What follows belongs to an exercise in optimizing a design on an open flow for small area; a production flow would make more cautious choices.
RTL that was checked went through simulation tests only; none was proved equivalent to the original.
Some runs may be left out. An edit can pass the tests and still lose a function that they never use.
Only the layout flow was run in run 3; the RTL was not checked for function there.

**Run 1: power grid**

The bar under the picture is 200 um long. Pins as bars on the die edge. Tap cells in grey.
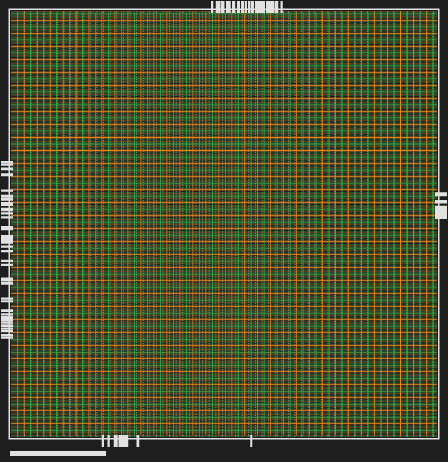
**Run 1: placed cells, one colour a class**

The bar under the picture is 200 um long.
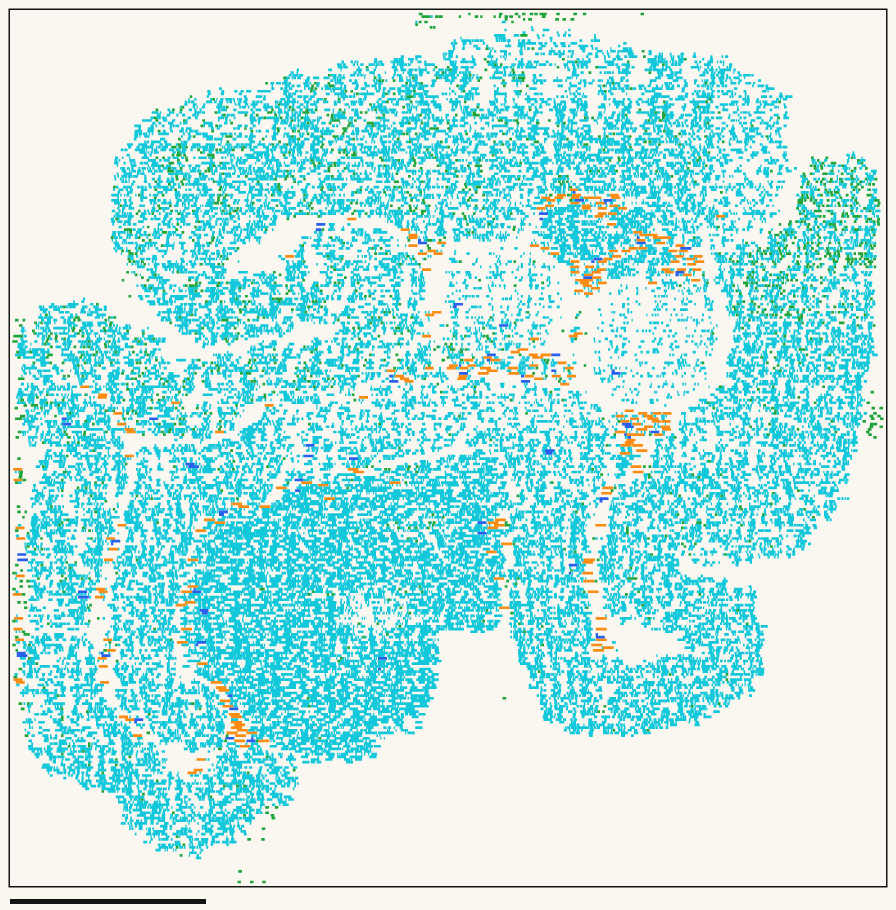
**Run 1: clock distribution**

The bar under the picture is 200 um long.
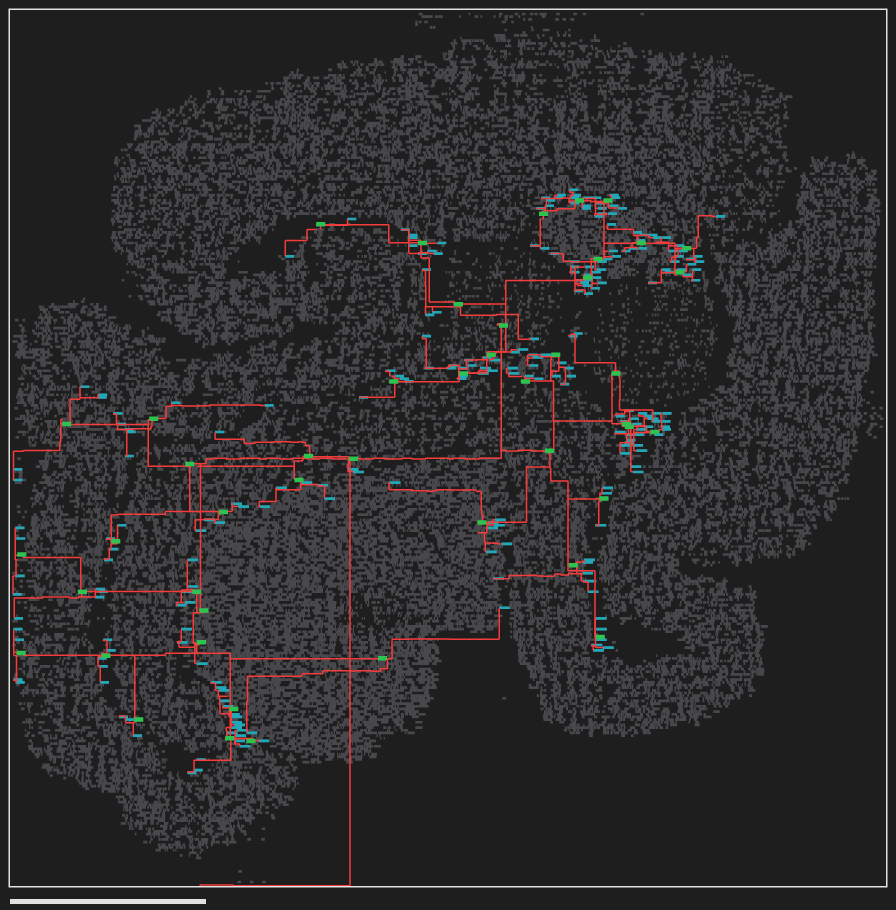
**Run 1: signal wires by layer**

The bar under the picture is 200 um long. Only two layers are drawn.
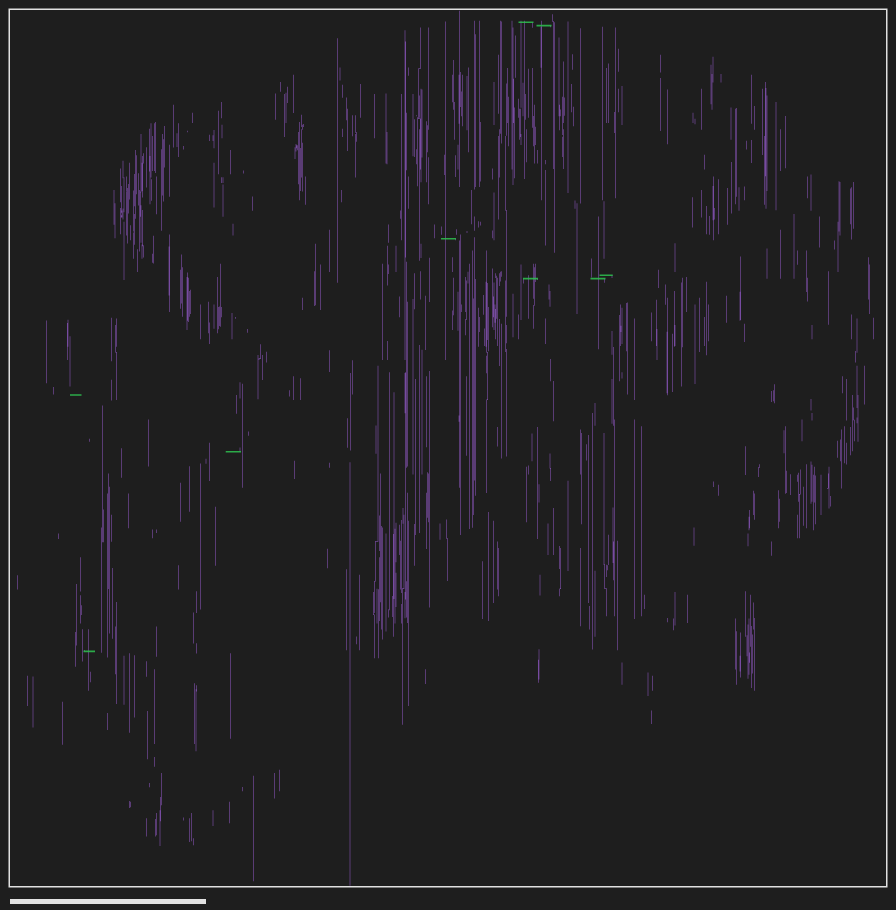
--- flow/design.v ---
`timescale 1ns/1ps
module Tradeoff_52bits(clk, rst_n, W, found, N);
parameter A = 50861 , W_BITS = 69, A_BITS = 16 , N_BITS = 53 , L_BITS = 7;
localparam [2:0] idle=3'b000, pre=3'b001,load=3'b010, lLUT=3'b011, 
                 R2_stage=3'b100, rLUT=3'b101, out=3'b110, done=3'b111;
input clk, rst_n;
input   [W_BITS-1:0]   W;
output reg  [N_BITS-1:0]   N;
output reg  found;
reg [2:0] ps;
reg [A_BITS-1 :0] R2, R1;
wire signed [L_BITS:0] l_val;
SEC_rLUT52bits rLUT_inst (
    .r(R2),
    .l(l_val) 
);
reg signed [L_BITS:0] h1, h2;
wire  [A_BITS-1:0] r_val;
SEC_lLUT52bits lLUT_inst (
    .l(h1),
    .r(r_val) 
);
function [L_BITS:0] abs;
    input signed [L_BITS:0] val;
    abs = val[L_BITS] ? ~val + 1 : val;
endfunction
reg     [L_BITS:0] H;
reg     s;               
reg 	[N_BITS-1:0]	Q;
reg 	[A_BITS-1:0]	R;
wire signed [A_BITS:0] decide;
assign decide = R - R1;
reg [W_BITS-1:0]  W_new;
always@(posedge clk or negedge rst_n) begin
    if(!rst_n) begin
        ps <= idle;
        R <= 0;
        Q <= 0;
        found <= 0;
        N <= 0;
        h1 <= 0;
        h2 <= 0;
        R1 <= 0;
        R2 <= 0;
    end
    else begin
        case(ps)
            idle: begin
                found <= 0;
                s <= 0;
                H <= 0;
                ps <= pre;
                end
		pre: begin
		     Q <= W / A;
		     ps <= load;
		   end
            load: begin
                R <= W - (A * Q);
                h1 <= (s == 0) ? -(H + 1) : (H + 1); 
                ps <= lLUT;
                end
            lLUT: begin
                if(R == 0) begin
                    N <= Q;
                    found <= 1;
                    ps <= idle;
                end
                else begin
                    R1 <= r_val;
                    ps <= R2_stage;
                    end
                end
            R2_stage: begin
                R2 <= (decide < 0) ? (decide + A) : (decide);
                ps <= rLUT;
            end
            rLUT: begin
                h2 <= l_val;
                ps <= out;
                end
	    	out: begin
		     W_new <= W - ((s ? 1 : -1) * (1 << (abs(h1) - 1))) - ((h2[L_BITS] ? -1 : 1) * (1 << (abs(h2) - 1)));
		     ps <= done;
		   end
            done: begin
                if(h2 != 0)begin
                   N <= W_new / A ;
                   found <= 1;
                   ps <= idle;
                end
                else begin
                    ps <= load; 
                    if (s == 0) 
                        s <= 1;
                    else begin 
                        s <= 0; 
                        H <= H + 1; 
                    end
                    if (H == (W_BITS - 1) && s == 1) begin
                        ps <= idle;      
                        found <= 1;
                        N <= Q;
                    end
                end
            end
        endcase
    end
end
endmodule
module SEC_lLUT52bits(l, r);
input	signed	[7:0]	l;
output	reg	[15:0]	r;
always@(*) begin
	case(l)
		1: r = 1;
		-1: r = 50860;
		2: r = 2;
		-2: r = 50859;
		3: r = 4;
		-3: r = 50857;
		4: r = 8;
		-4: r = 50853;
		5: r = 16;
		-5: r = 50845;
		6: r = 32;
		-6: r = 50829;
		7: r = 64;
		-7: r = 50797;
		8: r = 128;
		-8: r = 50733;
		9: r = 256;
		-9: r = 50605;
		10: r = 512;
		-10: r = 50349;
		11: r = 1024;
		-11: r = 49837;
		12: r = 2048;
		-12: r = 48813;
		13: r = 4096;
		-13: r = 46765;
		14: r = 8192;
		-14: r = 42669;
		15: r = 16384;
		-15: r = 34477;
		16: r = 32768;
		-16: r = 18093;
		17: r = 14675;
		-17: r = 36186;
		18: r = 29350;
		-18: r = 21511;
		19: r = 7839;
		-19: r = 43022;
		20: r = 15678;
		-20: r = 35183;
		21: r = 31356;
		-21: r = 19505;
		22: r = 11851;
		-22: r = 39010;
		23: r = 23702;
		-23: r = 27159;
		24: r = 47404;
		-24: r = 3457;
		25: r = 43947;
		-25: r = 6914;
		26: r = 37033;
		-26: r = 13828;
		27: r = 23205;
		-27: r = 27656;
		28: r = 46410;
		-28: r = 4451;
		29: r = 41959;
		-29: r = 8902;
		30: r = 33057;
		-30: r = 17804;
		31: r = 15253;
		-31: r = 35608;
		32: r = 30506;
		-32: r = 20355;
		33: r = 10151;
		-33: r = 40710;
		34: r = 20302;
		-34: r = 30559;
		35: r = 40604;
		-35: r = 10257;
		36: r = 30347;
		-36: r = 20514;
		37: r = 9833;
		-37: r = 41028;
		38: r = 19666;
		-38: r = 31195;
		39: r = 39332;
		-39: r = 11529;
		40: r = 27803;
		-40: r = 23058;
		41: r = 4745;
		-41: r = 46116;
		42: r = 9490;
		-42: r = 41371;
		43: r = 18980;
		-43: r = 31881;
		44: r = 37960;
		-44: r = 12901;
		45: r = 25059;
		-45: r = 25802;
		46: r = 50118;
		-46: r = 743;
		47: r = 49375;
		-47: r = 1486;
		48: r = 47889;
		-48: r = 2972;
		49: r = 44917;
		-49: r = 5944;
		50: r = 38973;
		-50: r = 11888;
		51: r = 27085;
		-51: r = 23776;
		52: r = 3309;
		-52: r = 47552;
		53: r = 6618;
		-53: r = 44243;
		54: r = 13236;
		-54: r = 37625;
		55: r = 26472;
		-55: r = 24389;
		56: r = 2083;
		-56: r = 48778;
		57: r = 4166;
		-57: r = 46695;
		58: r = 8332;
		-58: r = 42529;
		59: r = 16664;
		-59: r = 34197;
		60: r = 33328;
		-60: r = 17533;
		61: r = 15795;
		-61: r = 35066;
		62: r = 31590;
		-62: r = 19271;
		63: r = 12319;
		-63: r = 38542;
		64: r = 24638;
		-64: r = 26223;
		65: r = 49276;
		-65: r = 1585;
		66: r = 47691;
		-66: r = 3170;
		67: r = 44521;
		-67: r = 6340;
		68: r = 38181;
		-68: r = 12680;
		default: r = 0;
	endcase
end
endmodule
module SEC_rLUT52bits(r, l);
input 	[15:0]	r;
output	reg	signed	[7:0]	l;
always@(*) begin
	case(r)
		1: l = +1;
		50860: l = -1;
		2: l = +2;
		50859: l = -2;
		4: l = +3;
		50857: l = -3;
		8: l = +4;
		50853: l = -4;
		16: l = +5;
		50845: l = -5;
		32: l = +6;
		50829: l = -6;
		64: l = +7;
		50797: l = -7;
		128: l = +8;
		50733: l = -8;
		256: l = +9;
		50605: l = -9;
		512: l = +10;
		50349: l = -10;
		1024: l = +11;
		49837: l = -11;
		2048: l = +12;
		48813: l = -12;
		4096: l = +13;
		46765: l = -13;
		8192: l = +14;
		42669: l = -14;
		16384: l = +15;
		34477: l = -15;
		32768: l = +16;
		18093: l = -16;
		14675: l = +17;
		36186: l = -17;
		29350: l = +18;
		21511: l = -18;
		7839: l = +19;
		43022: l = -19;
		15678: l = +20;
		35183: l = -20;
		31356: l = +21;
		19505: l = -21;
		11851: l = +22;
		39010: l = -22;
		23702: l = +23;
		27159: l = -23;
		47404: l = +24;
		3457: l = -24;
		43947: l = +25;
		6914: l = -25;
		37033: l = +26;
		13828: l = -26;
		23205: l = +27;
		27656: l = -27;
		46410: l = +28;
		4451: l = -28;
		41959: l = +29;
		8902: l = -29;
		33057: l = +30;
		17804: l = -30;
		15253: l = +31;
		35608: l = -31;
		30506: l = +32;
		20355: l = -32;
		10151: l = +33;
		40710: l = -33;
		20302: l = +34;
		30559: l = -34;
		40604: l = +35;
		10257: l = -35;
		30347: l = +36;
		20514: l = -36;
		9833: l = +37;
		41028: l = -37;
		19666: l = +38;
		31195: l = -38;
		39332: l = +39;
		11529: l = -39;
		27803: l = +40;
		23058: l = -40;
		4745: l = +41;
		46116: l = -41;
		9490: l = +42;
		41371: l = -42;
		18980: l = +43;
		31881: l = -43;
		37960: l = +44;
		12901: l = -44;
		25059: l = +45;
		25802: l = -45;
		50118: l = +46;
		743: l = -46;
		49375: l = +47;
		1486: l = -47;
		47889: l = +48;
		2972: l = -48;
		44917: l = +49;
		5944: l = -49;
		38973: l = +50;
		11888: l = -50;
		27085: l = +51;
		23776: l = -51;
		3309: l = +52;
		47552: l = -52;
		6618: l = +53;
		44243: l = -53;
		13236: l = +54;
		37625: l = -54;
		26472: l = +55;
		24389: l = -55;
		2083: l = +56;
		48778: l = -56;
		4166: l = +57;
		46695: l = -57;
		8332: l = +58;
		42529: l = -58;
		16664: l = +59;
		34197: l = -59;
		33328: l = +60;
		17533: l = -60;
		15795: l = +61;
		35066: l = -61;
		31590: l = +62;
		19271: l = -62;
		12319: l = +63;
		38542: l = -63;
		24638: l = +64;
		26223: l = -64;
		49276: l = +65;
		1585: l = -65;
		47691: l = +66;
		3170: l = -66;
		44521: l = +67;
		6340: l = -67;
		38181: l = +68;
		12680: l = -68;
		default: l = 0;
	endcase
end
endmodule
--- flow/run.sh ---
#!/bin/bash
# synth_recipe.tcl (not shown) runs the flow's synth.tcl, then flattens the netlist and writes it again
# the make line also repeats each setting of config.mk as NAME=value (left out here)
make -C /OpenROAD-flow-scripts/flow DESIGN_CONFIG=/design/flow/config.mk WORK_HOME=/design/flow/orfs CLKGATE_MAP_FILE= SYNTH_SCRIPT=/design/flow/synth_recipe.tcl finish
--- flow/config.mk ---
export PLATFORM = sky130hd
export DESIGN_NAME = Tradeoff_52bits
export DESIGN_NICKNAME = Tradeoff_52bits
export VERILOG_FILES = /design/flow/design.v
export SDC_FILE = /design/flow/constraint.sdc
export NUM_CORES = 4
export LEC_CHECK = 0
export CAP_MARGIN = 20
export CORE_MARGIN = 2
export CORE_UTILIZATION = 30
export SLEW_MARGIN = 20
--- flow/constraint.sdc ---
create_clock -name core_clock -period 110.0 [get_ports {clk}]
set_input_delay 22.0000 -clock core_clock [delete_from_list [all_inputs] [get_ports {clk}]]
set_output_delay 22.0000 -clock core_clock [all_outputs]
set_load 0.01 [all_outputs]
==> impl_results.md, run 1 <==
- Largest net degree at the start of global routing: 75
- Total CTS buffers: 46
- CTS tree: done
- Post-Syn Area per Cell: 7.712 um^2
- CP Launch Type: input pin
- Final Hold Viols: 0
- Max Freq: 9.407 MHz
- Post-synth top area share: 12.07%
- # port buffers: 124
- Register-to-register setup slack: 6.11 ns
- Number of synthesized flops with an enable pin: 78
- Hold Crit Start: N[49]
- Initial Util: 30.06%
- Max-cap viol count: 0
- Critical-path top delay cell: or4_1
- Nets: 33430
- Least-Margin Pin Slew: 1.260 ns
- Cells after synthesis: 30877
- Reg2Reg Launch Point: W_new[1]
- DR DRC count: 0
- CTS sink cnt: 252
- Worst slew margin: 15.21%
- Arrival time at the worst endpoint: 106.95 ns
- Placed Area: 249100 um^2
- Skew-Pair Late Insertion Delay: 0.79 ns
- Clock buffer depth: 3
- Hpwl dp: 828.5 mm
- Area Overhead vs Synth: 5.896%
- Most frequent CP cell: buf_4
- Top FF cell, synth: dfrtp_1
- Worst Path Max Fanout: 53
- Worst Skew: 0.1292 ns
- Synth Warn #: 3
- Yosys reg bits: 252
- DRT iter0 DRCs: 27170
- GPL Wtd Cong: 0.9975
- Post-Syn Area: 238100 um^2
- IO Count: 125
- Initial antenna violation count: 40
- Root Buffer: clkbuf_16
- Setup TNS: 0 ns
- GRT overflow: 0
- Area leader, netlist: fa_1
- Post-synthesis sequential area ratio: 2.812%
- Final setup violation count: 0
- RSZ-0062 raised after global routing: yes
- Commonest cells post-synth: nor2_1, nand2_1, inv_1
- Number of library cell types mapped by synthesis: 261
- Worst setup path startpoint: W[2]
- Row count: 327
- TritonRoute pass-1 iters: 10
- Most common cell in the synthesized netlist: nor2_1
- Syn Nets: 33198
- Vias per cell: 6.004
- Worst Setup End Kind: flop
- Cells taking the most area after synthesis: fa_1, xnor2_1, nor2_1
- CTS clock-pin slew for the worst setup and hold paths: 0.07 ns
- Slew Limit Fails: 0
- Classification of the worst setup path: in -> reg
- Minimum clock period: 106.31 ns
- Worst Path Required: 110.64 ns
- Post-CTS Hold Fix Bufs: 0
- Post-route clock period utilization: 96.64%
- Vias in the first global route: 238330
- Hold/Removal Path Class: reg -> reg
- Final Cell Area: 252100 um^2
- First-pass GRT wire length: 1514 mm
- Worst path max stage delay: 0.72 ns
- ANT nets after route: 0
- Die area: 800800 um^2
- Share of flip-flops with an asynchronous set or reset: 69.05%
- Outcome: timing/DRC/antenna clean
- Share of cells above drive strength 1: 18.09%
- H-tree Lvls: 2
About 'power grid':
legend:
  green:
    net: VSS
  orange:
    net: VDD
tap cells: 10528
met4 straps: 65
signal pins: 125
rows: 327
Die Wd: 894.9 um
Core Area: 792100 um^2
Die Y: 894.9 um

About 'placed cells, one colour a class':
legend:
  cyan:
    class: all other logic
    cells: 29134
  green:
    class: other buffers and delay cells
    cells: 1675
  orange:
    class: flip-flops
    cells: 252
  blue:
    class: clock drivers and dummy loads
    cells: 86

About 'clock distribution':
legend:
  cyan:
    item: flip-flops
    count: 252
  green:
    item: cells driving clock nets
    count: 46
  red:
    item: clock wires
    length: 8850 um
routed clock nets: 47

About 'signal wires by layer':
legend:
  purple:
    layer: met4
    wire_length: 34.4 mm
  green:
    layer: met5
    wire_length: 115 um
total global routing track utilization: 23.65%
average wire per cell in the routed design: 23.94 um
drt total wl: 998.1 mm
via count: 250290

## run 1: final timing paths
check                         end  cells past startpoint
max in group asynchronous  R2[10]                      3
setup / recovery             Q[0]                    278
hold reg to reg             N[49]                      2
setup reg to reg             N[0]                    254
min in group asynchronous   Q[25]                      1
hold / removal              N[49]                      2
## run 1: cells by family after synthesis
kind of cell	after synthesis	synth area share, %
AOI/OAI and AO/OA	9218	29.65
xor gates and xnor gates	2745	10.82
muxes	573	2.656
adders and majority gates	2285	16.50
buffers and inverters	3651	9.768
DFF	252	2.812
and+or+nand+nor	12153	27.79
## run 1: flip-flops by register name, indices dropped and copies added, names as in the netlist
| signal | count |
|---|---|
| W_new | 69 |
| N | 53 |
| Q | 53 |
| R1 | 16 |
| R2 | 16 |
| R | 16 |
| H | 8 |
| h1 | 8 |
| h2 | 8 |
| ps | 3 |
| found | 1 |
| s | 1 |
## run 1: through the flow
stage	hold WS, ns	setup slack [ns]	cells	util [%]
after CTS	0.4814	0.2885	41619	31.65
after detailed placement	0.4713	-0.5529	41533	31.45
final	0.4747	3.694	41690	31.83
after floorplan	0.4492	14.95	30877	-
after global routing	0.5142	-0.2097	41677	31.83
after global placement	0.4659	-1.042	41530	31.44
## run 1: metal layers
layer  GRT usage, %  wire [um]  vias to the layer above
li1               -          -                   114864
met1          33.56     451500                   123392
met2          37.30     439200                    10594
met3          3.045      72850                     1422
met4          6.985      34420                       18
met5              0        115                        -
## run 1: area by class of cell
type,instances,area [um^2]
Clock buffer,54,1274
Tap cell,10528,13170
Clock inverter,32,364.1
Inverter,2150,8124
Timing Repair Buffer,1675,13090
Multi-Input combinational cell,26984,209400
Sequential cell,252,6696
Antenna cell,15,37.54
Fill cell,85493,540000
## run 1: timing repair
action / 4_1_cts / 5_1_grt
buffers inserted: 0 / 46
gates cloned: 0 / 10
gates resized for setup: 1 / 150
endpoints found under the setup margin: 1 / 5
pin swaps: 0 / 35
## run 1: placed cells by master (no fill, tap or decap), types with 813 or more instances in the layout
master,synthesis,routed
nand2_1,2672,2671
buf_4,38,1527
inv_1,2111,2107
o21ai_0,1356,1353
ha_1,814,813
nor3_1,1093,1082
a21oi_1,1672,1669
fa_1,1436,1435
xnor2_1,1895,1874
nor2_1,2726,2713
nand3_1,1046,1045
## run 1: critical path, delay by kind of cell
family	cells	cell delay, ns
multiplexers	6	1.90
AO/OA/AOI/OAI	136	41.58
adder cells (fa/ha/maj)	1	0.39
buffers and inverters	38	10.03
AND/OR/NAND/NOR	87	28.30
XOR/XNOR	10	2.33
**Run 1: placed standard cells**

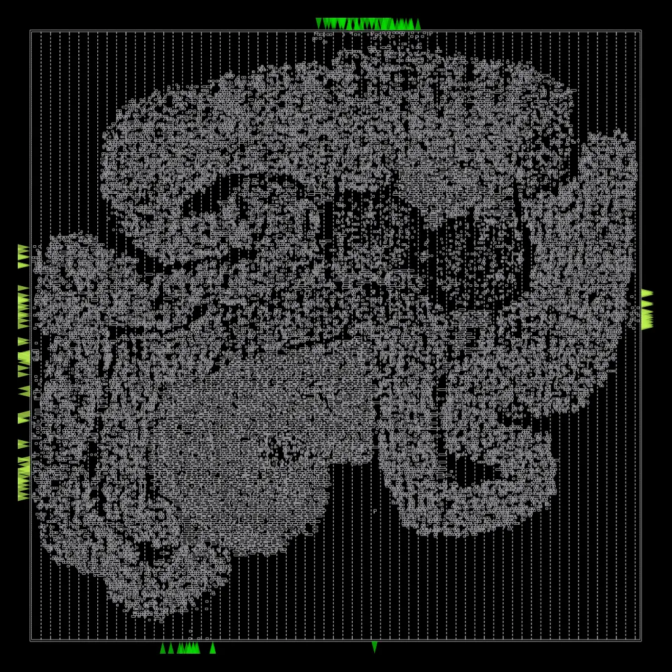

==> run 2, diff against run 1 <==
==> flow/design.v (replaced) <==
`timescale 1ns/1ps
module Tradeoff_52bits(clk, rst_n, W, found, N);
input clk, rst_n;
input [68:0] W;
output reg found;
output reg [52:0] N;
localparam [17:0] A = 18'd50861;
localparam [2:0] P1 = 3'd0, SRCH = 3'd1, BRW = 3'd2, LOAD = 3'd3, HENS = 3'd4;
reg [2:0] ph;
reg [6:0] cnt;           
reg [2:0] kk;            
reg sc;                  
reg cyc;                 
reg sgn;                 
reg [16:0] V;            
reg [6:0] bc, bb;        
reg bsc, bsh;            
reg [1:0] car;           
wire wi = W[cnt];
wire dc = (cnt == bc);
wire db = (cnt == bb);
wire [2:0] dlt = (dc ? (bsc ? 3'd1 : 3'd7) : 3'd0) +
                 (db ? (bsh ? 3'd1 : 3'd7) : 3'd0);       
wire is_dbl = (cnt[6] & cnt[2]) | (kk > cnt[6:4]);
wire dbl = (ph == SRCH) & is_dbl & (cnt != 7'd0);
wire chk = (ph == SRCH) & ~is_dbl;
wire [2:0] xd = (ph == P1) ? {2'b00, wi} : (dlt - {2'b00, wi});
wire xzero = ((ph == P1) & (cnt == 7'd0)) | (ph == LOAD);
wire [17:0] Vx = {V[16], V};
wire [17:0] X = xzero ? 18'd0 : (dbl ? {V[15:0], 2'b00} : Vx);
wire odd = X[0] ^ xd[0];
wire f = (V[15:0] >= 16'd25431);
reg [17:0] Kc;
always @(*) begin
    case (kk)
        3'd0: Kc = 18'd1;
        3'd1: Kc = 18'd22819;
        3'd2: Kc = 18'd42704;
        3'd3: Kc = 18'd16677;
        default: Kc = 18'd10461;
    endcase
end
wire [17:0] C0 = sc ? (18'd0 - Kc) : (Kc - A);
wire [17:0] Cc = cyc ? (sgn ? C0 + A : C0 - A) : C0;
reg [17:0] Y;
always @(*) begin
    if (ph == SRCH)
        Y = dbl ? (f ? (18'd0 - (A << 1)) : 18'd0) : Cc;
    else if (ph == LOAD)
        Y = (car == 2'b11) ? 18'd282 : (car == 2'b01) ? ((A - 18'd141) << 1) : 18'd0;
    else
        Y = (odd ? A : 18'd0) + {{15{xd[2]}}, xd};
end
wire [17:0] S = X + Y;
reg [3:0] e;
integer j;
always @(*) begin
    e = 4'd0;
    for (j = 15; j >= 0; j = j - 1)
        if (S[j]) e = j;
end
wire nz = |S[15:0];
wire [17:0] above = S & ~((18'd2 << e) - 18'd1);    
wire [17:0] fill = S[17] ? ~((18'd2 << e) - 18'd1) : 18'd0;
wire pat = nz & (above == fill);
wire [6:0] bnew = cnt + {3'd0, e};
wire bok = ~(bnew[6] & (|bnew[5:2]));
wire [6:0] cnew = {cnt[6:4] - kk, cnt[3:0]};
wire better = {cnew, sc} < {bc, bsc};
wire hit = chk & pat & bok & better;
wire valid = ~(bc[6] & bc[5]);
wire zero = (V == 17'd0) | (V == A[16:0]);
wire [3:0] bt = {3'b000, wi} - {dlt[2], dlt} + {{2{car[1]}}, car};
always @(posedge clk) begin
    N <= {odd, N[52:1]};
    if ((ph == P1) | (ph == HENS) | (ph == LOAD) | dbl)
        V <= S[17:1];
    if (ph == P1) begin
        bc <= 7'h7f; bsc <= 1'b1; bb <= 7'h7f; bsh <= 1'b1;
        car <= 2'b00;
    end else if (hit) begin
        bc <= cnew; bsc <= sc; bb <= bnew; bsh <= ~S[17];
    end else if (ph == BRW)
        car <= bt[2:1];
    if (chk & ~cyc) sgn <= S[17];
end
always @(posedge clk or negedge rst_n) begin
    if (!rst_n) begin
        ph <= P1; cnt <= 7'd0; found <= 1'b0;
        kk <= 3'd0; sc <= 1'b0; cyc <= 1'b0;
    end else begin
        found <= 1'b0;
        case (ph)
            P1: begin
                if (cnt == 7'd68) begin ph <= SRCH; cnt <= 7'd69; end
                else cnt <= cnt + 7'd1;
                {kk, sc, cyc} <= 5'd0;
            end
            SRCH: begin
                if ((cnt == 7'd69) & zero) begin ph <= LOAD; end
                else if (is_dbl) begin
                    {kk, sc, cyc} <= 5'd0;
                    if (cnt == 7'd0) ph <= valid ? BRW : HENS;
                    else cnt <= cnt - 7'd1;
                end else
                    {kk, sc, cyc} <= {kk, sc, cyc} + 5'd1;
            end
            BRW: begin
                if (cnt == 7'd68) begin ph <= LOAD; cnt <= 7'd0; end
                else cnt <= cnt + 7'd1;
            end
            LOAD: begin ph <= HENS; cnt <= 7'd0; end
            default: begin
                if (cnt == 7'd52) begin ph <= P1; cnt <= 7'd0; found <= 1'b1; end
                else cnt <= cnt + 7'd1;
            end
        endcase
    end
end
endmodule
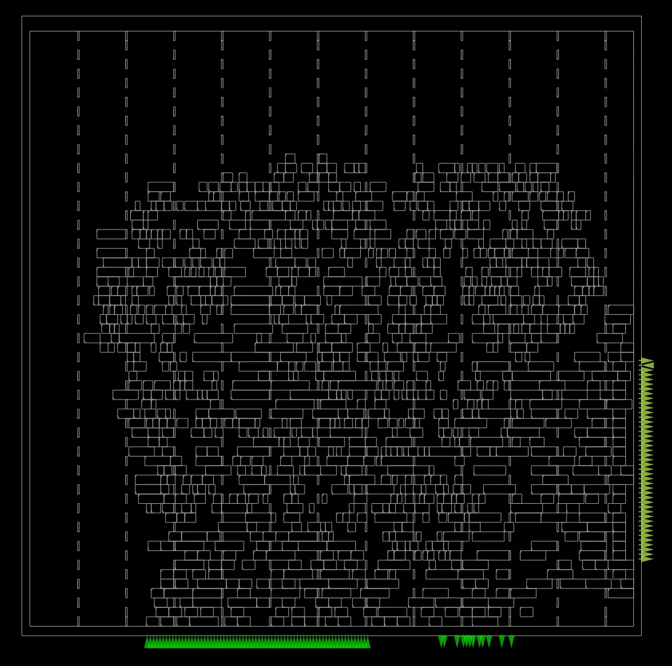
**Above:** run 2 (placed standard cells).
final core utilization: 36.92%
Seq Cell Count: 105
fill count: 3032
row count: 63
number of tapcells: 390

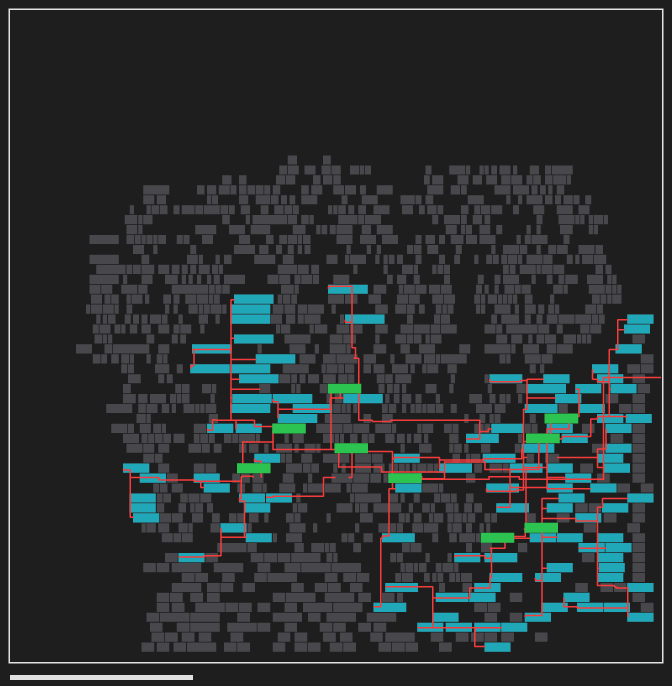
**Above:** run 2 (clock distribution).
The bar under the picture is 50 um long.
legend:
  green:
    item: cells driving clock nets
    count: 9
  cyan:
    item: flip-flops
    count: 105
  red:
    item: clock wires
    length: 1260 um
routed clock nets: 10

==> run 2 against run 1 <==
Still clean on timing, DRC and antenna. Clock skew fell by 0.12 ns. Sequential share of layout area rose by 19 points. Count of clock-buffer cells in the layout fell by 45. Via count fell by 97%. Worst hold slack got worse by 0.13 ns. Critical path depth fell by 238.
==> impl_results.md, run 2 <==
- Outcome: timing/DRC/antenna clean
- Regs by FF count: N: 53 flops, V: 17 flops
- FF-to-FF path depth: 40
- Post-Syn Area: 9126 um^2
- Placed cells: 1515
- Commonest cells post-synth: nor2_1, nand2_1, dfxtp_1
- Reg2Reg Launch Point: cnt[0]
- Yosys reg bits: 105
- ANT nets after route: 0
- Hold Crit Start: N[41]
- Worst Path Required: 110.20 ns
- Worst Hold Path EP: N[40]
- Clock buffer depth: 2
- DRT iter0 DRCs: 761
- H-tree Lvls: 3
- CP Launch Type: input pin
- Non-Filler Instances: 1531
- Setup TNS: 0 ns
- Worst setup path startpoint: W[38]
- Arrival time at the worst endpoint: 33.11 ns
- Most frequent cells in the layout: clkdlybuf4s50_1, nor2_1, nand2_1
- Max FFs per register: 53
- Slew Limit Fails: 0
- Largest net degree at the start of global routing: 37
- Hpwl dp: 21.22 mm
- Hold/Removal Path Class: reg -> reg
- CTS clock-pin slew for the worst setup and hold paths: 0.08 ns
- Hold depth: 0
- Post-route clock period utilization: 29.92%
- CTS tree: done
- # diodes: 0
- Die Wd: 178.4 um
- Max Freq: 30.38 MHz
- RSZ-0062 raised after global routing: no
- Initial antenna violation count: 0
- Post-Synth XOR/XNOR Area: 7.184%
- Most frequent CP cell: ha_1
- Critical-path top delay cell: nor2_1
- Core Area: 29800 um^2
- Final Hold Viols: 0
- CTS sink cnt: 105
- Cells after synthesis: 1043
- Simple-gate share of the synthesized area: 19.54%
- Root Buffer: clkbuf_16
- Total global routing track utilization: 16.87%
- IO Count: 125
- Largest family of logic cells by synthesized area: compound AO/OA/AOI/OAI gates
- Worst Path Max Fanout: 11
- Share of cells above drive strength 1: 8.414%
- Worst path max stage delay: 0.76 ns
- Cells taking the most area after synthesis: dfxtp_1, ha_1, edfxtp_1
- GPL Wtd Cong: 0.9591
- Drt total wl: 26.85 mm
- Synth Warn #: 1
- First-pass GRT wire length: 43.09 mm
- CTS resizes: 0
- DR DRC count: 0
- GRT overflow: 0
- Post-CTS Setup Bufs: 0
- Initial Util: 30.63%
- Worst Setup End Kind: flop
- Die Y: 178.4 um
- Area leader, netlist: dfxtp_1
- TritonRoute pass-1 iters: 8
- Worst slew margin: 33.71%
- Final setup violation count: 0
- Register-to-register setup slack: 98.31 ns
- Post-synth top area share: 15.57%
- Worst Skew: 0.008860 ns
- Post-Synth Adder-Cell Area: 11.35%
## run 2: cell type report
type	instances	area [um^2]	area share, %
multi-input cells	840	6370	57.91
inverters	49	183.9	1.672
clock inverters	7	76.32	0.6939
well taps	390	488.0	4.436
repair buffers	131	1294	11.76
flip-flops and latches	105	2362	21.48
clock buffers	9	225.2	2.048
## run 2: cell families after synthesis
| kind of cell | Yosys count |
|---|---|
| fa+ha+maj | 78 |
| xor+xnor | 66 |
| mux | 43 |
| compound gates | 311 |
| buf+inv | 98 |
| simple gates | 342 |
| flops | 105 |
## run 2: worst max-delay path by stage
stage | depth (start not counted) | endpoint | slack [ns]
2_1_floorplan | 41 | bb[0] | 78.93
3_3_place_gp | 40 | bsc | 77.13
3_5_place_dp | 40 | bb[4] | 76.87
4_1_cts | 40 | bb[4] | 77.25
5_1_grt | 40 | bb[4] | 76.24
6_report | 40 | bb[4] | 77.09
## run 2: through the flow
stage	setup slack (ns)	hold WS, ns	utilization [%]
final	77.09	0.3479	36.92
after global routing	76.24	0.3562	36.92
after CTS	77.25	0.3484	36.92
after detailed placement	76.87	0.3362	35.90
after global placement	77.13	0.3338	35.90
after floorplan	78.93	0.3817	-
## run 2: critical path: cells and delay by family
family	cells	cell delay, ns
simple gates	12	3.56
compound gates	14	3.32
fa+ha+maj	5	1.52
mux	3	1.44
xor+xnor	4	0.79
buf+inv	2	0.48
## run 2: per-layer routing
metal  vias up  GRT usage (%)  share of wire [%]
met2       261          27.46                 46
met1      4084          23.49                 47
met5         -              0                  0
li1       4089              -                  -
met4         0          3.489                1.7
met3        42          2.792                5.9
**Run 2: placed cells, one colour a class**

The bar under the picture is 50 um long.
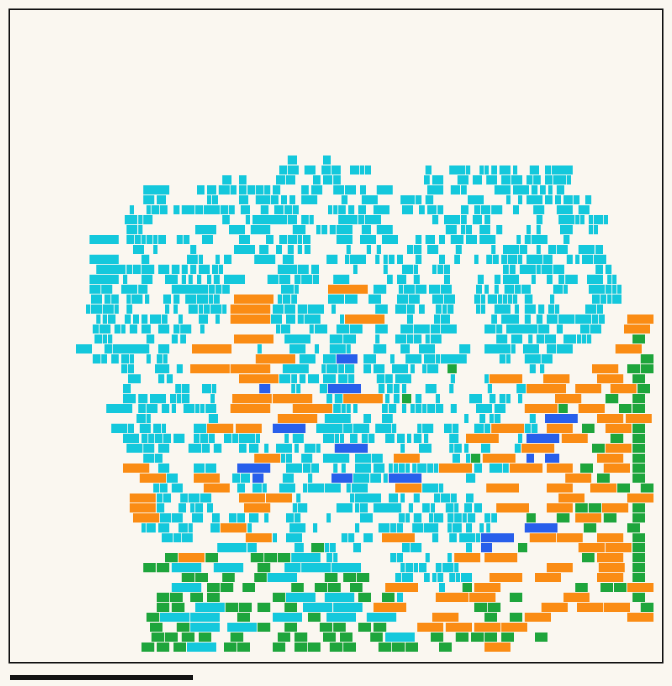

==> run 3: a larger rewrite; changed files in full <==
removed: flow/run.sh
==> flow/design.v <==
`timescale 1ns/1ps
module Tradeoff_52bits(clk, rst_n, W, found, N);
input clk, rst_n;
input [68:0] W;
output reg found;
output reg [52:0] N;
localparam [16:0] A = 17'd50861;
localparam [1:0] P1 = 2'd0, SRCH = 2'd1, BRW = 2'd2, HENS = 2'd3;
reg [1:0] ph;
reg [6:0] cnt;           
reg [2:0] kk;            
reg sc;                  
reg cyc;                 
reg sgn;                 
reg [15:0] V;            
reg [6:0] bc, bb;        
reg bsc, bsh;            
reg [1:0] car;           
wire p1 = (ph == P1);
wire srch = (ph == SRCH);
wire brw = (ph == BRW);
wire hens = (ph == HENS);
wire [4:0] sub = {kk, sc, cyc};
reg [6:0] cnt1;
reg [4:0] sub1;
reg icy;
integer ii;
always @(*) begin
    icy = 1'b1;
    for (ii = 0; ii < 7; ii = ii + 1) begin
        cnt1[ii] = cnt[ii] ^ icy;
        icy = icy & cnt[ii];
    end
    icy = 1'b1;
    for (ii = 0; ii < 5; ii = ii + 1) begin
        sub1[ii] = sub[ii] ^ icy;
        icy = icy & sub[ii];
    end
end
wire wi = W[cnt];
wire [6:0] t = ~cnt;
wire valid = ~(bc[6] & bc[5]);
wire dc = (cnt == bc);
wire db = valid & (cnt == bb);
wire [2:0] dlt = (dc ? (bsc ? 3'd1 : 3'd7) : 3'd0) +
                 (db ? (bsh ? 3'd1 : 3'd7) : 3'd0);       
wire kgt = (kk[2] & ~t[6]) | (~(kk[2] ^ t[6]) & ((kk[1] & ~t[5]) | (~(kk[1] ^ t[5]) & kk[0] & ~t[4])));
wire is_dbl = (t[6] & t[2]) | kgt;
wire dbl = srch & is_dbl & (t != 7'd0);
wire chk = srch & ~is_dbl;
wire [3:0] bt = {3'b000, wi} - {dlt[2], dlt} + {{2{car[1]}}, car};
wire [1:0] carn = bt[2:1];
wire ldr = brw & (cnt == 7'd68);
wire h0 = hens & (cnt == 7'd0);
wire [3:0] xd = p1 ? {3'b000, wi} : ({dlt[2], dlt} - {3'b000, wi} + (h0 ? 4'd6 : 4'd3));
wire xzero = (p1 & (cnt == 7'd0)) | ldr;
wire [16:0] X = xzero ? 17'd0 : (dbl ? {V[14:0], 2'b00} : {1'b0, V});
wire odd = X[0] ^ xd[0];
reg f;
integer fi;
always @(*) begin
    f = 1'b1;                       
    for (fi = 0; fi < 16; fi = fi + 1)
        f = ((16'd25431 >> fi) & 16'd1) ? (V[fi] & f) : (V[fi] | f);
end
reg [15:0] Kc;
always @(*) begin
    case (kk)
        3'd0: Kc = 16'd1;
        3'd1: Kc = 16'd22819;
        3'd2: Kc = 16'd42704;
        3'd3: Kc = 16'd16677;
        default: Kc = 16'd10461;
    endcase
end
wire [16:0] T1 = chk ? ({1'b0, Kc} ^ {17{sc}}) :
                 ldr ? ((carn == 2'b11) ? 17'd282 : (carn == 2'b01) ? 17'd130790 : 17'd0) :
                 dbl ? 17'd0 : {13'd0, xd};
wire cin = chk & sc;
wire m1 = chk ? (sc ? cyc : ~cyc) : (p1 | hens) ? odd : 1'b0;
wire m2 = chk ? (~sc & cyc & ~sgn) : dbl ? f : ldr ? (carn == 2'b01) : 1'b0;
wire mneg = chk ? (sc ? ~sgn : 1'b1) : dbl;
wire [16:0] Am = (m1 ? A : 17'd0) | (m2 ? {A[15:0], 1'b0} : 17'd0);
wire [16:0] T2 = mneg ? (17'd0 - Am) : Am;
reg [16:0] S, ps, pc;
reg ac;
integer ai;
always @(*) begin
    for (ai = 0; ai < 17; ai = ai + 1) begin
        ps[ai] = X[ai] ^ T1[ai] ^ T2[ai];
        pc[ai] = (X[ai] & T1[ai]) | (T2[ai] & (X[ai] ^ T1[ai]));
    end
    ac = cin;
    S[0] = ps[0] ^ ac;
    ac = ps[0] & ac;
    for (ai = 1; ai < 17; ai = ai + 1) begin
        S[ai] = ps[ai] ^ pc[ai-1] ^ ac;
        ac = (ps[ai] & pc[ai-1]) | (ac & (ps[ai] ^ pc[ai-1]));
    end
end
wire [15:0] lo = S[15:0] & ~{S[14:0], 1'b0};
wire [3:0] e = {|(lo & 16'hff00), |(lo & 16'hf0f0), |(lo & 16'hcccc), |(lo & 16'haaaa)};
reg any_, mul_;
integer q;
always @(*) begin
    any_ = 1'b0; mul_ = 1'b0;
    for (q = 0; q < 16; q = q + 1) begin
        mul_ = mul_ | (any_ & S[q]);
        any_ = any_ | S[q];
    end
end
wire onehot = ~S[16] & any_ & ~mul_;
wire negpat = S[16] & S[15] & ~(|(S[14:0] & ~S[15:1]));
wire pat = onehot | negpat;
wire [6:0] e7 = {3'b000, e};
reg [6:0] bnew;
reg bcy;
integer bi;
always @(*) begin
    bcy = 1'b0;
    for (bi = 0; bi < 7; bi = bi + 1) begin
        bnew[bi] = t[bi] ^ e7[bi] ^ bcy;
        bcy = (t[bi] & e7[bi]) | (bcy & (t[bi] ^ e7[bi]));
    end
end
wire bok = ~(bnew[6] & (|bnew[5:2]));
reg [2:0] ch;
reg chb;
integer ci;
always @(*) begin
    chb = 1'b0;
    for (ci = 0; ci < 3; ci = ci + 1) begin
        ch[ci] = t[ci+4] ^ kk[ci] ^ chb;
        chb = (~t[ci+4] & kk[ci]) | (chb & ~(t[ci+4] ^ kk[ci]));
    end
end
wire [6:0] cnew = {ch, t[3:0]};
reg better;
integer li;
always @(*) begin
    better = ~sc & bsc;
    for (li = 0; li < 7; li = li + 1)
        better = (~cnew[li] & bc[li]) | (~(cnew[li] ^ bc[li]) & better);
end
wire hit = chk & pat & bok & better;
wire [15:0] Vn = S[16:1];
wire zero = (Vn == 16'd0) | (Vn == A[15:0]);
always @(posedge clk) begin
    N <= {odd, N[52:1]};
    if (p1 | hens | ldr | dbl)
        V <= Vn;
    if (p1) begin
        bc[6:5] <= 2'b11;
        car <= 2'b00;
    end else if (hit) begin
        bc <= cnew; bsc <= sc; bb <= bnew; bsh <= ~S[16];
    end else if (brw)
        car <= carn;
    if (~cyc) sgn <= S[16];
    if (p1 | dbl)
        {kk, sc, cyc} <= 5'd0;
    else if (chk)
        {kk, sc, cyc} <= sub1;
end
always @(posedge clk or negedge rst_n) begin
    if (!rst_n) begin
        ph <= P1; cnt <= 7'd0; found <= 1'b0;
    end else begin
        found <= 1'b0;
        case (ph)
            P1: begin
                if (cnt == 7'd68) begin
                    if (zero) begin ph <= BRW; cnt <= 7'd0; end
                    else begin ph <= SRCH; cnt <= ~7'd69; end
                end else cnt <= cnt1;
            end
            SRCH: begin
                if (is_dbl) begin
                    cnt <= cnt1;
                    if (t == 7'd0) ph <= valid ? BRW : HENS;
                end
            end
            BRW: begin
                if (cnt == 7'd68) begin ph <= HENS; cnt <= 7'd0; end
                else cnt <= cnt1;
            end
            default: begin
                if (cnt == 7'd52) begin ph <= P1; cnt <= 7'd0; found <= 1'b1; end
                else cnt <= cnt1;
            end
        endcase
    end
end
endmodule
==> flow/flow/run.sh <==
#!/bin/bash
# The standard layout, with two changes:
#  - synthesis maps the logic with an area-oriented ABC script (flow/abc.script)
#    instead of ORFS's delay-oriented one; everything else in synthesis is the
#    standard synth_recipe.tcl, so the registers are the standard ones;
#  - the port buffers use the smallest buffer cell.
set -euo pipefail
cp -r "$FLOW_HOME/scripts" scripts_area
cp flow/abc.script scripts_area/abc_speed.script
cp flow/abc.script scripts_area/abc_area.script
SCRIPTS_DIR="$PWD/scripts_area" bash standard.sh synth > synth.log 2>&1
export BUFFER_PORTS_ARGS="-buffer_cell sky130_fd_sc_hd__buf_1"
bash standard.sh > layout.log 2>&1
==> flow/flow/abc.script <==
strash
dc2
&get -n
&dch -f
&nf -R 1000 -F 8 -A 4 -C 32
&put
==> flow/standard.sh <==
#!/bin/bash
# synth_recipe.tcl (not shown) runs the flow's synth.tcl, then flattens the netlist and writes it again
# the make line also repeats each setting of config.mk as NAME=value (left out here)
make -C /OpenROAD-flow-scripts/flow DESIGN_CONFIG=/design/flow/config.mk WORK_HOME=/design/flow/orfs CLKGATE_MAP_FILE= SYNTH_SCRIPT=/design/flow/synth_recipe.tcl "${@:-finish}"
==> flow/config.mk <==
export PLATFORM = sky130hd
export DESIGN_NAME = Tradeoff_52bits
export DESIGN_NICKNAME = Tradeoff_52bits
export VERILOG_FILES = /design/flow/design.v
export SDC_FILE = /design/flow/constraint.sdc
export NUM_CORES = 4
export LEC_CHECK = 0
export CAP_MARGIN = 20
export CORE_MARGIN = 2
export CORE_UTILIZATION = 30
export CTS_BUF_LIST = sky130_fd_sc_hd__clkbuf_8
export SLEW_MARGIN = 20
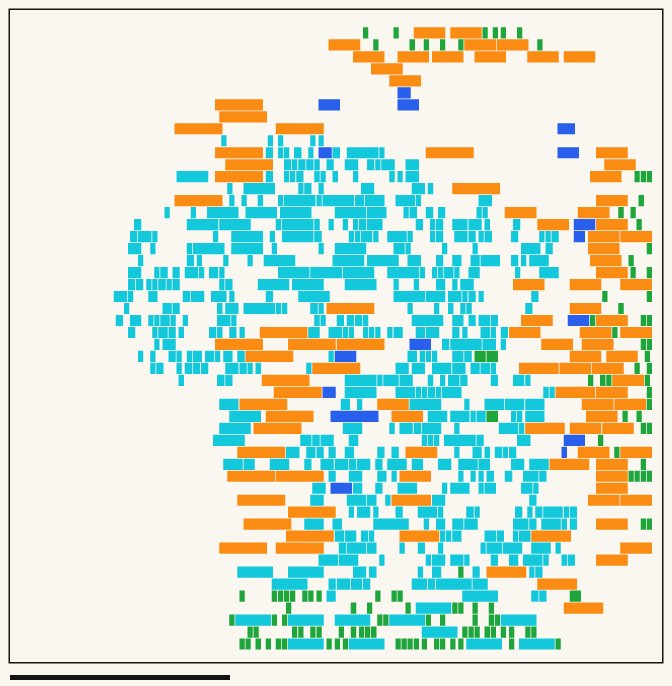
**Above:** run 3 (placed cells, one colour a class).
The bar under the picture is 50 um long.
legend:
  green:
    class: other buffers and delay cells
    cells: 128
  blue:
    class: clock drivers and dummy loads
    cells: 16
  cyan:
    class: all other logic
    cells: 505
  orange:
    class: flip-flops
    cells: 103
row count: 52
final core utilization: 35.76%
Core Area: 20300 um^2
register fraction of the total cell area: 33.37%
Final Cell Area: 7259 um^2

==> run 3 against run 2 <==
Maximum frequency shrank 9.6%. Worst hold slack better by 0.0021 ns. Global-route usage down 1.5 points. Sequential share of layout area rose by 12 points. Still clean. Setup slack got worse by 3.5 ns. Non-clock buffer count decreased by 3. Count of clock-buffer cells in the layout is the same. Utilization decreased by 1.2 points. First-iteration DRC count shrank 47%. Clock skew up 0.0080 ns.
==> impl_results.md, run 3 <==
- Outcome: timing/DRC/antenna clean
- FF-to-FF path depth: 47
- Worst Skew: 0.01682 ns
- Hold/Removal Path Class: reg -> reg
- Synth Warn #: 1
- Die Y: 148 um
- Worst Hold Path EP: N[34]
- CTS resizes: 0
- Share of cells above drive strength 1: 4.920%
- GRT overflow: 0
- Hpwl dp: 12.84 mm
- Worst Setup End Kind: flop
- Regs by FF count: N: 53 flops, V: 16 flops
- Slew Limit Fails: 0
- Worst Path Required: 110.02 ns
- Post-Syn Area per Cell: 10.23 um^2
- Largest net degree at the start of global routing: 24
- Max Freq: 27.48 MHz
- Root Buffer: clkbuf_8
- Share of flip-flops with an asynchronous set or reset: 9.709%
- Worst slew margin: 40.56%
- Most frequent cells in the layout: buf_1, clkinv_1, nand2_1
- # port buffers: 124
- Die Wd: 148 um
- CTS sink cnt: 103
- Vias in the first global route: 5070
- First-pass GRT wire length: 26.56 mm
- Initial Util: 30.65%
- Commonest cells post-synth: clkinv_1, nand2_1, dfxtp_1
- Most common cell in the synthesized netlist: clkinv_1
- Reg2Reg Launch Point: cnt[1]
- Clock buffer depth: 2
- ANT nets after route: 0
- Number of synthesized flops with an enable pin: 31
- Final Hold Viols: 0
- Most common cell after layout, fill and taps aside: buf_1
- Critical-path top delay cell: fa_1
- Hold_ws: 0.3500 ns
- Hold depth: 0
- Post-CTS Hold Fix Bufs: 0
- DR DRC count: 0
- Final setup violation count: 0
- Post-Syn Area: 6221 um^2
- RSZ-0062 raised after global routing: no
- Cells after synthesis: 608
- Average wire per cell in the routed design: 15.93 um
- Skew-Pair Late Insertion Delay: 0.39 ns
- Drt total wl: 16.28 mm
- Post-route clock period utilization: 33.08%
- Nets: 897
- Yosys reg bits: 103
- Post-synthesis sequential area ratio: 38.94%
- Total CTS buffers: 9
- Cells taking the most area after synthesis: dfxtp_1, edfxtp_1, fa_1
- IO Count: 125
- Hold Crit Start: N[35]
- Area Overhead vs Synth: 16.69%
- Least-Margin Pin Slew: 0.8891 ns
- Max-cap viol count: 0
- Arrival time at the worst endpoint: 36.41 ns
- H-tree Lvls: 3
- Worst Path Max Fanout: 14
- Die area: 21900 um^2
- CTS tree: done
- WP buf/inv: 5
- Area leader, netlist: dfxtp_1
- Initial antenna violation count: 1
- Post-synth top area share: 19.95%
- Top FF cell, synth: dfxtp_1
- Setup TNS: 0 ns
- Total global routing track utilization: 15.36%
- Reg2reg end: bsh
- GPL Wtd Cong: 0.8988
- CP top delay family: adder cells
- DRT iter0 DRCs: 402
- Top reg by flops: N
- Via count: 5142
- CTS clock-pin slew for the worst setup and hold paths: 0.10 ns
- Worst path max stage delay: 0.65 ns
- Minimum clock period: 36.39 ns
- CP Launch Type: input pin
- Post-CTS Setup Bufs: 0
- Number of library cell types mapped by synthesis: 45
- # diodes: 0
- Vias per cell: 5.031
- Register-to-register setup slack: 93.53 ns
- Syn Nets: 758
- TritonRoute pass-1 iters: 5
- Max FFs per register: 53
- Most frequent CP cell: fa_1
- Classification of the worst setup path: in -> reg
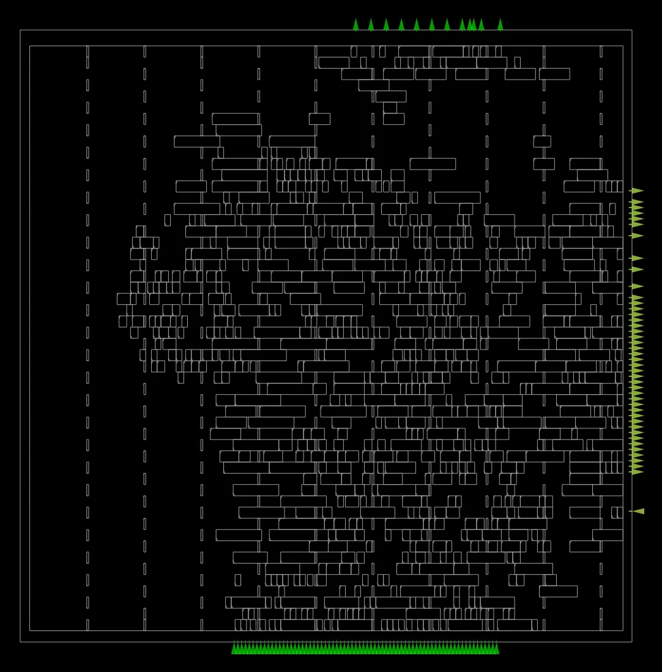
**Above:** run 3 (placed standard cells).
fill count: 2092
Seq Cell Count: 103
Non-Filler Instances: 1022
number of tapcells: 270

[run 3: changes by cell type after synthesis, sizes merged, moves of 22 or more]
cell | previous run | this run
xnor2 | 36 | 14
o21ai | 78 | 38
a21oi | 71 | 48
clkinv | 1 | 68
fa | 8 | 39
nor2 | 92 | 56
ha | 70 | 40
inv | 48 | 0
clkbuf | 31 | 0
[run 3: stage by stage]
stage	cells	instance area, um^2	setup slack [ns]
floorplan	608	6221	74.13
global placement	1006	7054	73.30
detailed placement	1006	7054	72.82
CTS	1022	7257	73.37
global route	1022	7259	72.73
finish	1022	7259	73.61
[run 3: worst max path at each step]
stage               cells after the start  startpoint     to
floorplan                              47       W[47]  bb[0]
global placement                       48       W[47]  bc[3]
detailed placement                     48       W[47]  bb[0]
CTS                                    48       W[47]    bsh
global route                           47       W[46]  bb[0]
finish                                 48       W[47]    bsh
[run 3: cells by family (layout without fill, tap and decap cells)]
| group | count (synthesis) | in the layout | synth area share (%) |
|---|---|---|---|
| and+or+nand+nor | 176 | 176 | 12.57 |
| AOI/OAI and AO/OA | 138 | 138 | 13.78 |
| DFF | 103 | 103 | 38.94 |
| adders and majority gates | 79 | 79 | 20.60 |
| buffers and inverters | 68 | 212 | 4.103 |
| xor gates and xnor gates | 24 | 24 | 3.379 |
| muxes | 20 | 20 | 6.637 |
[run 3: final cells by class]
cell class / count / area (um^2)
Fill cell: 2092 / 13040
Multi-Input combinational cell: 437 / 3546
Sequential cell: 103 / 2422
Timing Repair Buffer: 128 / 495.5
Tap cell: 270 / 337.8
Inverter: 68 / 255.2
Clock buffer: 9 / 123.9
Clock inverter: 7 / 78.83
[run 3: metal layers]
layer	up-vias	GRT usage, %	part of all wire [%]
met4	0	5.000	2.3
li1	2454	-	-
met1	2499	21.11	47
met3	25	3.642	6.1
met5	-	0	0
met2	164	23.94	45
**Run 3: signal wires by layer**

The bar under the picture is 50 um long. Only two layers are drawn.
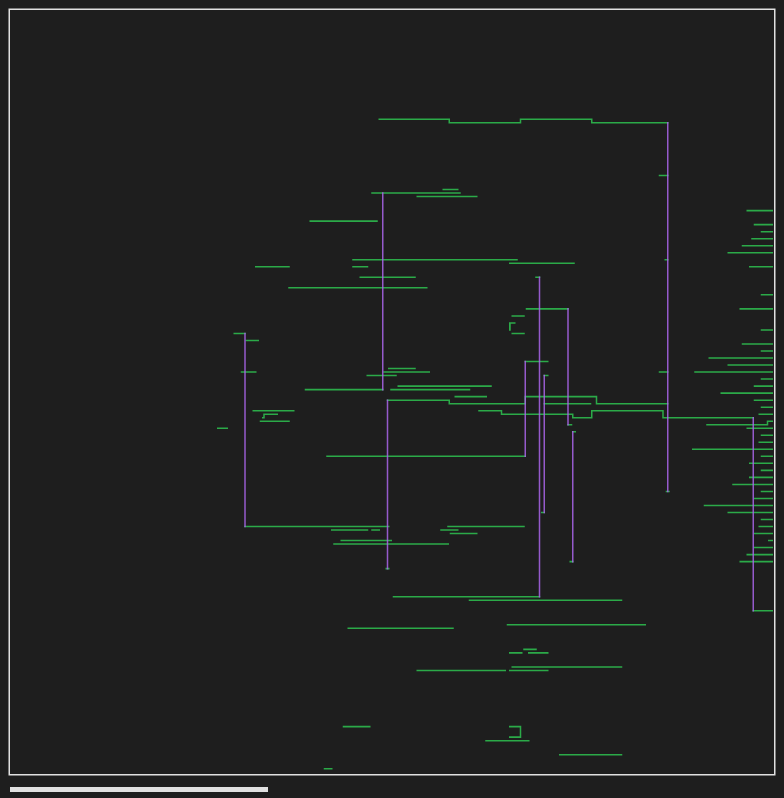

==> run 4, diff against run 3 <==
--- a/flow/design.v
+++ b/flow/design.v
@@ -42,17 +42,63 @@
 wire valid = ~(bc[6] & bc[5]);
 wire dc = (cnt == bc);
 wire db = valid & (cnt == bb);
-wire [2:0] dlt = (dc ? (bsc ? 3'd1 : 3'd7) : 3'd0) +
-                 (db ? (bsh ? 3'd1 : 3'd7) : 3'd0);       
+wire dp = (dc & bsc) | (db & bsh);       
+wire dm = (dc & ~bsc) | (db & ~bsh);     
+wire d2 = dc & db;                       
 wire kgt = (kk[2] & ~t[6]) | (~(kk[2] ^ t[6]) & ((kk[1] & ~t[5]) | (~(kk[1] ^ t[5]) & kk[0] & ~t[4])));
 wire is_dbl = (t[6] & t[2]) | kgt;
 wire dbl = srch & is_dbl & (t != 7'd0);
 wire chk = srch & ~is_dbl;
-wire [3:0] bt = {3'b000, wi} - {dlt[2], dlt} + {{2{car[1]}}, car};
-wire [1:0] carn = bt[2:1];
+reg [1:0] carn;
+always @(*) begin
+    case ({car, d2, dp, dm})
+        5'b00000: carn = 2'b00;
+        5'b00010: carn = wi ? 2'b00 : 2'b11;            
+        5'b00001: carn = wi ? 2'b01 : 2'b00;            
+        5'b00110: carn = 2'b11;                         
+        5'b00101: carn = 2'b01;                         
+        5'b01000: carn = wi ? 2'b01 : 2'b00;
+        5'b01010: carn = 2'b00;
+        5'b01001: carn = 2'b01;
+        5'b01110: carn = wi ? 2'b00 : 2'b11;
+        5'b01101: carn = 2'b01;
+        5'b11000: carn = wi ? 2'b00 : 2'b11;
+        5'b11010: carn = 2'b11;
+        5'b11001: carn = 2'b00;
+        5'b11110: carn = 2'b11;
+        5'b11101: carn = wi ? 2'b01 : 2'b00;
+        default:  carn = 2'b00;
+    endcase
+end
 wire ldr = brw & (cnt == 7'd68);
 wire h0 = hens & (cnt == 7'd0);
-wire [3:0] xd = p1 ? {3'b000, wi} : ({dlt[2], dlt} - {3'b000, wi} + (h0 ? 4'd6 : 4'd3));
+reg [3:0] xh;
+always @(*) begin
+    case ({h0, d2, dp, dm, wi})
+        5'b00000: xh = 4'd3;
+        5'b00001: xh = 4'd2;
+        5'b00100: xh = 4'd4;
+        5'b00101: xh = 4'd3;
+        5'b00010: xh = 4'd2;
+        5'b00011: xh = 4'd1;
+        5'b01100: xh = 4'd5;
+        5'b01101: xh = 4'd4;
+        5'b01010: xh = 4'd1;
+        5'b01011: xh = 4'd0;
+        5'b10000: xh = 4'd6;
+        5'b10001: xh = 4'd5;
+        5'b10100: xh = 4'd7;
+        5'b10101: xh = 4'd6;
+        5'b10010: xh = 4'd5;
+        5'b10011: xh = 4'd4;
+        5'b11100: xh = 4'd8;
+        5'b11101: xh = 4'd7;
+        5'b11010: xh = 4'd4;
+        5'b11011: xh = 4'd3;
+        default: xh = 4'd0;
+    endcase
+end
+wire [3:0] xd = p1 ? {3'b000, wi} : xh;
 wire xzero = (p1 & (cnt == 7'd0)) | ldr;
 wire [16:0] X = xzero ? 17'd0 : (dbl ? {V[14:0], 2'b00} : {1'b0, V});
 wire odd = X[0] ^ xd[0];
@@ -81,7 +127,7 @@
 wire m2 = chk ? (~sc & cyc & ~sgn) : dbl ? f : ldr ? (carn == 2'b01) : 1'b0;
 wire mneg = chk ? (sc ? ~sgn : 1'b1) : dbl;
 wire [16:0] Am = (m1 ? A : 17'd0) | (m2 ? {A[15:0], 1'b0} : 17'd0);
-wire [16:0] T2 = mneg ? (17'd0 - Am) : Am;
+wire [16:0] T2 = Am ^ {17{mneg}};      
 reg [16:0] S, ps, pc;
 reg ac;
 integer ai;
@@ -91,8 +137,8 @@
         pc[ai] = (X[ai] & T1[ai]) | (T2[ai] & (X[ai] ^ T1[ai]));
     end
     ac = cin;
-    S[0] = ps[0] ^ ac;
-    ac = ps[0] & ac;
+    S[0] = ps[0] ^ mneg ^ ac;
+    ac = (ps[0] & mneg) | (ac & (ps[0] ^ mneg));
     for (ai = 1; ai < 17; ai = ai + 1) begin
         S[ai] = ps[ai] ^ pc[ai-1] ^ ac;
         ac = (ps[ai] & pc[ai-1]) | (ac & (ps[ai] ^ pc[ai-1]));
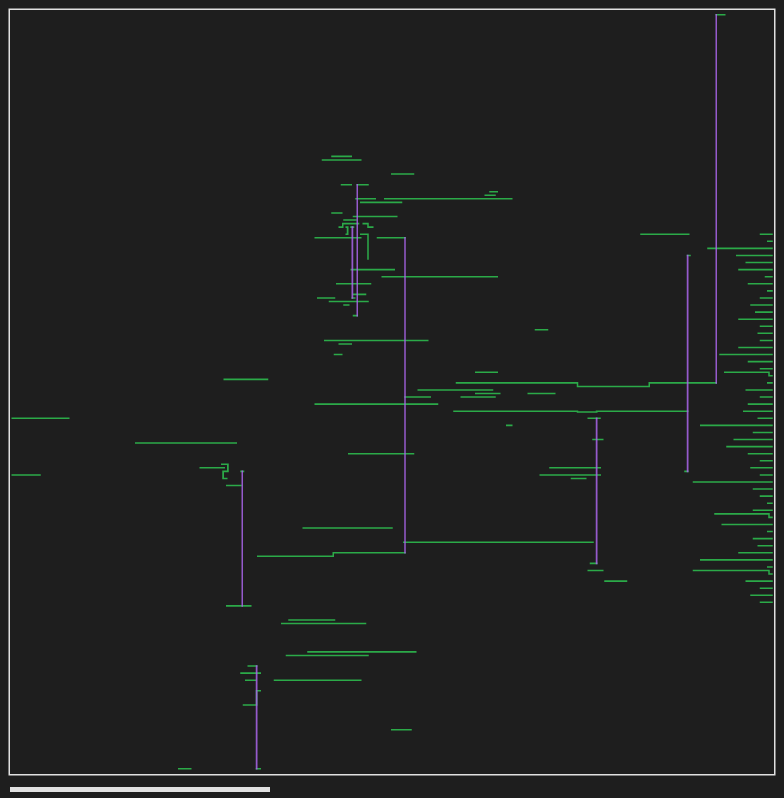
**Above:** run 4 (signal wires by layer).
The bar under the picture is 50 um long. Only two layers are drawn.
legend:
  green:
    layer: met3
    wire_length: 902 um
  purple:
    layer: met4
    wire_length: 285 um
drt total wl: 16.52 mm
via count: 5393

==> run 4 against run 3 <==
Critical path depth rose by 5. Area after synthesis down 1.7%. Sequential share of layout area is 0.65 points higher. Count of clock-buffer cells in the layout unchanged. Global-route usage rose by 0.48 points. First-iteration DRC count grew 19%.
==> impl_results.md, run 4 <==
- Most common cell in the synthesized netlist: nor2_1
- # port buffers: 124
- Share of flip-flops with an asynchronous set or reset: 9.709%
- Placed Area: 6942 um^2
- Yosys reg bits: 103
- # diodes: 0
- Nets: 922
- Worst Skew: 0.01597 ns
- CTS resizes: 0
- Final Hold Viols: 0
- Post-synthesis sequential area ratio: 39.61%
- Core Area: 20100 um^2
- Number of library cell types mapped by synthesis: 44
- RSZ-0062 raised after global routing: no
- Max FFs per register: 53
- CP Launch Type: input pin
- Initial antenna violation count: 0
- Share of cells above drive strength 1: 3.177%
- Most frequent cells in the layout: buf_1, nor2_1, o21ai_0
- Die Wd: 146.8 um
- Arrival time at the worst endpoint: 37.52 ns
- Average wire per cell in the routed design: 15.63 um
- Die Y: 146.8 um
- Worst slew margin: 37.63%
- Commonest cells post-synth: nor2_1, o21ai_0, dfxtp_1
- Synth Warn #: 1
- Worst path max stage delay: 0.73 ns
- Simple-gate share of the synthesized area: 15.51%
- Post-synth top area share: 20.29%
- Top reg by flops: N
- Mux contribution to synthesized area: 2.721%
- GPL Wtd Cong: 0.8532
- Post-CTS Hold Fix Bufs: 0
- Minimum clock period: 37.50 ns
- FF-to-FF path depth: 51
- DRT iter0 DRCs: 479
- Fill count: 2067
- Total CTS buffers: 9
- Syn Nets: 784
- Post-CTS Setup Bufs: 0
- Total global routing track utilization: 15.85%
- Area leader, netlist: dfxtp_1
- Worst setup path startpoint: W[31]
- Worst Path Required: 110.02 ns
- Register-to-register setup slack: 92.66 ns
- Max-cap viol count: 0
- Reg2Reg Launch Point: cnt[0]
- ANT nets after route: 0
- Classification of the worst setup path: in -> reg
- Hold depth: 0
- Synth Area in Compound Gates: 17.08%
- Post-Syn Area per Cell: 9.482 um^2
- Initial Util: 30.42%
- Critical-path top delay cell: xnor2_1
- Top FF cell, synth: dfxtp_1
- CTS sink cnt: 103
- Hold/Removal Path Class: reg -> reg
- Row count: 52
- Number of synthesized flops with an enable pin: 31
- Largest net degree at the start of global routing: 23
- Root Buffer: clkbuf_8
- Setup TNS: 0 ns
- Post-route clock period utilization: 34.09%
- GRT overflow: 0
- Most frequent CP cell: fa_1
- Final setup violation count: 0
- TritonRoute pass-1 iters: 5
- Reg2reg end: bc[1]
- H-tree Lvls: 3
- CTS clock-pin slew for the worst setup and hold paths: 0.10 ns
- Cells after synthesis: 645
- Post-Synth Adder-Cell Area: 18.33%
- Post-Synth XOR/XNOR Area: 3.437%
- Outcome: timing/DRC/antenna clean
- Post-Syn Area: 6116 um^2
- Least-Margin Pin Slew: 0.9289 ns
- Skew-Pair Late Insertion Delay: 0.38 ns
- First-pass GRT wire length: 27.38 mm
- Slew Limit Fails: 0
- Critical Path Sink: bc[1]
- Die area: 21540 um^2
- Most common cell after layout, fill and taps aside: buf_1
- Clock buffer depth: 2
- Cells taking the most area after synthesis: dfxtp_1, edfxtp_1, fa_1
- Area Overhead vs Synth: 16.43%
- IO Count: 125
- Regs by FF count: N: 53 flops, V: 16 flops
- Largest family of logic cells by synthesized area: adder cells
- DR DRC count: 0
- CTS tree: done
- Worst Setup End Kind: flop
- Vias per cell: 5.102
- Max Freq: 26.67 MHz
- Worst Path Max Fanout: 14
- Vias in the first global route: 5295
- Hpwl dp: 12.92 mm
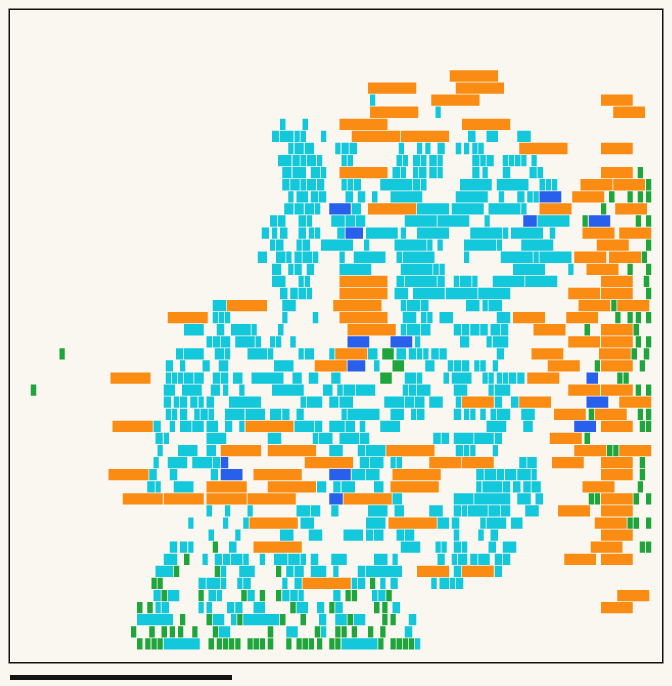
**Above:** run 4 (placed cells, one colour a class).
The bar under the picture is 50 um long.
legend:
  green:
    class: other buffers and delay cells
    cells: 127
  blue:
    class: clock drivers and dummy loads
    cells: 15
  cyan:
    class: all other logic
    cells: 542
  orange:
    class: flip-flops
    cells: 103
Final Cell Area: 7121 um^2
final core utilization: 35.42%
register fraction of the total cell area: 34.02%

run 4: cell count changes in the layout (fill, tap and decap cells not counted), moves of 6 or more:
| cell | delta |
|---|---|
| mux4_2 | -11 |
| nor2_1 | +33 |
| a22oi_1 | +9 |
| nand2_1 | -12 |
| ha_1 | -8 |
| clkinv_1 | -14 |
| nor3_1 | +6 |
| nand4_1 | +6 |
| o21ai_0 | +29 |
run 4: logic make-up (layout without fill, tap and decap cells):
kind of cell,Yosys count,in the layout
XOR/XNOR,24,24
AND/OR/NAND/NOR,212,212
flip-flops,103,103
multiplexers,9,9
adder cells (fa/ha/maj),68,68
AO/OA/AOI/OAI,175,175
buffers and inverters,54,196
run 4: worst max-delay path: cells and delay by family:
family / cells / cell delay, ns
AOI/OAI and AO/OA: 12 / 2.46
xor gates and xnor gates: 2 / 0.95
adders and majority gates: 24 / 9.28
buffers and inverters: 6 / 0.61
muxes: 1 / 0.46
and+or+nand+nor: 8 / 1.77
run 4: layer usage:
| layer | vias up | share of wire [%] | GRT usage [%] |
|---|---|---|---|
| li1 | 2584 | - | - |
| met3 | 18 | 5.5 | 2.516 |
| met5 | - | 0 | 0 |
| met2 | 203 | 48 | 26.81 |
| met4 | 0 | 1.7 | 5.000 |
| met1 | 2588 | 45 | 20.87 |
run 4: area by class of cell:
class	count	area (um^2)	area share (%)
multi-input cells	488	3493	49.06
flip-flops and latches	103	2422	34.02
repair buffers	127	488.0	6.853
well taps	270	337.8	4.744
inverters	54	202.7	2.847
clock buffers	9	123.9	1.740
clock inverters	6	52.55	0.7380
run 4: how the worst min path moves through the flow:
stage / from / end / slack (ns)
after global placement: N[31] / N[30] / 0.33
after floorplan: N[1] / N[0] / 0.38
after detailed placement: N[15] / N[14] / 0.33
final: N[17] / N[16] / 0.35
after global routing: N[15] / N[14] / 0.36
after CTS: N[17] / N[16] / 0.35
run 4: metrics by stage:
step	std cells	setup WS, ns	utilization (%)	hold WS [ns]
floorplan	645	73.27	-	0.3817
detailed placement	1042	71.77	34.53	0.3329
global route	1057	71.42	35.42	0.3597
CTS	1057	72.19	35.41	0.3480
finish	1057	72.50	35.42	0.3485
global placement	1042	72.24	34.53	0.3321
**Run 4: placed standard cells**

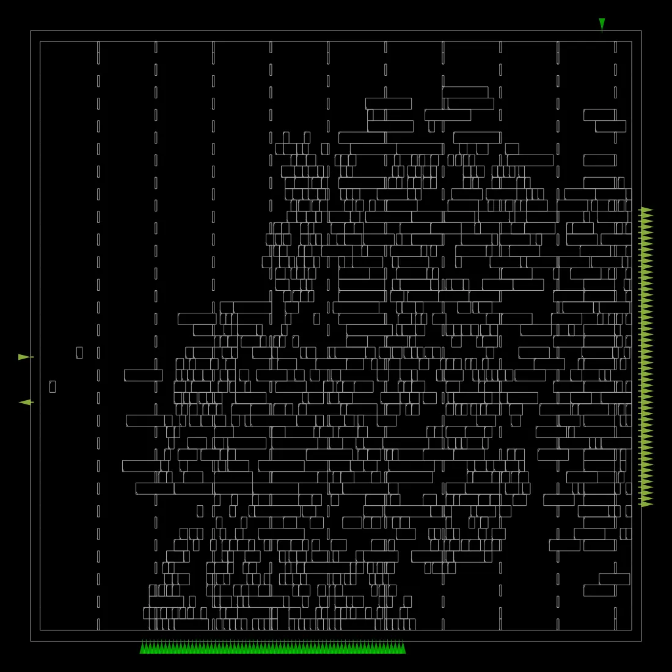

==> run 5, diff against run 4 <==
--- a/flow/design.v
+++ b/flow/design.v
@@ -2,7 +2,7 @@
 module Tradeoff_52bits(clk, rst_n, W, found, N);
 input clk, rst_n;
 input [68:0] W;
-output reg found;
+output found;
 output reg [52:0] N;
 localparam [16:0] A = 17'd50861;
 localparam [1:0] P1 = 2'd0, SRCH = 2'd1, BRW = 2'd2, HENS = 2'd3;
@@ -15,11 +15,12 @@
 reg [15:0] V;            
 reg [6:0] bc, bb;        
 reg bsc, bsh;            
-reg [1:0] car;           
 wire p1 = (ph == P1);
+wire [1:0] car = {sc, cyc};   
 wire srch = (ph == SRCH);
 wire brw = (ph == BRW);
 wire hens = (ph == HENS);
+assign found = hens & (cnt == 7'd53);
 wire [4:0] sub = {kk, sc, cyc};
 reg [6:0] cnt1;
 reg [4:0] sub1;
@@ -51,23 +52,42 @@
 wire chk = srch & ~is_dbl;
 reg [1:0] carn;
 always @(*) begin
-    case ({car, d2, dp, dm})
-        5'b00000: carn = 2'b00;
-        5'b00010: carn = wi ? 2'b00 : 2'b11;            
-        5'b00001: carn = wi ? 2'b01 : 2'b00;            
-        5'b00110: carn = 2'b11;                         
-        5'b00101: carn = 2'b01;                         
-        5'b01000: carn = wi ? 2'b01 : 2'b00;
-        5'b01010: carn = 2'b00;
-        5'b01001: carn = 2'b01;
-        5'b01110: carn = wi ? 2'b00 : 2'b11;
-        5'b01101: carn = 2'b01;
-        5'b11000: carn = wi ? 2'b00 : 2'b11;
-        5'b11010: carn = 2'b11;
-        5'b11001: carn = 2'b00;
-        5'b11110: carn = 2'b11;
-        5'b11101: carn = wi ? 2'b01 : 2'b00;
-        default:  carn = 2'b00;
+    case ({car, d2, dp, dm, wi})
+        7'b000000: carn = 2'b00;
+        7'b000001: carn = 2'b00;
+        7'b000100: carn = 2'b11;
+        7'b000101: carn = 2'b00;
+        7'b000010: carn = 2'b00;
+        7'b000011: carn = 2'b01;
+        7'b001100: carn = 2'b11;
+        7'b001101: carn = 2'b11;
+        7'b001010: carn = 2'b01;
+        7'b001011: carn = 2'b01;
+        7'b001110: carn = 2'b00;
+        7'b001111: carn = 2'b00;
+        7'b010000: carn = 2'b00;
+        7'b010001: carn = 2'b01;
+        7'b010100: carn = 2'b00;
+        7'b010101: carn = 2'b00;
+        7'b010010: carn = 2'b01;
+        7'b010011: carn = 2'b01;
+        7'b011100: carn = 2'b11;
+        7'b011101: carn = 2'b00;
+        7'b011010: carn = 2'b01;
+        7'b011110: carn = 2'b00;
+        7'b011111: carn = 2'b01;
+        7'b110000: carn = 2'b11;
+        7'b110001: carn = 2'b00;
+        7'b110100: carn = 2'b11;
+        7'b110101: carn = 2'b11;
+        7'b110010: carn = 2'b00;
+        7'b110011: carn = 2'b00;
+        7'b111101: carn = 2'b11;
+        7'b111010: carn = 2'b00;
+        7'b111011: carn = 2'b01;
+        7'b111110: carn = 2'b11;
+        7'b111111: carn = 2'b00;
+        default: carn = 2'b00;
     endcase
 end
 wire ldr = brw & (cnt == 7'd68);
@@ -85,6 +105,8 @@
         5'b01101: xh = 4'd4;
         5'b01010: xh = 4'd1;
         5'b01011: xh = 4'd0;
+        5'b01110: xh = 4'd3;
+        5'b01111: xh = 4'd2;
         5'b10000: xh = 4'd6;
         5'b10001: xh = 4'd5;
         5'b10100: xh = 4'd7;
@@ -95,6 +117,8 @@
         5'b11101: xh = 4'd7;
         5'b11010: xh = 4'd4;
         5'b11011: xh = 4'd3;
+        5'b11110: xh = 4'd6;
+        5'b11111: xh = 4'd5;
         default: xh = 4'd0;
     endcase
 end
@@ -190,35 +214,31 @@
 end
 wire hit = chk & pat & bok & better;
 wire [15:0] Vn = S[16:1];
-wire zero = (Vn == 16'd0) | (Vn == A[15:0]);
 always @(posedge clk) begin
     N <= {odd, N[52:1]};
     if (p1 | hens | ldr | dbl)
         V <= Vn;
-    if (p1) begin
+    if (p1)
         bc[6:5] <= 2'b11;
-        car <= 2'b00;
-    end else if (hit) begin
+    else if (hit) begin
         bc <= cnew; bsc <= sc; bb <= bnew; bsh <= ~S[16];
-    end else if (brw)
-        car <= carn;
+    end
     if (~cyc) sgn <= S[16];
     if (p1 | dbl)
         {kk, sc, cyc} <= 5'd0;
     else if (chk)
         {kk, sc, cyc} <= sub1;
+    else if (brw)
+        {sc, cyc} <= carn;
 end
 always @(posedge clk or negedge rst_n) begin
     if (!rst_n) begin
-        ph <= P1; cnt <= 7'd0; found <= 1'b0;
+        ph <= P1; cnt <= 7'd0;
     end else begin
-        found <= 1'b0;
         case (ph)
             P1: begin
-                if (cnt == 7'd68) begin
-                    if (zero) begin ph <= BRW; cnt <= 7'd0; end
-                    else begin ph <= SRCH; cnt <= ~7'd69; end
-                end else cnt <= cnt1;
+                if (cnt == 7'd68) begin ph <= SRCH; cnt <= ~7'd69; end
+                else cnt <= cnt1;
             end
             SRCH: begin
                 if (is_dbl) begin
@@ -231,7 +251,7 @@
                 else cnt <= cnt1;
             end
             default: begin
-                if (cnt == 7'd52) begin ph <= P1; cnt <= 7'd0; found <= 1'b1; end
+                if (cnt == 7'd53) begin ph <= P1; cnt <= 7'd0; end
                 else cnt <= cnt1;
             end
         endcase
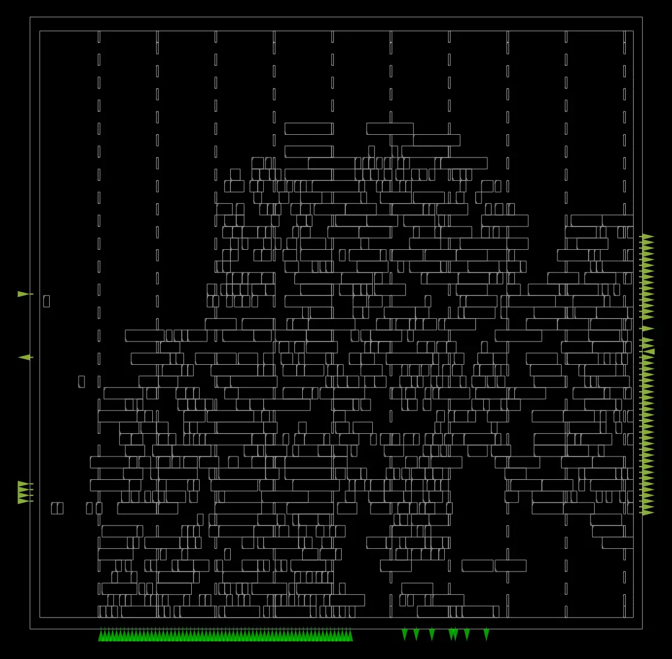
**Above:** run 5 (placed standard cells).
Seq Cell Count: 100
Core Area: 19460 um^2
register fraction of the total cell area: 33.82%
fill count: 1968

==> run 5 against run 4 <==
Non-clock buffer count is 1 higher. Sequential cell count is 3 lower. Die area is 2.7% lower. Highest routed layer unchanged. Critical endpoint is now bc[0]. Sequential share of layout area is 0.20 points lower.
==> impl_results.md, run 5 <==
- Outcome: timing/DRC/antenna clean
- Hold Crit Start: N[28]
- Worst slew margin: 38.03%
- GRT overflow: 0
- Most frequent cells in the layout: buf_1, dfxtp_1, nor2_1, nand2_1, clkinv_1
- Die Wd: 144.8 um
- Share of flip-flops with an asynchronous set or reset: 9.000%
- Post-CTS Setup Bufs: 0
- Clock buffer depth: 2
- Arrival time at the worst endpoint: 37.10 ns
- Commonest cells post-synth: dfxtp_1, nand2_1, nor2_1
- CTS resizes: 0
- CTS sink cnt: 100
- Worst Setup End Kind: flop
- Max FFs per register: 53
- First-pass GRT wire length: 24.09 mm
- Share of cells above drive strength 1: 5.182%
- Via count: 4794
- Skew-Pair Late Insertion Delay: 0.40 ns
- Total global routing track utilization: 14.80%
- Syn Nets: 712
- # port buffers: 124
- DRT iter0 DRCs: 356
- Least-Margin Pin Slew: 0.9291 ns
- Top reg by flops: N
- Top FF cell, synth: dfxtp_1
- Root Buffer: clkbuf_8
- Most common cell in the synthesized netlist: dfxtp_1
- Nets: 851
- Row count: 51
- Synth Warn #: 1
- Die Y: 144.8 um
- IO Count: 125
- Post-Syn Area per Cell: 10.43 um^2
- Minimum clock period: 36.98 ns
- DR DRC count: 0
- Area Overhead vs Synth: 17.28%
- Die area: 20950 um^2
- Cells taking the most area after synthesis: dfxtp_1, edfxtp_1, fa_1
- Setup TNS: 0 ns
- Final core utilization: 35.81%
- Most frequent CP cell: fa_1
- Max-cap viol count: 0
- Largest net degree at the start of global routing: 26
- Worst path max stage delay: 0.66 ns
- GPL Wtd Cong: 0.8697
- Hold depth: 0
- Post-synthesis sequential area ratio: 39.66%
- Final Hold Viols: 0
- Most common cell after layout, fill and taps aside: buf_1
- Initial Util: 30.54%
- Total CTS buffers: 9
- Final setup violation count: 0
- Vias per cell: 4.897
- FF-to-FF path depth: 52
- Drt total wl: 15.00 mm
- Worst Skew: 0.01240 ns
- H-tree Lvls: 3
- Vias in the first global route: 4749
- Average wire per cell in the routed design: 15.32 um
- Worst Path Required: 110.12 ns
- Regs by FF count: N: 53 flops, V: 16 flops
- Hpwl dp: 11.80 mm
- WP buf/inv: 7
- Yosys reg bits: 100
- Cells after synthesis: 570
- Number of synthesized flops with an enable pin: 31
- Max Freq: 27.04 MHz
- ANT nets after route: 0
- Worst Hold Path EP: N[27]
- CP top delay family: adder cells
- Post-Syn Area: 5943 um^2
- Register-to-register setup slack: 93.45 ns
- Reg2reg end: bc[0]
- Hold/Removal Path Class: reg -> reg
- Number of library cell types mapped by synthesis: 49
- Critical-path top delay cell: xnor2_1
- Initial antenna violation count: 0
- # diodes: 0
- Worst Path Max Fanout: 8
- Hold_ws: 0.3485 ns
- Reg2Reg Launch Point: cnt[1]
- Classification of the worst setup path: in -> reg
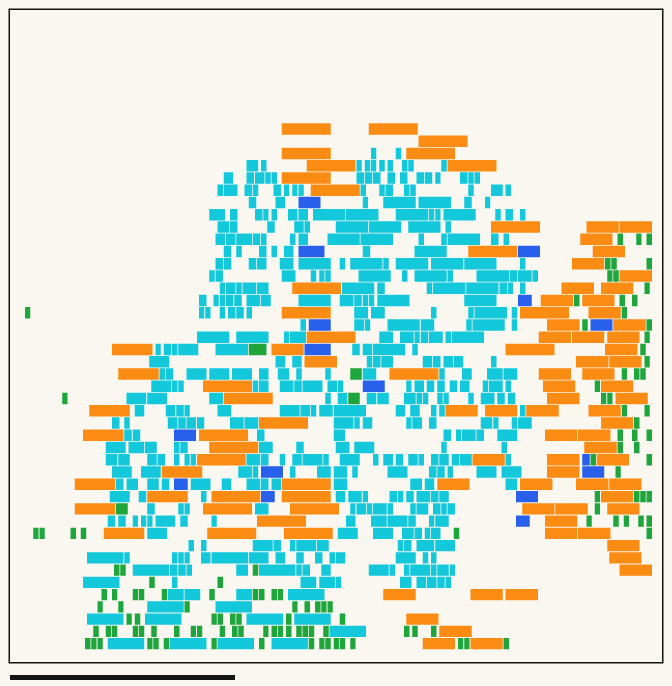
**Above:** run 5 (placed cells, one colour a class).
The bar under the picture is 50 um long.
legend:
  orange:
    class: flip-flops
    cells: 100
  cyan:
    class: all other logic
    cells: 470
  blue:
    class: clock drivers and dummy loads
    cells: 16
  green:
    class: other buffers and delay cells
    cells: 128

run 5: kinds of logic (layout without fill, tap and decap cells):
logic type | after synthesis | in the layout | share of synthesized area (%)
simple gates | 169 | 169 | 12.97
xor+xnor | 23 | 23 | 3.389
fa+ha+maj | 72 | 72 | 19.66
compound gates | 134 | 134 | 13.98
buf+inv | 51 | 195 | 3.221
flops | 100 | 100 | 39.66
mux | 21 | 21 | 7.116
run 5: final cells by class:
class / count / area, um^2
repair buffers: 128 / 499.2
well taps: 265 / 331.6
flip-flops and latches: 100 / 2357
multi-input cells: 419 / 3395
clock inverters: 7 / 72.57
inverters: 51 / 191.4
fillers: 1968 / 12490
clock buffers: 9 / 123.9
run 5: through the flow:
step / std cells / worst slack, ns / cell area [um^2]
floorplan: 570 / 74.09 / 5943
global placement: 962 / 72.81 / 6763
detailed placement: 963 / 72.60 / 6774
CTS: 979 / 73.04 / 6970
global route: 979 / 72.01 / 6970
finish: 979 / 73.02 / 6970
run 5: how the worst max path moves through the flow:
stage,start,endpoint,cells past startpoint
4_1_cts,W[51],bb[0],54
2_1_floorplan,W[15],bb[0],53
3_3_place_gp,W[15],bb[3],54
3_5_place_dp,W[51],bc[0],54
5_1_grt,W[15],bc[0],55
6_report,W[15],bc[0],55
run 5: layer usage:
metal,track usage [%],part of all wire (%),vias to the layer above
met5,0,0,-
met4,3.475,1.4,0
met3,3.422,6.3,23
met2,24.01,46,153
met1,20.11,47,2278
li1,-,-,2340
**Run 5: clock distribution**

The bar under the picture is 50 um long.
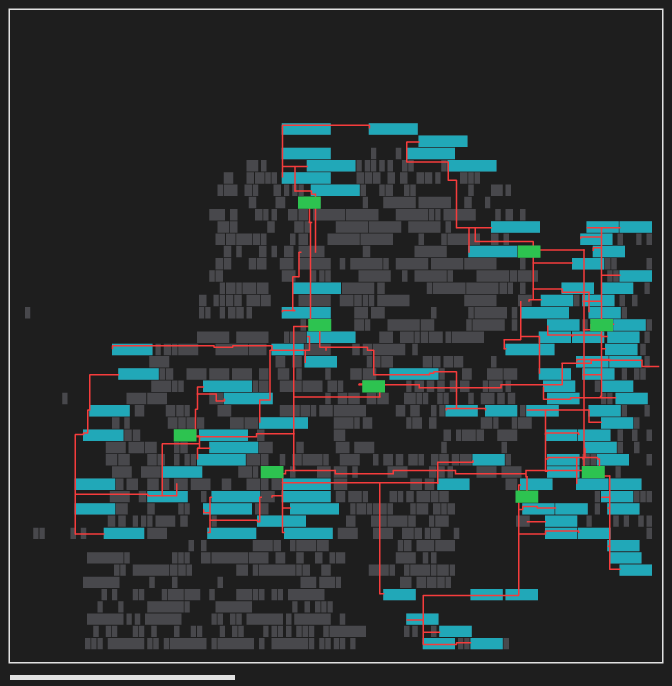

==> run 6, diff against run 5 <==
--- a/flow/config.mk
+++ b/flow/config.mk
@@ -5,8 +5,8 @@
 export SDC_FILE = /design/flow/constraint.sdc
 export NUM_CORES = 4
 export LEC_CHECK = 0
-export CAP_MARGIN = 20
+export CAP_MARGIN = 0
 export CORE_MARGIN = 2
 export CORE_UTILIZATION = 30
 export CTS_BUF_LIST = sky130_fd_sc_hd__clkbuf_8
-export SLEW_MARGIN = 20
+export SLEW_MARGIN = 0
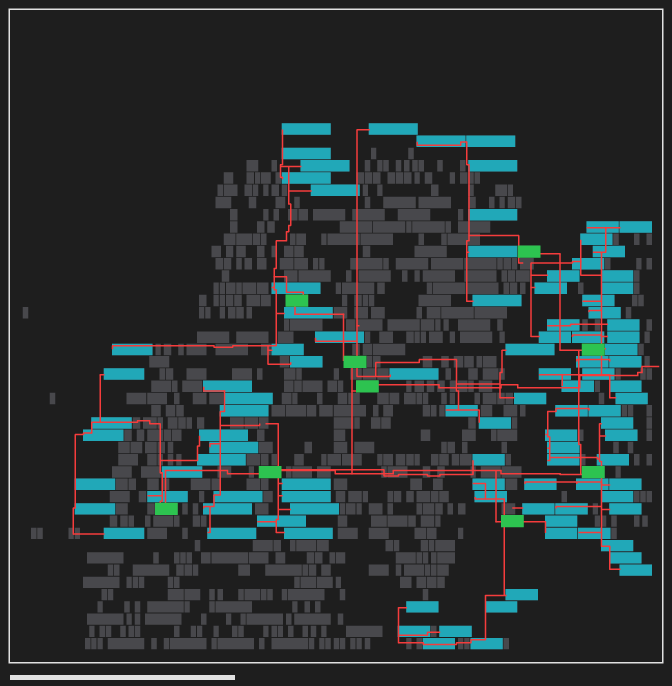
**Above:** run 6 (clock distribution).
The bar under the picture is 50 um long.
legend:
  cyan:
    item: flip-flops
    count: 100
  red:
    item: clock wires
    length: 1270 um
  green:
    item: cells driving clock nets
    count: 9
routed clock nets: 10

==> run 6 against run 5 <==
Maximum frequency fell by 0.63%. Setup slack got worse by 0.23 ns. Cell count fell by 0.20%. First-iteration DRC count is 6.5% higher. Area after synthesis did not move.
==> impl_results.md, run 6 <==
- Outcome: timing/DRC/antenna clean
- Minimum clock period: 37.22 ns
- Most frequent CP cell: fa_1
- Yosys reg bits: 100
- Most common cell in the synthesized netlist: dfxtp_1
- CTS resizes: 0
- GRT overflow: 0
- GPL Wtd Cong: 0.8697
- Vias per cell: 4.939
- Vias in the first global route: 4803
- Share of cells above drive strength 1: 4.916%
- Worst Path Required: 110.00 ns
- Classification of the worst setup path: in -> reg
- Final setup violation count: 0
- Slew Limit Fails: 0
- IO Count: 125
- Area leader, netlist: dfxtp_1
- Post-route clock period utilization: 33.83%
- Most frequent cells in the layout: buf_1, dfxtp_1, nor2_1, nand2_1, clkinv_1
- CTS tree: done
- Die Wd: 144.8 um
- CP top delay family: adder cells
- # diodes: 0
- Max-cap viol count: 0
- Average wire per cell in the routed design: 15.40 um
- Regs by FF count: N: 53 flops, V: 16 flops
- Max Freq: 26.87 MHz
- Final Hold Viols: 0
- Worst path max stage delay: 0.96 ns
- Drt total wl: 15.05 mm
- Largest net degree at the start of global routing: 26
- H-tree Lvls: 3
- Via count: 4825
- Placed Area: 6763 um^2
- Most common cell after layout, fill and taps aside: buf_1
- Root Buffer: clkbuf_8
- Post-synthesis sequential area ratio: 39.66%
- CP Launch Type: input pin
- Arrival time at the worst endpoint: 37.22 ns
- Core Area: 19460 um^2
- Least-Margin Pin Slew: 1.130 ns
- DRT iter0 DRCs: 379
- Total CTS buffers: 9
- Syn Nets: 712
- Commonest cells post-synth: dfxtp_1, nand2_1, nor2_1
- Critical-path top delay cell: nor2b_1
- Total global routing track utilization: 14.94%
- WP buf/inv: 6
- Final Cell Area: 6944 um^2
- TritonRoute pass-1 iters: 5
- Sequential Area: 2357 um^2
- Share of flip-flops with an asynchronous set or reset: 9.000%
- Number of library cell types mapped by synthesis: 49
- Initial antenna violation count: 0
- Cells taking the most area after synthesis: dfxtp_1, edfxtp_1, fa_1
- DR DRC count: 0
- Worst Path Max Fanout: 14
- # port buffers: 124
- Area Overhead vs Synth: 16.84%
- ANT nets after route: 0
- Post-Syn Area per Cell: 10.43 um^2
- Die area: 20950 um^2
- Worst Setup End Kind: flop
- Post-CTS Setup Bufs: 0
- CTS clock-pin slew for the worst setup and hold paths: 0.10 ns
- Synth Warn #: 1
- Final core utilization: 35.68%
- Hpwl dp: 11.80 mm
- Die Y: 144.8 um
- Post-CTS Hold Fix Bufs: 0
- Worst Skew: 0.01520 ns
- Worst slew margin: 24.48%
- Multi-input gate area: 3395 um^2
- Top reg by flops: N
- Initial Util: 30.54%
- RSZ-0062 raised after global routing: no
- Number of synthesized flops with an enable pin: 31
- Setup TNS: 0 ns
- Clock buffer depth: 2
- Hold/Removal Path Class: reg -> reg
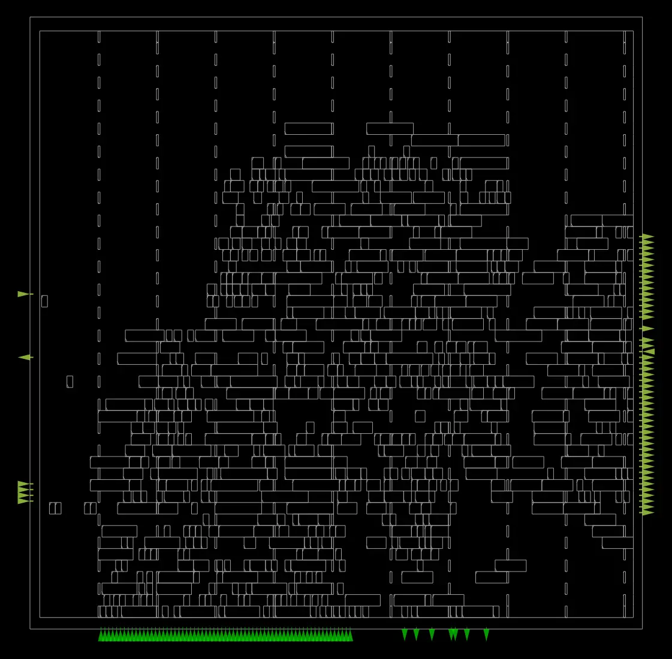
**Above:** run 6 (placed standard cells).
Non-Filler Instances: 977
row count: 51
register fraction of the total cell area: 33.95%
number of tapcells: 265
fill count: 1949

[run 6: cell counts after synthesis]
No cell type changed its count.
[run 6: routing by layer]
layer / up-vias / track usage (%) / routed length, um
met3: 23 / 3.291 / 927
met2: 162 / 24.11 / 6886
met1: 2297 / 20.26 / 7035
met5: - / 0 / 0
met4: 0 / 4.088 / 197
li1: 2343 / - / -
[run 6: metrics by stage]
step	worst slack [ns]	std cells	hold WS [ns]
3_5_place_dp	72.35	962	0.3340
5_1_grt	71.67	977	0.3574
2_1_floorplan	74.09	570	0.3817
3_3_place_gp	72.81	962	0.3319
4_1_cts	72.78	977	0.3532
6_report	72.78	977	0.3524
[run 6: layout make-up]
class | count | share of cell area (%)
Sequential cell | 100 | 33.95
Tap cell | 265 | 4.775
Inverter | 51 | 2.757
Timing Repair Buffer | 127 | 7.027
Clock inverter | 6 | 0.8288
Multi-Input combinational cell | 419 | 48.88
Clock buffer | 9 | 1.784
[run 6: path summary, 6_finish.rpt]
| kind | startpoint | to | slack (ns) | depth (start not counted) |
|---|---|---|---|---|
| setup / recovery | W[51] | bb[4] | 72.78 | 53 |
| hold / removal | N[11] | N[10] | 0.35 | 0 |
| setup reg to reg | cnt[1] | bb[4] | 93.17 | 51 |
| hold reg to reg | N[11] | N[10] | 0.35 | 0 |
| max in group asynchronous | rst_n | cnt[2] | 88.09 | 1 |
| min in group asynchronous | rst_n | ph[1] | 21.55 | 1 |
[run 6: logic make-up (layout without fill, tap and decap cells)]
group | after synthesis | count (layout) | share of synthesized area (%)
mux | 21 | 21 | 7.116
compound gates | 134 | 134 | 13.98
simple gates | 169 | 169 | 12.97
fa+ha+maj | 72 | 72 | 19.66
xor+xnor | 23 | 23 | 3.389
buf+inv | 51 | 193 | 3.221
flops | 100 | 100 | 39.66
**Run 6: power grid**

The bar under the picture is 50 um long. Pins as bars on the die edge. Tap cells in grey.
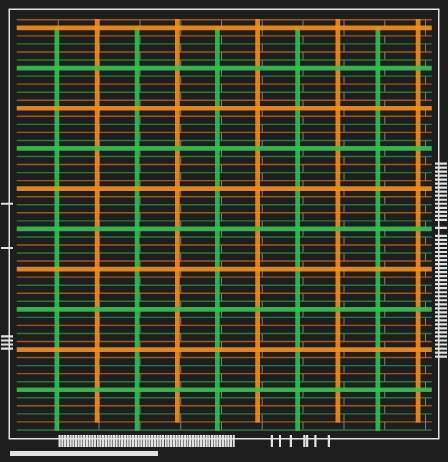

==> run 7, diff against run 6 <==
--- a/flow/flow/run.sh
+++ b/flow/flow/run.sh
@@ -1,6 +1,6 @@
 #!/bin/bash
 # The standard layout, with two changes:
-#  - synthesis maps the logic with an area-oriented ABC script (flow/abc.script)
+#  - synthesis maps the logic with an area-oriented ABC script (flow/abc.script: SAT-based resynthesis, then area-recovering mapping)
 #    instead of ORFS's delay-oriented one; everything else in synthesis is the
 #    standard synth_recipe.tcl, so the registers are the standard ones;
 #  - the port buffers use the smallest buffer cell.
==> flow/flow/abc.script (replaced) <==
strash
&get -n
&deepsyn -J 50
&put
&get -n
&dch -f
&nf -R 1000 -F 8 -A 4 -C 32
&put
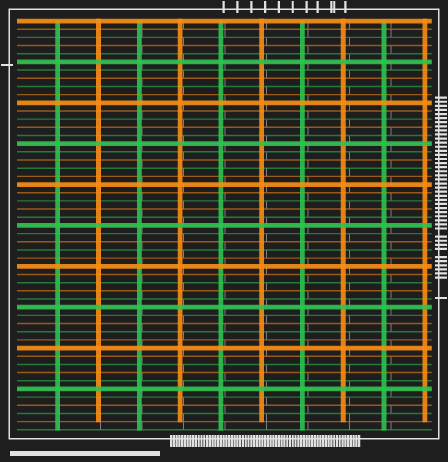
**Above:** run 7 (power grid).
The bar under the picture is 50 um long. Pins as bars on the die edge. Tap cells in grey.
legend:
  orange:
    net: VDD
  green:
    net: VSS
tap cells: 234
rows: 50
met4 straps: 10
met1 rails: 51

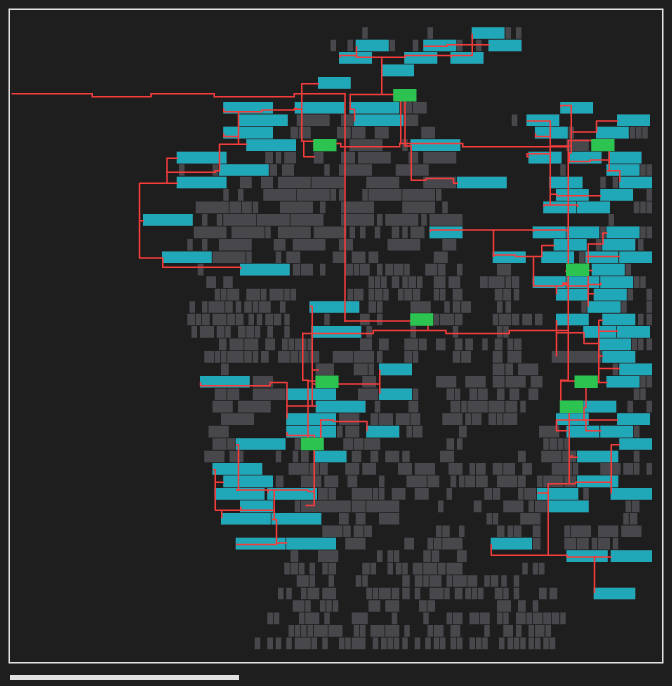
**Above:** run 7 (clock distribution).
The bar under the picture is 50 um long.
legend:
  cyan:
    item: flip-flops
    count: 100
  red:
    item: clock wires
    length: 1220 um
  green:
    item: cells driving clock nets
    count: 9
routed clock nets: 10
Skew-Pair Late Insertion Delay: 0.37 ns

==> run 7 against run 6 <==
Die area down 3.2%. Non-clock buffer count up 1. Final area down 2.5%. Register-to-register slack better by 1.0 ns. Critical path depth down 4. Routed wire length up 5.0%. Still clean on timing, DRC and antenna. Sequential share of layout area up 0.87 points. First-iteration DRC count up 22%. Global-route usage up 1.0 points.
==> impl_results.md, run 7 <==
- Critical-path top delay cell: nor3_1
- Outcome: timing/DRC/antenna clean
- GRT overflow: 0
- Cells after synthesis: 575
- Reg2reg end: bsc
- TritonRoute pass-1 iters: 5
- Worst Setup End Kind: flop
- ANT nets after route: 0
- FF-to-FF path depth: 50
- Area Overhead vs Synth: 17.84%
- Post-CTS Hold Fix Bufs: 0
- Average wire per cell in the routed design: 16.58 um
- Synth Warn #: 1
- Worst setup path startpoint: W[2]
- Hold/Removal Path Class: reg -> reg
- Largest net degree at the start of global routing: 18
- Number of library cell types mapped by synthesis: 48
- Number of synthesized flops with an enable pin: 31
- Yosys reg bits: 100
- Least-Margin Pin Slew: 0.8911 ns
- # diodes: 0
- Total global routing track utilization: 15.98%
- Setup TNS: 0 ns
- Vias per cell: 5.315
- Max Freq: 27.97 MHz
- Top reg by flops: N
- Post-Syn Area: 5746 um^2
- Post-synth top area share: 20.91%
- Post-Synth Adder-Cell Area: 20.34%
- Synth Area in Compound Gates: 18.75%
- Top FF cell, synth: dfxtp_1
- Worst Path Required: 110.07 ns
- Minimum clock period: 35.76 ns
- CTS tree: done
- Core Area: 18770 um^2
- Commonest cells post-synth: dfxtp_1, clkinv_1, nand2_1
- Cells taking the most area after synthesis: dfxtp_1, edfxtp_1, fa_1
- IO Count: 125
- Worst path max stage delay: 0.67 ns
- Initial antenna violation count: 0
- Post-synthesis sequential area ratio: 41.03%
- DR DRC count: 0
- Register-to-register setup slack: 94.22 ns
- Largest family of logic cells by synthesized area: adder cells
- Die Wd: 142.4 um
- Drt total wl: 15.80 mm
- Simple-gate share of the synthesized area: 13.98%
- Initial Util: 30.61%
- Slew Limit Fails: 0
- Reg2Reg Launch Point: cnt[0]
- Worst Skew: 0.009092 ns
- Max-cap viol count: 0
- CP Launch Type: input pin
- Die area: 20270 um^2
- Final setup violation count: 0
- Mux contribution to synthesized area: 0.1742%
- Row count: 50
- Most frequent cells in the layout: buf_1, dfxtp_1, clkinv_1, nand2_1, nor2_1
- Most frequent CP cell: fa_1
- Final Hold Viols: 0
- Hpwl dp: 12.24 mm
- Classification of the worst setup path: in -> reg
- Post-route clock period utilization: 32.51%
- GPL Wtd Cong: 0.9311
- Critical Path Sink: bsc
- Most common cell after layout, fill and taps aside: buf_1
- Max FFs per register: 53
- Post-Syn Area per Cell: 9.992 um^2
- CTS sink cnt: 100
- Via count: 5065
- Post-CTS Setup Bufs: 0
- Total CTS buffers: 9
- CTS resizes: 0
- Syn Nets: 717
- Nets: 856
- Arrival time at the worst endpoint: 35.83 ns
- Area leader, netlist: dfxtp_1
- # port buffers: 124
- CTS clock-pin slew for the worst setup and hold paths: 0.09 ns
- Share of flip-flops with an asynchronous set or reset: 9.000%
- DRT iter0 DRCs: 462
- Vias in the first global route: 4884
- Clock buffer depth: 2
- Worst Path Max Fanout: 15
- Most common cell in the synthesized netlist: dfxtp_1
- First-pass GRT wire length: 25.41 mm
- H-tree Lvls: 3
- Regs by FF count: N: 53 flops, V: 16 flops
run 7: cell count changes after synthesis, moves of 7 or more:
| cell | before | now |
|---|---|---|
| a221oi_1 | 1 | 9 |
| a22oi_1 | 0 | 20 |
| a21oi_1 | 37 | 25 |
| xnor2_1 | 16 | 8 |
| nor3_1 | 7 | 18 |
| a22o_1 | 1 | 14 |
| nor2_1 | 55 | 44 |
| mux4_2 | 17 | 0 |
| a211oi_1 | 9 | 2 |
| nand3_1 | 9 | 17 |
run 7: worst max-delay path, delay by kind of cell:
family	cells	cell delay (ns)
adders and majority gates	24	8.25
AOI/OAI and AO/OA	11	2.19
and+or+nand+nor	6	1.67
buffers and inverters	6	0.86
xor gates and xnor gates	2	0.85
run 7: logic make-up after synthesis:
| family | after synthesis |
|---|---|
| xor gates and xnor gates | 14 |
| adders and majority gates | 72 |
| buffers and inverters | 55 |
| DFF | 100 |
| AOI/OAI and AO/OA | 159 |
| muxes | 1 |
| and+or+nand+nor | 174 |
run 7: per-layer routing:
| layer | global-route usage [%] | share of wire, % | vias to the layer above |
|---|---|---|---|
| met5 | 0 | 0 | - |
| met4 | 5.315 | 2.0 | 0 |
| met3 | 4.576 | 7.3 | 27 |
| met2 | 24.76 | 45 | 194 |
| met1 | 21.48 | 46 | 2463 |
| li1 | - | - | 2381 |
run 7: worst min-delay path by stage:
stage                     startpoint     to  slack [ns]  depth (start not counted)
after floorplan                 N[1]   N[0]        0.38                          0
after detailed placement       N[46]  N[45]        0.33                          0
after global routing            N[1]   N[0]        0.36                          0
after CTS                       N[1]   N[0]        0.35                          0
final                           N[1]   N[0]        0.34                          0
after global placement         N[46]  N[45]        0.33                          0
run 7: stage by stage:
step	cells	hold WS, ns	cell area (um^2)	utilization, %	worst slack [ns]
after floorplan	575	0.3817	5746	-	73.89
after global placement	937	0.3308	6540	34.85	74.08
after detailed placement	937	0.3329	6540	34.85	73.88
after CTS	953	0.3458	6770	36.07	74.22
after global routing	953	0.3555	6770	36.07	73.28
final	953	0.3448	6770	36.07	74.24
run 7: final cells by class:
cell class,count,area [um^2]
fillers,1866,12000
clock inverters,6,92.59
well taps,234,292.8
repair buffers,128,495.5
clock buffers,10,137.6
multi-input cells,420,3188
inverters,55,206.4
flip-flops and latches,100,2357
**Run 7: placed cells, one colour a class**

The bar under the picture is 50 um long.
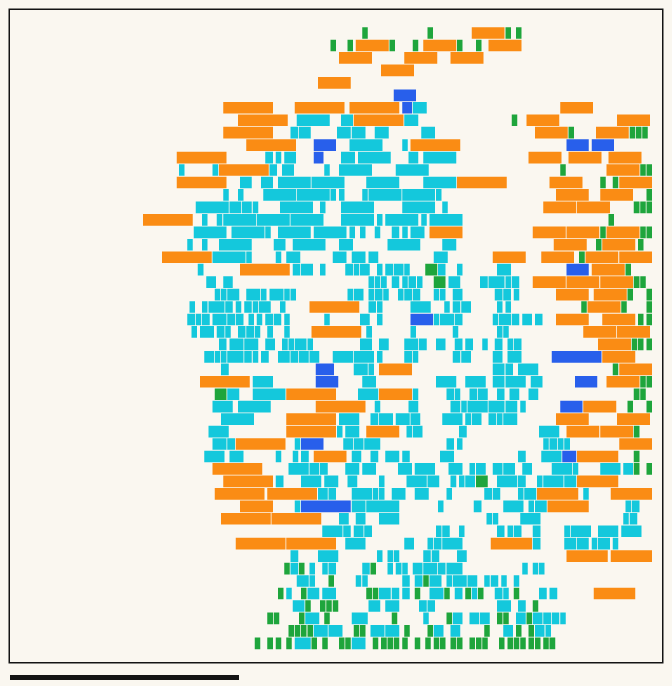

==> run 8, diff against run 7 <==
==> flow/flow/run.sh (replaced) <==
#!/bin/bash
# The standard layout, with these changes:
#  - synthesis maps the logic with an area-oriented ABC script (flow/abc.script:
#    SAT-based resynthesis, then area-recovering mapping) instead of ORFS's
#    delay-oriented one; everything else in synthesis is the standard
#    synth_recipe.tcl, so the registers are the standard ones;
#  - the port buffers use the smallest buffer cell;
#  - clock tree synthesis inserts no dummy loads.
set -euo pipefail
cp -r "$FLOW_HOME/scripts" scripts_area
cp flow/abc.script scripts_area/abc_speed.script
cp flow/abc.script scripts_area/abc_area.script
SCRIPTS_DIR="$PWD/scripts_area" bash standard.sh synth > synth.log 2>&1
export BUFFER_PORTS_ARGS="-buffer_cell sky130_fd_sc_hd__buf_1"
export CTS_ARGS="-sink_clustering_enable -repair_clock_nets -buf_list sky130_fd_sc_hd__clkbuf_8 -dont_use_dummy_load"
bash standard.sh > layout.log 2>&1
--- a/flow/config.mk
+++ b/flow/config.mk
@@ -8,5 +8,5 @@
 export CAP_MARGIN = 0
 export CORE_MARGIN = 2
 export CORE_UTILIZATION = 30
-export CTS_BUF_LIST = sky130_fd_sc_hd__clkbuf_8
+export GPL_TIMING_DRIVEN = 0
 export SLEW_MARGIN = 0
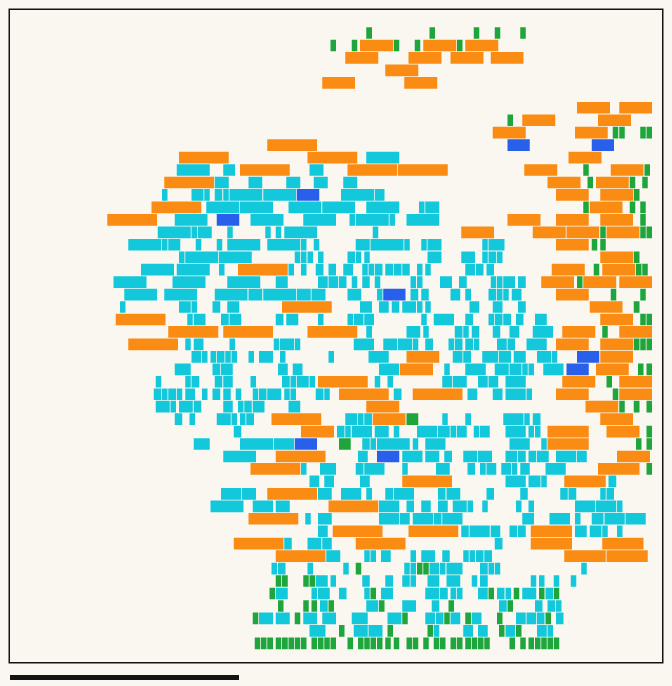
**Above:** run 8 (placed cells, one colour a class).
The bar under the picture is 50 um long.
legend:
  blue:
    class: cells driving clock nets
    cells: 9
  green:
    class: other buffers and delay cells
    cells: 126
  orange:
    class: flip-flops
    cells: 100
  cyan:
    class: all other logic
    cells: 475

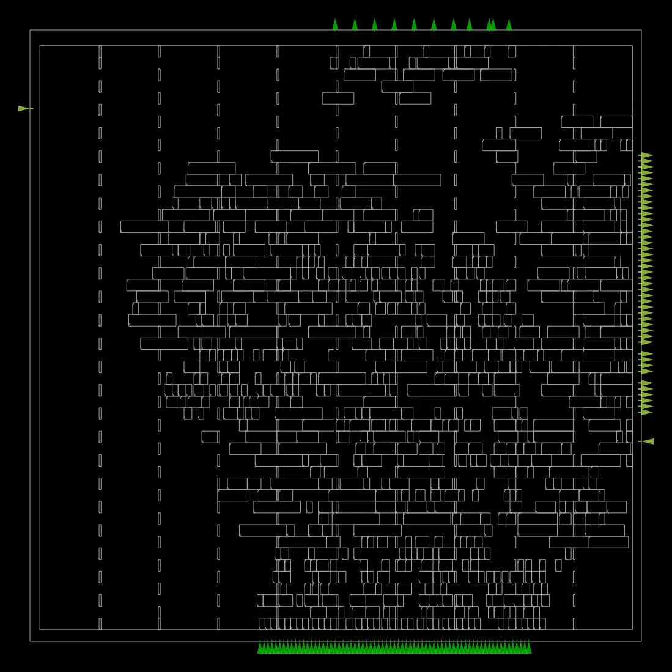
**Above:** run 8 (placed standard cells).
register fraction of the total cell area: 35.45%
Non-Filler Instances: 944

==> run 8 against run 7 <==
Still clean. Area after synthesis unchanged. Via count down 2.3%. Critical path type unchanged. Largest cell class unchanged.
==> impl_results.md, run 8 <==
- Outcome: timing/DRC/antenna clean
- Synth Warn #: 1
- CTS tree: done
- GRT busiest layer: met2
- Reg2reg end: bb[0]
- Worst Skew: 0.02613 ns
- CP top delay family: adder cells
- Average wire per cell in the routed design: 16.33 um
- Routing usage on met2: 24.10%
- Worst slew margin: 21.36%
- TritonRoute pass-1 iters: 5
- Largest net degree at the start of global routing: 18
- Cells after synthesis: 575
- Worst Hold Path EP: N[7]
- Area Overhead vs Synth: 15.72%
- Cells taking the most area after synthesis: dfxtp_1, edfxtp_1, fa_1
- Worst Path Required: 110.08 ns
- Nets: 854
- Root Buffer: clkbuf_8
- Met1 Track Usage GR: 21.40%
- Number of library cell types mapped by synthesis: 48
- Regs by FF count: N: 53 flops, V: 16 flops
- Top FF cell, synth: dfxtp_1
- Arrival time at the worst endpoint: 36.54 ns
- Final setup margin: 73.54 ns
- Initial antenna violation count: 0
- Reg2Reg Launch Point: cnt[1]
- ANT nets after route: 0
- Total global routing track utilization: 15.44%
- Worst Path Max Fanout: 8
- Final Hold Viols: 0
- CTS resizes: 0
- Core Area: 18770 um^2
- Die area: 20270 um^2
- Register-to-register setup slack: 93.55 ns
- Slew Limit Fails: 0
- Placed cells: 935
- M3 GR Usage: 3.634%
- Drt total wl: 15.42 mm
- CTS clock-pin slew for the worst setup and hold paths: 0.09 ns
- First-pass GRT wire length: 24.70 mm
- Top reg by flops: N
- Max Freq: 27.43 MHz
- Via count: 4950
- RSZ-0062 raised after global routing: no
- Skew-Pair Late Insertion Delay: 0.37 ns
- Initial Util: 30.61%
- Area leader, netlist: dfxtp_1
- Post-place setup slack: 73.14 ns
- Row count: 50
- Max-cap viol count: 0
- Post-CTS Setup Bufs: 0
- Worst path max stage delay: 0.75 ns
[run 8: cell counts after synthesis]
No cell type changed its count.
[run 8: final cells by class]
class                      instances  area [um^2]
sequential                       100         2357
multi-input combinational        420         3188
clock buffer                       9        123.9
fill                            1924        12120
tap                              234        292.8
timing repair buffer             126        480.5
inverter                          55        206.4
[run 8: cell families (layout without fill, tap and decap cells)]
group,after synthesis,in the layout,synth area share [%]
buffers and inverters,55,190,3.593
AO/OA/AOI/OAI,159,159,18.75
AND/OR/NAND/NOR,174,174,13.98
flip-flops,100,100,41.03
XOR/XNOR,14,14,2.134
multiplexers,1,1,0.1742
adder cells (fa/ha/maj),72,72,20.34
[run 8: worst reg2reg max path, delay by kind of cell (launching register included)]
| kind | cells | cell delay (ns) |
|---|---|---|
| adders and majority gates | 24 | 8.42 |
| AOI/OAI and AO/OA | 11 | 2.61 |
| and+or+nand+nor | 7 | 2.31 |
| buffers and inverters | 7 | 1.40 |
| xor gates and xnor gates | 2 | 0.84 |
| DFF | 1 | 0.56 |
[run 8: worst max-delay path by stage]
stage	startpoint	end	slack, ns	cells after the start
2_1_floorplan	W[1]	bb[0]	73.89	47
3_3_place_gp	W[1]	bb[3]	71.57	48
3_5_place_dp	W[2]	bb[3]	73.14	50
4_1_cts	W[2]	bb[0]	73.48	50
5_1_grt	W[1]	bb[1]	72.68	50
6_report	W[1]	bb[0]	73.54	50
[run 8: metrics by stage]
| step | utilization, % | cell area [um^2] |
|---|---|---|
| after global routing | 35.43 | 6649 |
| after global placement | 34.65 | 6504 |
| final | 35.43 | 6649 |
| after detailed placement | 34.77 | 6525 |
| after CTS | 35.43 | 6649 |
| after floorplan | - | 5746 |
[run 8: per-layer routing]
| metal | routed length, um | vias up |
|---|---|---|
| met3 | 921 | 18 |
| li1 | - | 2372 |
| met2 | 6925 | 156 |
| met1 | 7324 | 2404 |
| met4 | 248 | 0 |
| met5 | 0 | - |
==> run 9, diff against run 8 <==
--- a/flow/flow/run.sh
+++ b/flow/flow/run.sh
@@ -12,5 +12,5 @@
 cp flow/abc.script scripts_area/abc_area.script
 SCRIPTS_DIR="$PWD/scripts_area" bash standard.sh synth > synth.log 2>&1
 export BUFFER_PORTS_ARGS="-buffer_cell sky130_fd_sc_hd__buf_1"
-export CTS_ARGS="-sink_clustering_enable -repair_clock_nets -buf_list sky130_fd_sc_hd__clkbuf_8 -dont_use_dummy_load"
+export CTS_ARGS="-sink_clustering_enable -repair_clock_nets -buf_list sky130_fd_sc_hd__clkbuf_8 -sink_clustering_size 20 -dont_use_dummy_load"
 bash standard.sh > layout.log 2>&1
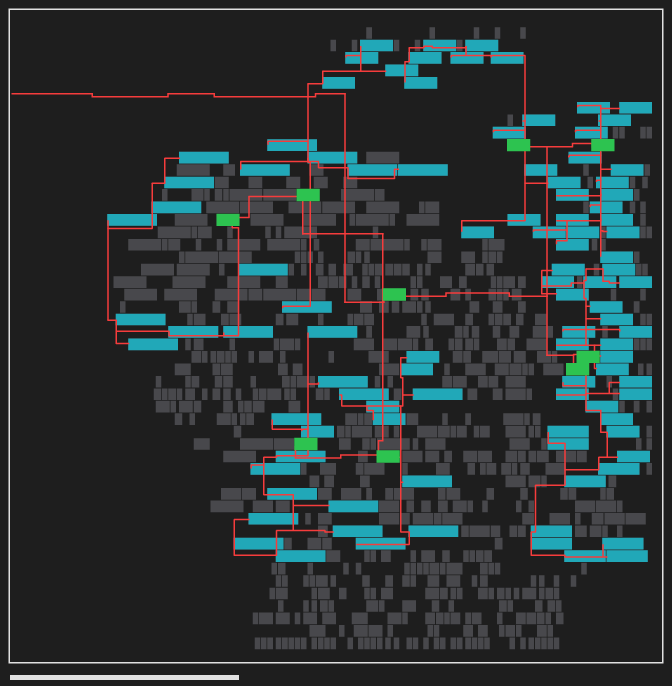
**Above:** run 9 (clock distribution).
The bar under the picture is 50 um long.
legend:
  red:
    item: clock wires
    length: 1230 um
  green:
    item: cells driving clock nets
    count: 9
  cyan:
    item: flip-flops
    count: 100
routed clock nets: 10

==> run 9 against run 8 <==
Utilization unchanged. Worst hold slack did not move. Synthesized cell count did not move. Still clean on timing, DRC and antenna. Largest cell class unchanged. Global-route usage stayed put. Register-to-register slack about the same. Sequential share of layout area stayed put. Non-clock buffer count unchanged.
==> impl_results.md, run 9 <==
- Outcome: timing/DRC/antenna clean
- Skew-Pair Late Insertion Delay: 0.37 ns
- Largest net degree at the start of global routing: 18
- Most frequent CP cell: fa_1
- Hold depth: 0
- Post-synth top area share: 20.91%
- Minimum clock period: 36.46 ns
- Slew Limit Fails: 0
- Final Hold Viols: 0
- Critical-path top delay cell: nor3_1
- Fill count: 1924
- Post-CTS Hold Fix Bufs: 0
- Setup TNS: 0 ns
- CTS sink cnt: 100
- Total CTS buffers: 9
- Register-to-register setup slack: 93.55 ns
- Share of cells above drive strength 1: 1.690%
- WP buf/inv: 7
- GRT overflow: 0
- Max-cap viol count: 0
- Vias in the first global route: 4738
- # port buffers: 124
- Nets: 854
- Post-synthesis sequential area ratio: 41.03%
- CP Launch Type: input pin
- Die Y: 142.4 um
- Final setup violation count: 0
- ANT nets after route: 0
- Most common cell in the synthesized netlist: dfxtp_1
- Post-Syn Area per Cell: 9.992 um^2
- Most common cell after layout, fill and taps aside: buf_1
- Final core utilization: 35.43%
- GPL Wtd Cong: 0.8761
- Hold/Removal Path Class: reg -> reg
- First-pass GRT wire length: 24.70 mm
- Post-route clock period utilization: 33.14%
- Worst Hold Path EP: N[7]
- Hpwl dp: 12.11 mm
- IO Count: 125
- Via count: 4950
- Synth Warn #: 1
- Regs by FF count: N: 53 flops, V: 16 flops
- Initial Util: 30.61%
- Row count: 50
- Most frequent cells in the layout: buf_1, dfxtp_1, clkinv_1, nand2_1, nor2_1
- Syn Nets: 717
- Placed cells: 935
- FF-to-FF path depth: 51
- Root Buffer: clkbuf_8
- Share of flip-flops with an asynchronous set or reset: 9.000%
- Worst Setup End Kind: flop
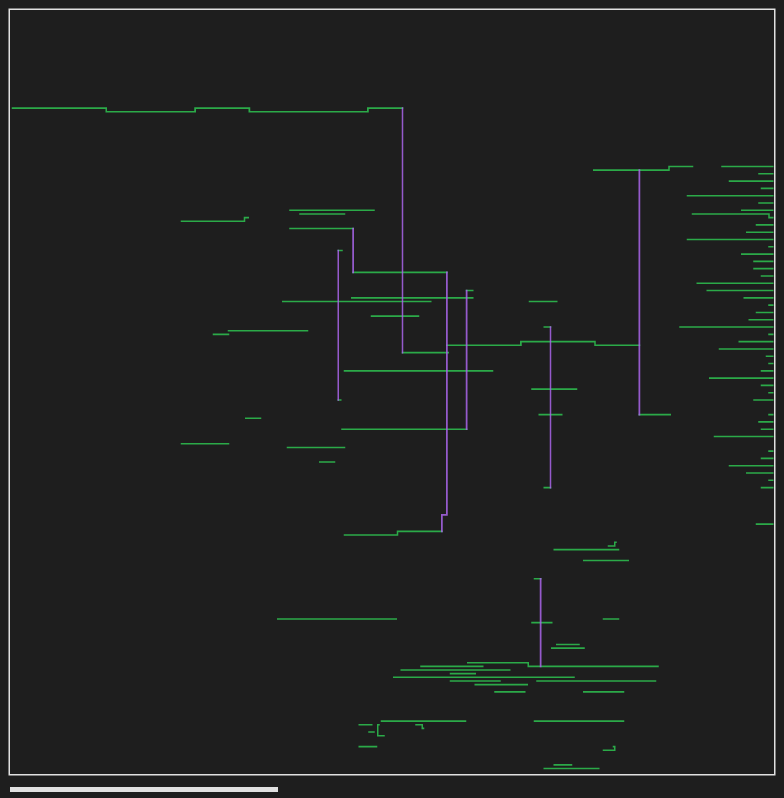
**Above:** run 9 (signal wires by layer).
The bar under the picture is 50 um long. Only two layers are drawn.
legend:
  green:
    layer: met3
    wire_length: 921 um
  purple:
    layer: met4
    wire_length: 248 um

[run 9: cell counts in the layout (fill, tap and decap cells not counted)]
No cell type changed its count.
[run 9: cell families (layout without fill, tap and decap cells)]
family,count (synthesis),count (layout),share of synthesized area (%)
adder cells (fa/ha/maj),72,72,20.34
AND/OR/NAND/NOR,174,174,13.98
flip-flops,100,100,41.03
XOR/XNOR,14,14,2.134
AO/OA/AOI/OAI,159,159,18.75
multiplexers,1,1,0.1742
buffers and inverters,55,190,3.593
[run 9: per-layer routing]
layer	wire (um)	GRT usage [%]
met5	0	0
met4	248	4.429
met3	921	3.634
met2	6925	24.10
met1	7324	21.40
[run 9: layout make-up]
| type | instances | area (um^2) | share of cell area [%] |
|---|---|---|---|
| Tap cell | 234 | 292.8 | 4.403 |
| Timing Repair Buffer | 126 | 480.5 | 7.226 |
| Multi-Input combinational cell | 420 | 3188 | 47.95 |
| Inverter | 55 | 206.4 | 3.105 |
| Sequential cell | 100 | 2357 | 35.45 |
| Clock buffer | 9 | 123.9 | 1.863 |
[run 9: worst reg2reg max path, delay by kind of cell (launching register included)]
| kind | cells | cell delay [ns] |
|---|---|---|
| xor gates and xnor gates | 2 | 0.84 |
| and+or+nand+nor | 7 | 2.31 |
| buffers and inverters | 7 | 1.40 |
| DFF | 1 | 0.56 |
| AOI/OAI and AO/OA | 11 | 2.61 |
| adders and majority gates | 24 | 8.42 |
[run 9: how the worst max path moves through the flow]
stage | to | slack [ns] | depth (start not counted)
floorplan | bb[0] | 73.89 | 47
global placement | bb[3] | 71.57 | 48
detailed placement | bb[3] | 73.14 | 50
CTS | bb[0] | 73.48 | 50
global route | bb[1] | 72.68 | 50
finish | bb[0] | 73.54 | 50
[run 9: stage by stage]
stage / cell area (um^2) / setup slack, ns
after floorplan: 5746 / 73.89
after global placement: 6504 / 71.57
after detailed placement: 6525 / 73.14
after CTS: 6649 / 73.48
after global routing: 6649 / 72.68
final: 6649 / 73.54

==> layout pictures side by side <==
Signal wires by layer.
The bar under the picture is 50 um long. Only two layers are drawn.
shot_01.png
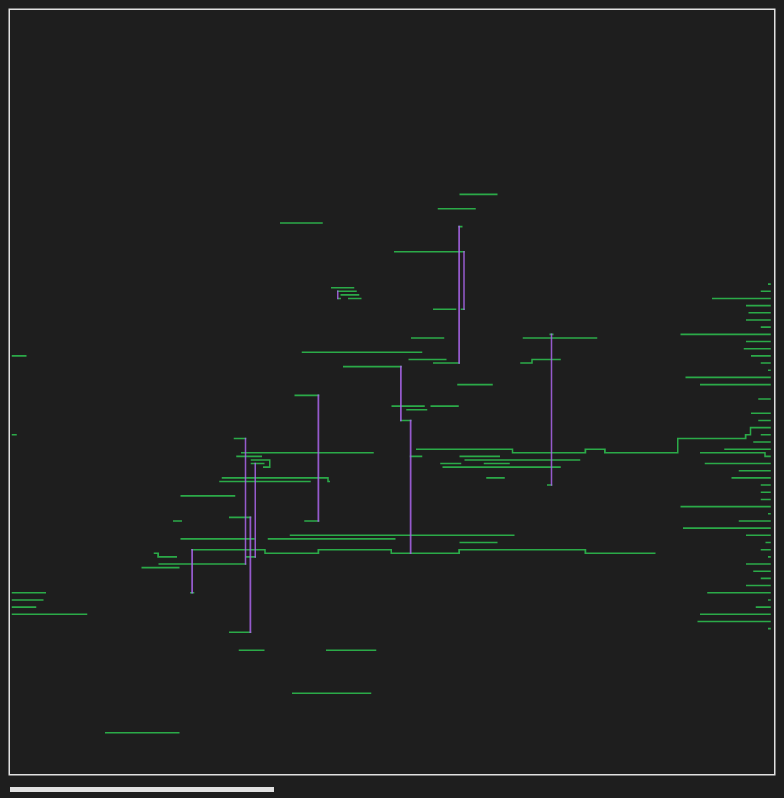
shot_02.png
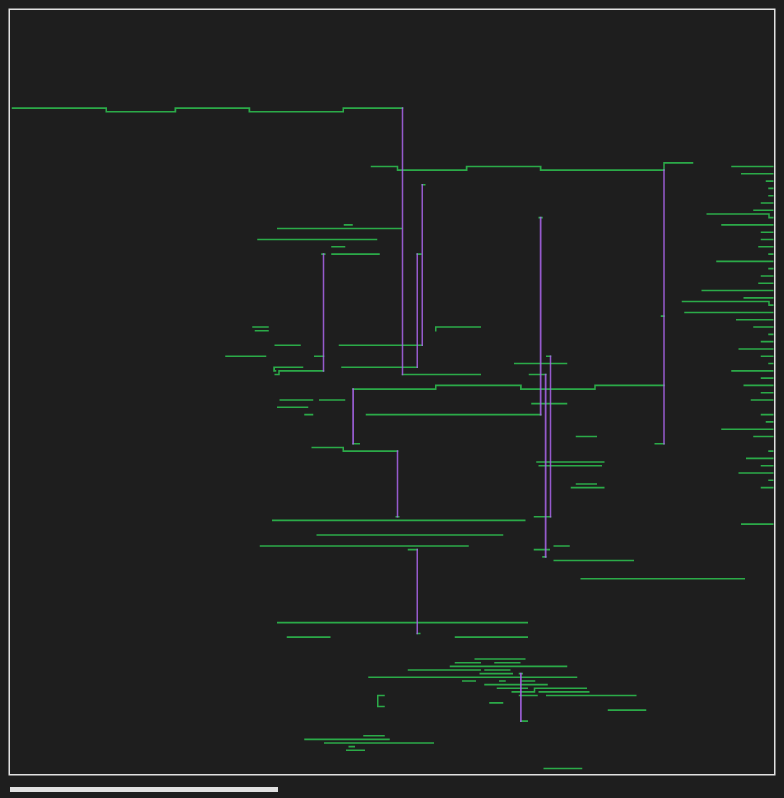
| from | picture |
|---|---|
| run 7 | shot_02.png |
| run 6 | shot_01.png |

Key to shot_01.png:
legend:
  purple:
    layer: met4
    wire_length: 197 um
  green:
    layer: met3
    wire_length: 928 um

afterwards: timing with drivers on the ports:
Ports are ideal in the flow. The routed layouts listed here were re-timed in OpenROAD.
Step 1 (the two cells are an assumption about what drives the block):
set clk [get_ports {clk}]
set_driving_cell -lib_cell sky130_fd_sc_hd__clkbuf_16 $clk
set_driving_cell -lib_cell sky130_fd_sc_hd__buf_2 [delete_from_list [all_inputs] $clk]
Step 2 adds t to the input delays and takes it off the output delays; t is the mean of the earliest and latest rising clock arrival at the registers after step 1. Input paths then give back, and output paths get back, about the clock's delay inside the block.
Three values: ideal ports, drivers, drivers and shift; two values: the first two.
| run | t, ns | setup WS [ns] | worst hold slack (ns) |
|---|---|---|---|
| run 1 | 0.841 | 3.694 / 3.746 / 2.905 | 0.475 / 0.475 / 0.475 |
| run 2 | 0.386 | 77.087 / 77.103 / 76.717 | 0.348 / 0.348 / 0.348 |
| run 3 | 0.413 | 73.611 / 73.625 / 73.212 | 0.350 / 0.350 / 0.350 |
| run 4 | 0.416 | 72.504 / 72.521 / 72.105 | 0.349 / 0.349 / 0.349 |
| run 5 | 0.419 | 73.018 / 73.027 / 72.608 | 0.348 / 0.348 / 0.348 |
| run 6 | 0.411 | 72.784 / 72.793 / 72.382 | 0.352 / 0.352 / 0.352 |
| run 7 | 0.407 | 74.242 / 74.258 / 73.851 | 0.345 / 0.345 / 0.345 |
| run 8 | 0.398 | 73.541 / 73.540 / 73.142 | 0.335 / 0.335 / 0.335 |
| run 9 | 0.398 | 73.541 / 73.540 / 73.142 | 0.335 / 0.335 / 0.335 |
After both steps setup and hold are still met in every run listed. For run 1, which loses most, drivers alone change the setup slack by +0.052 ns; drivers and shift together by -0.789 ns.
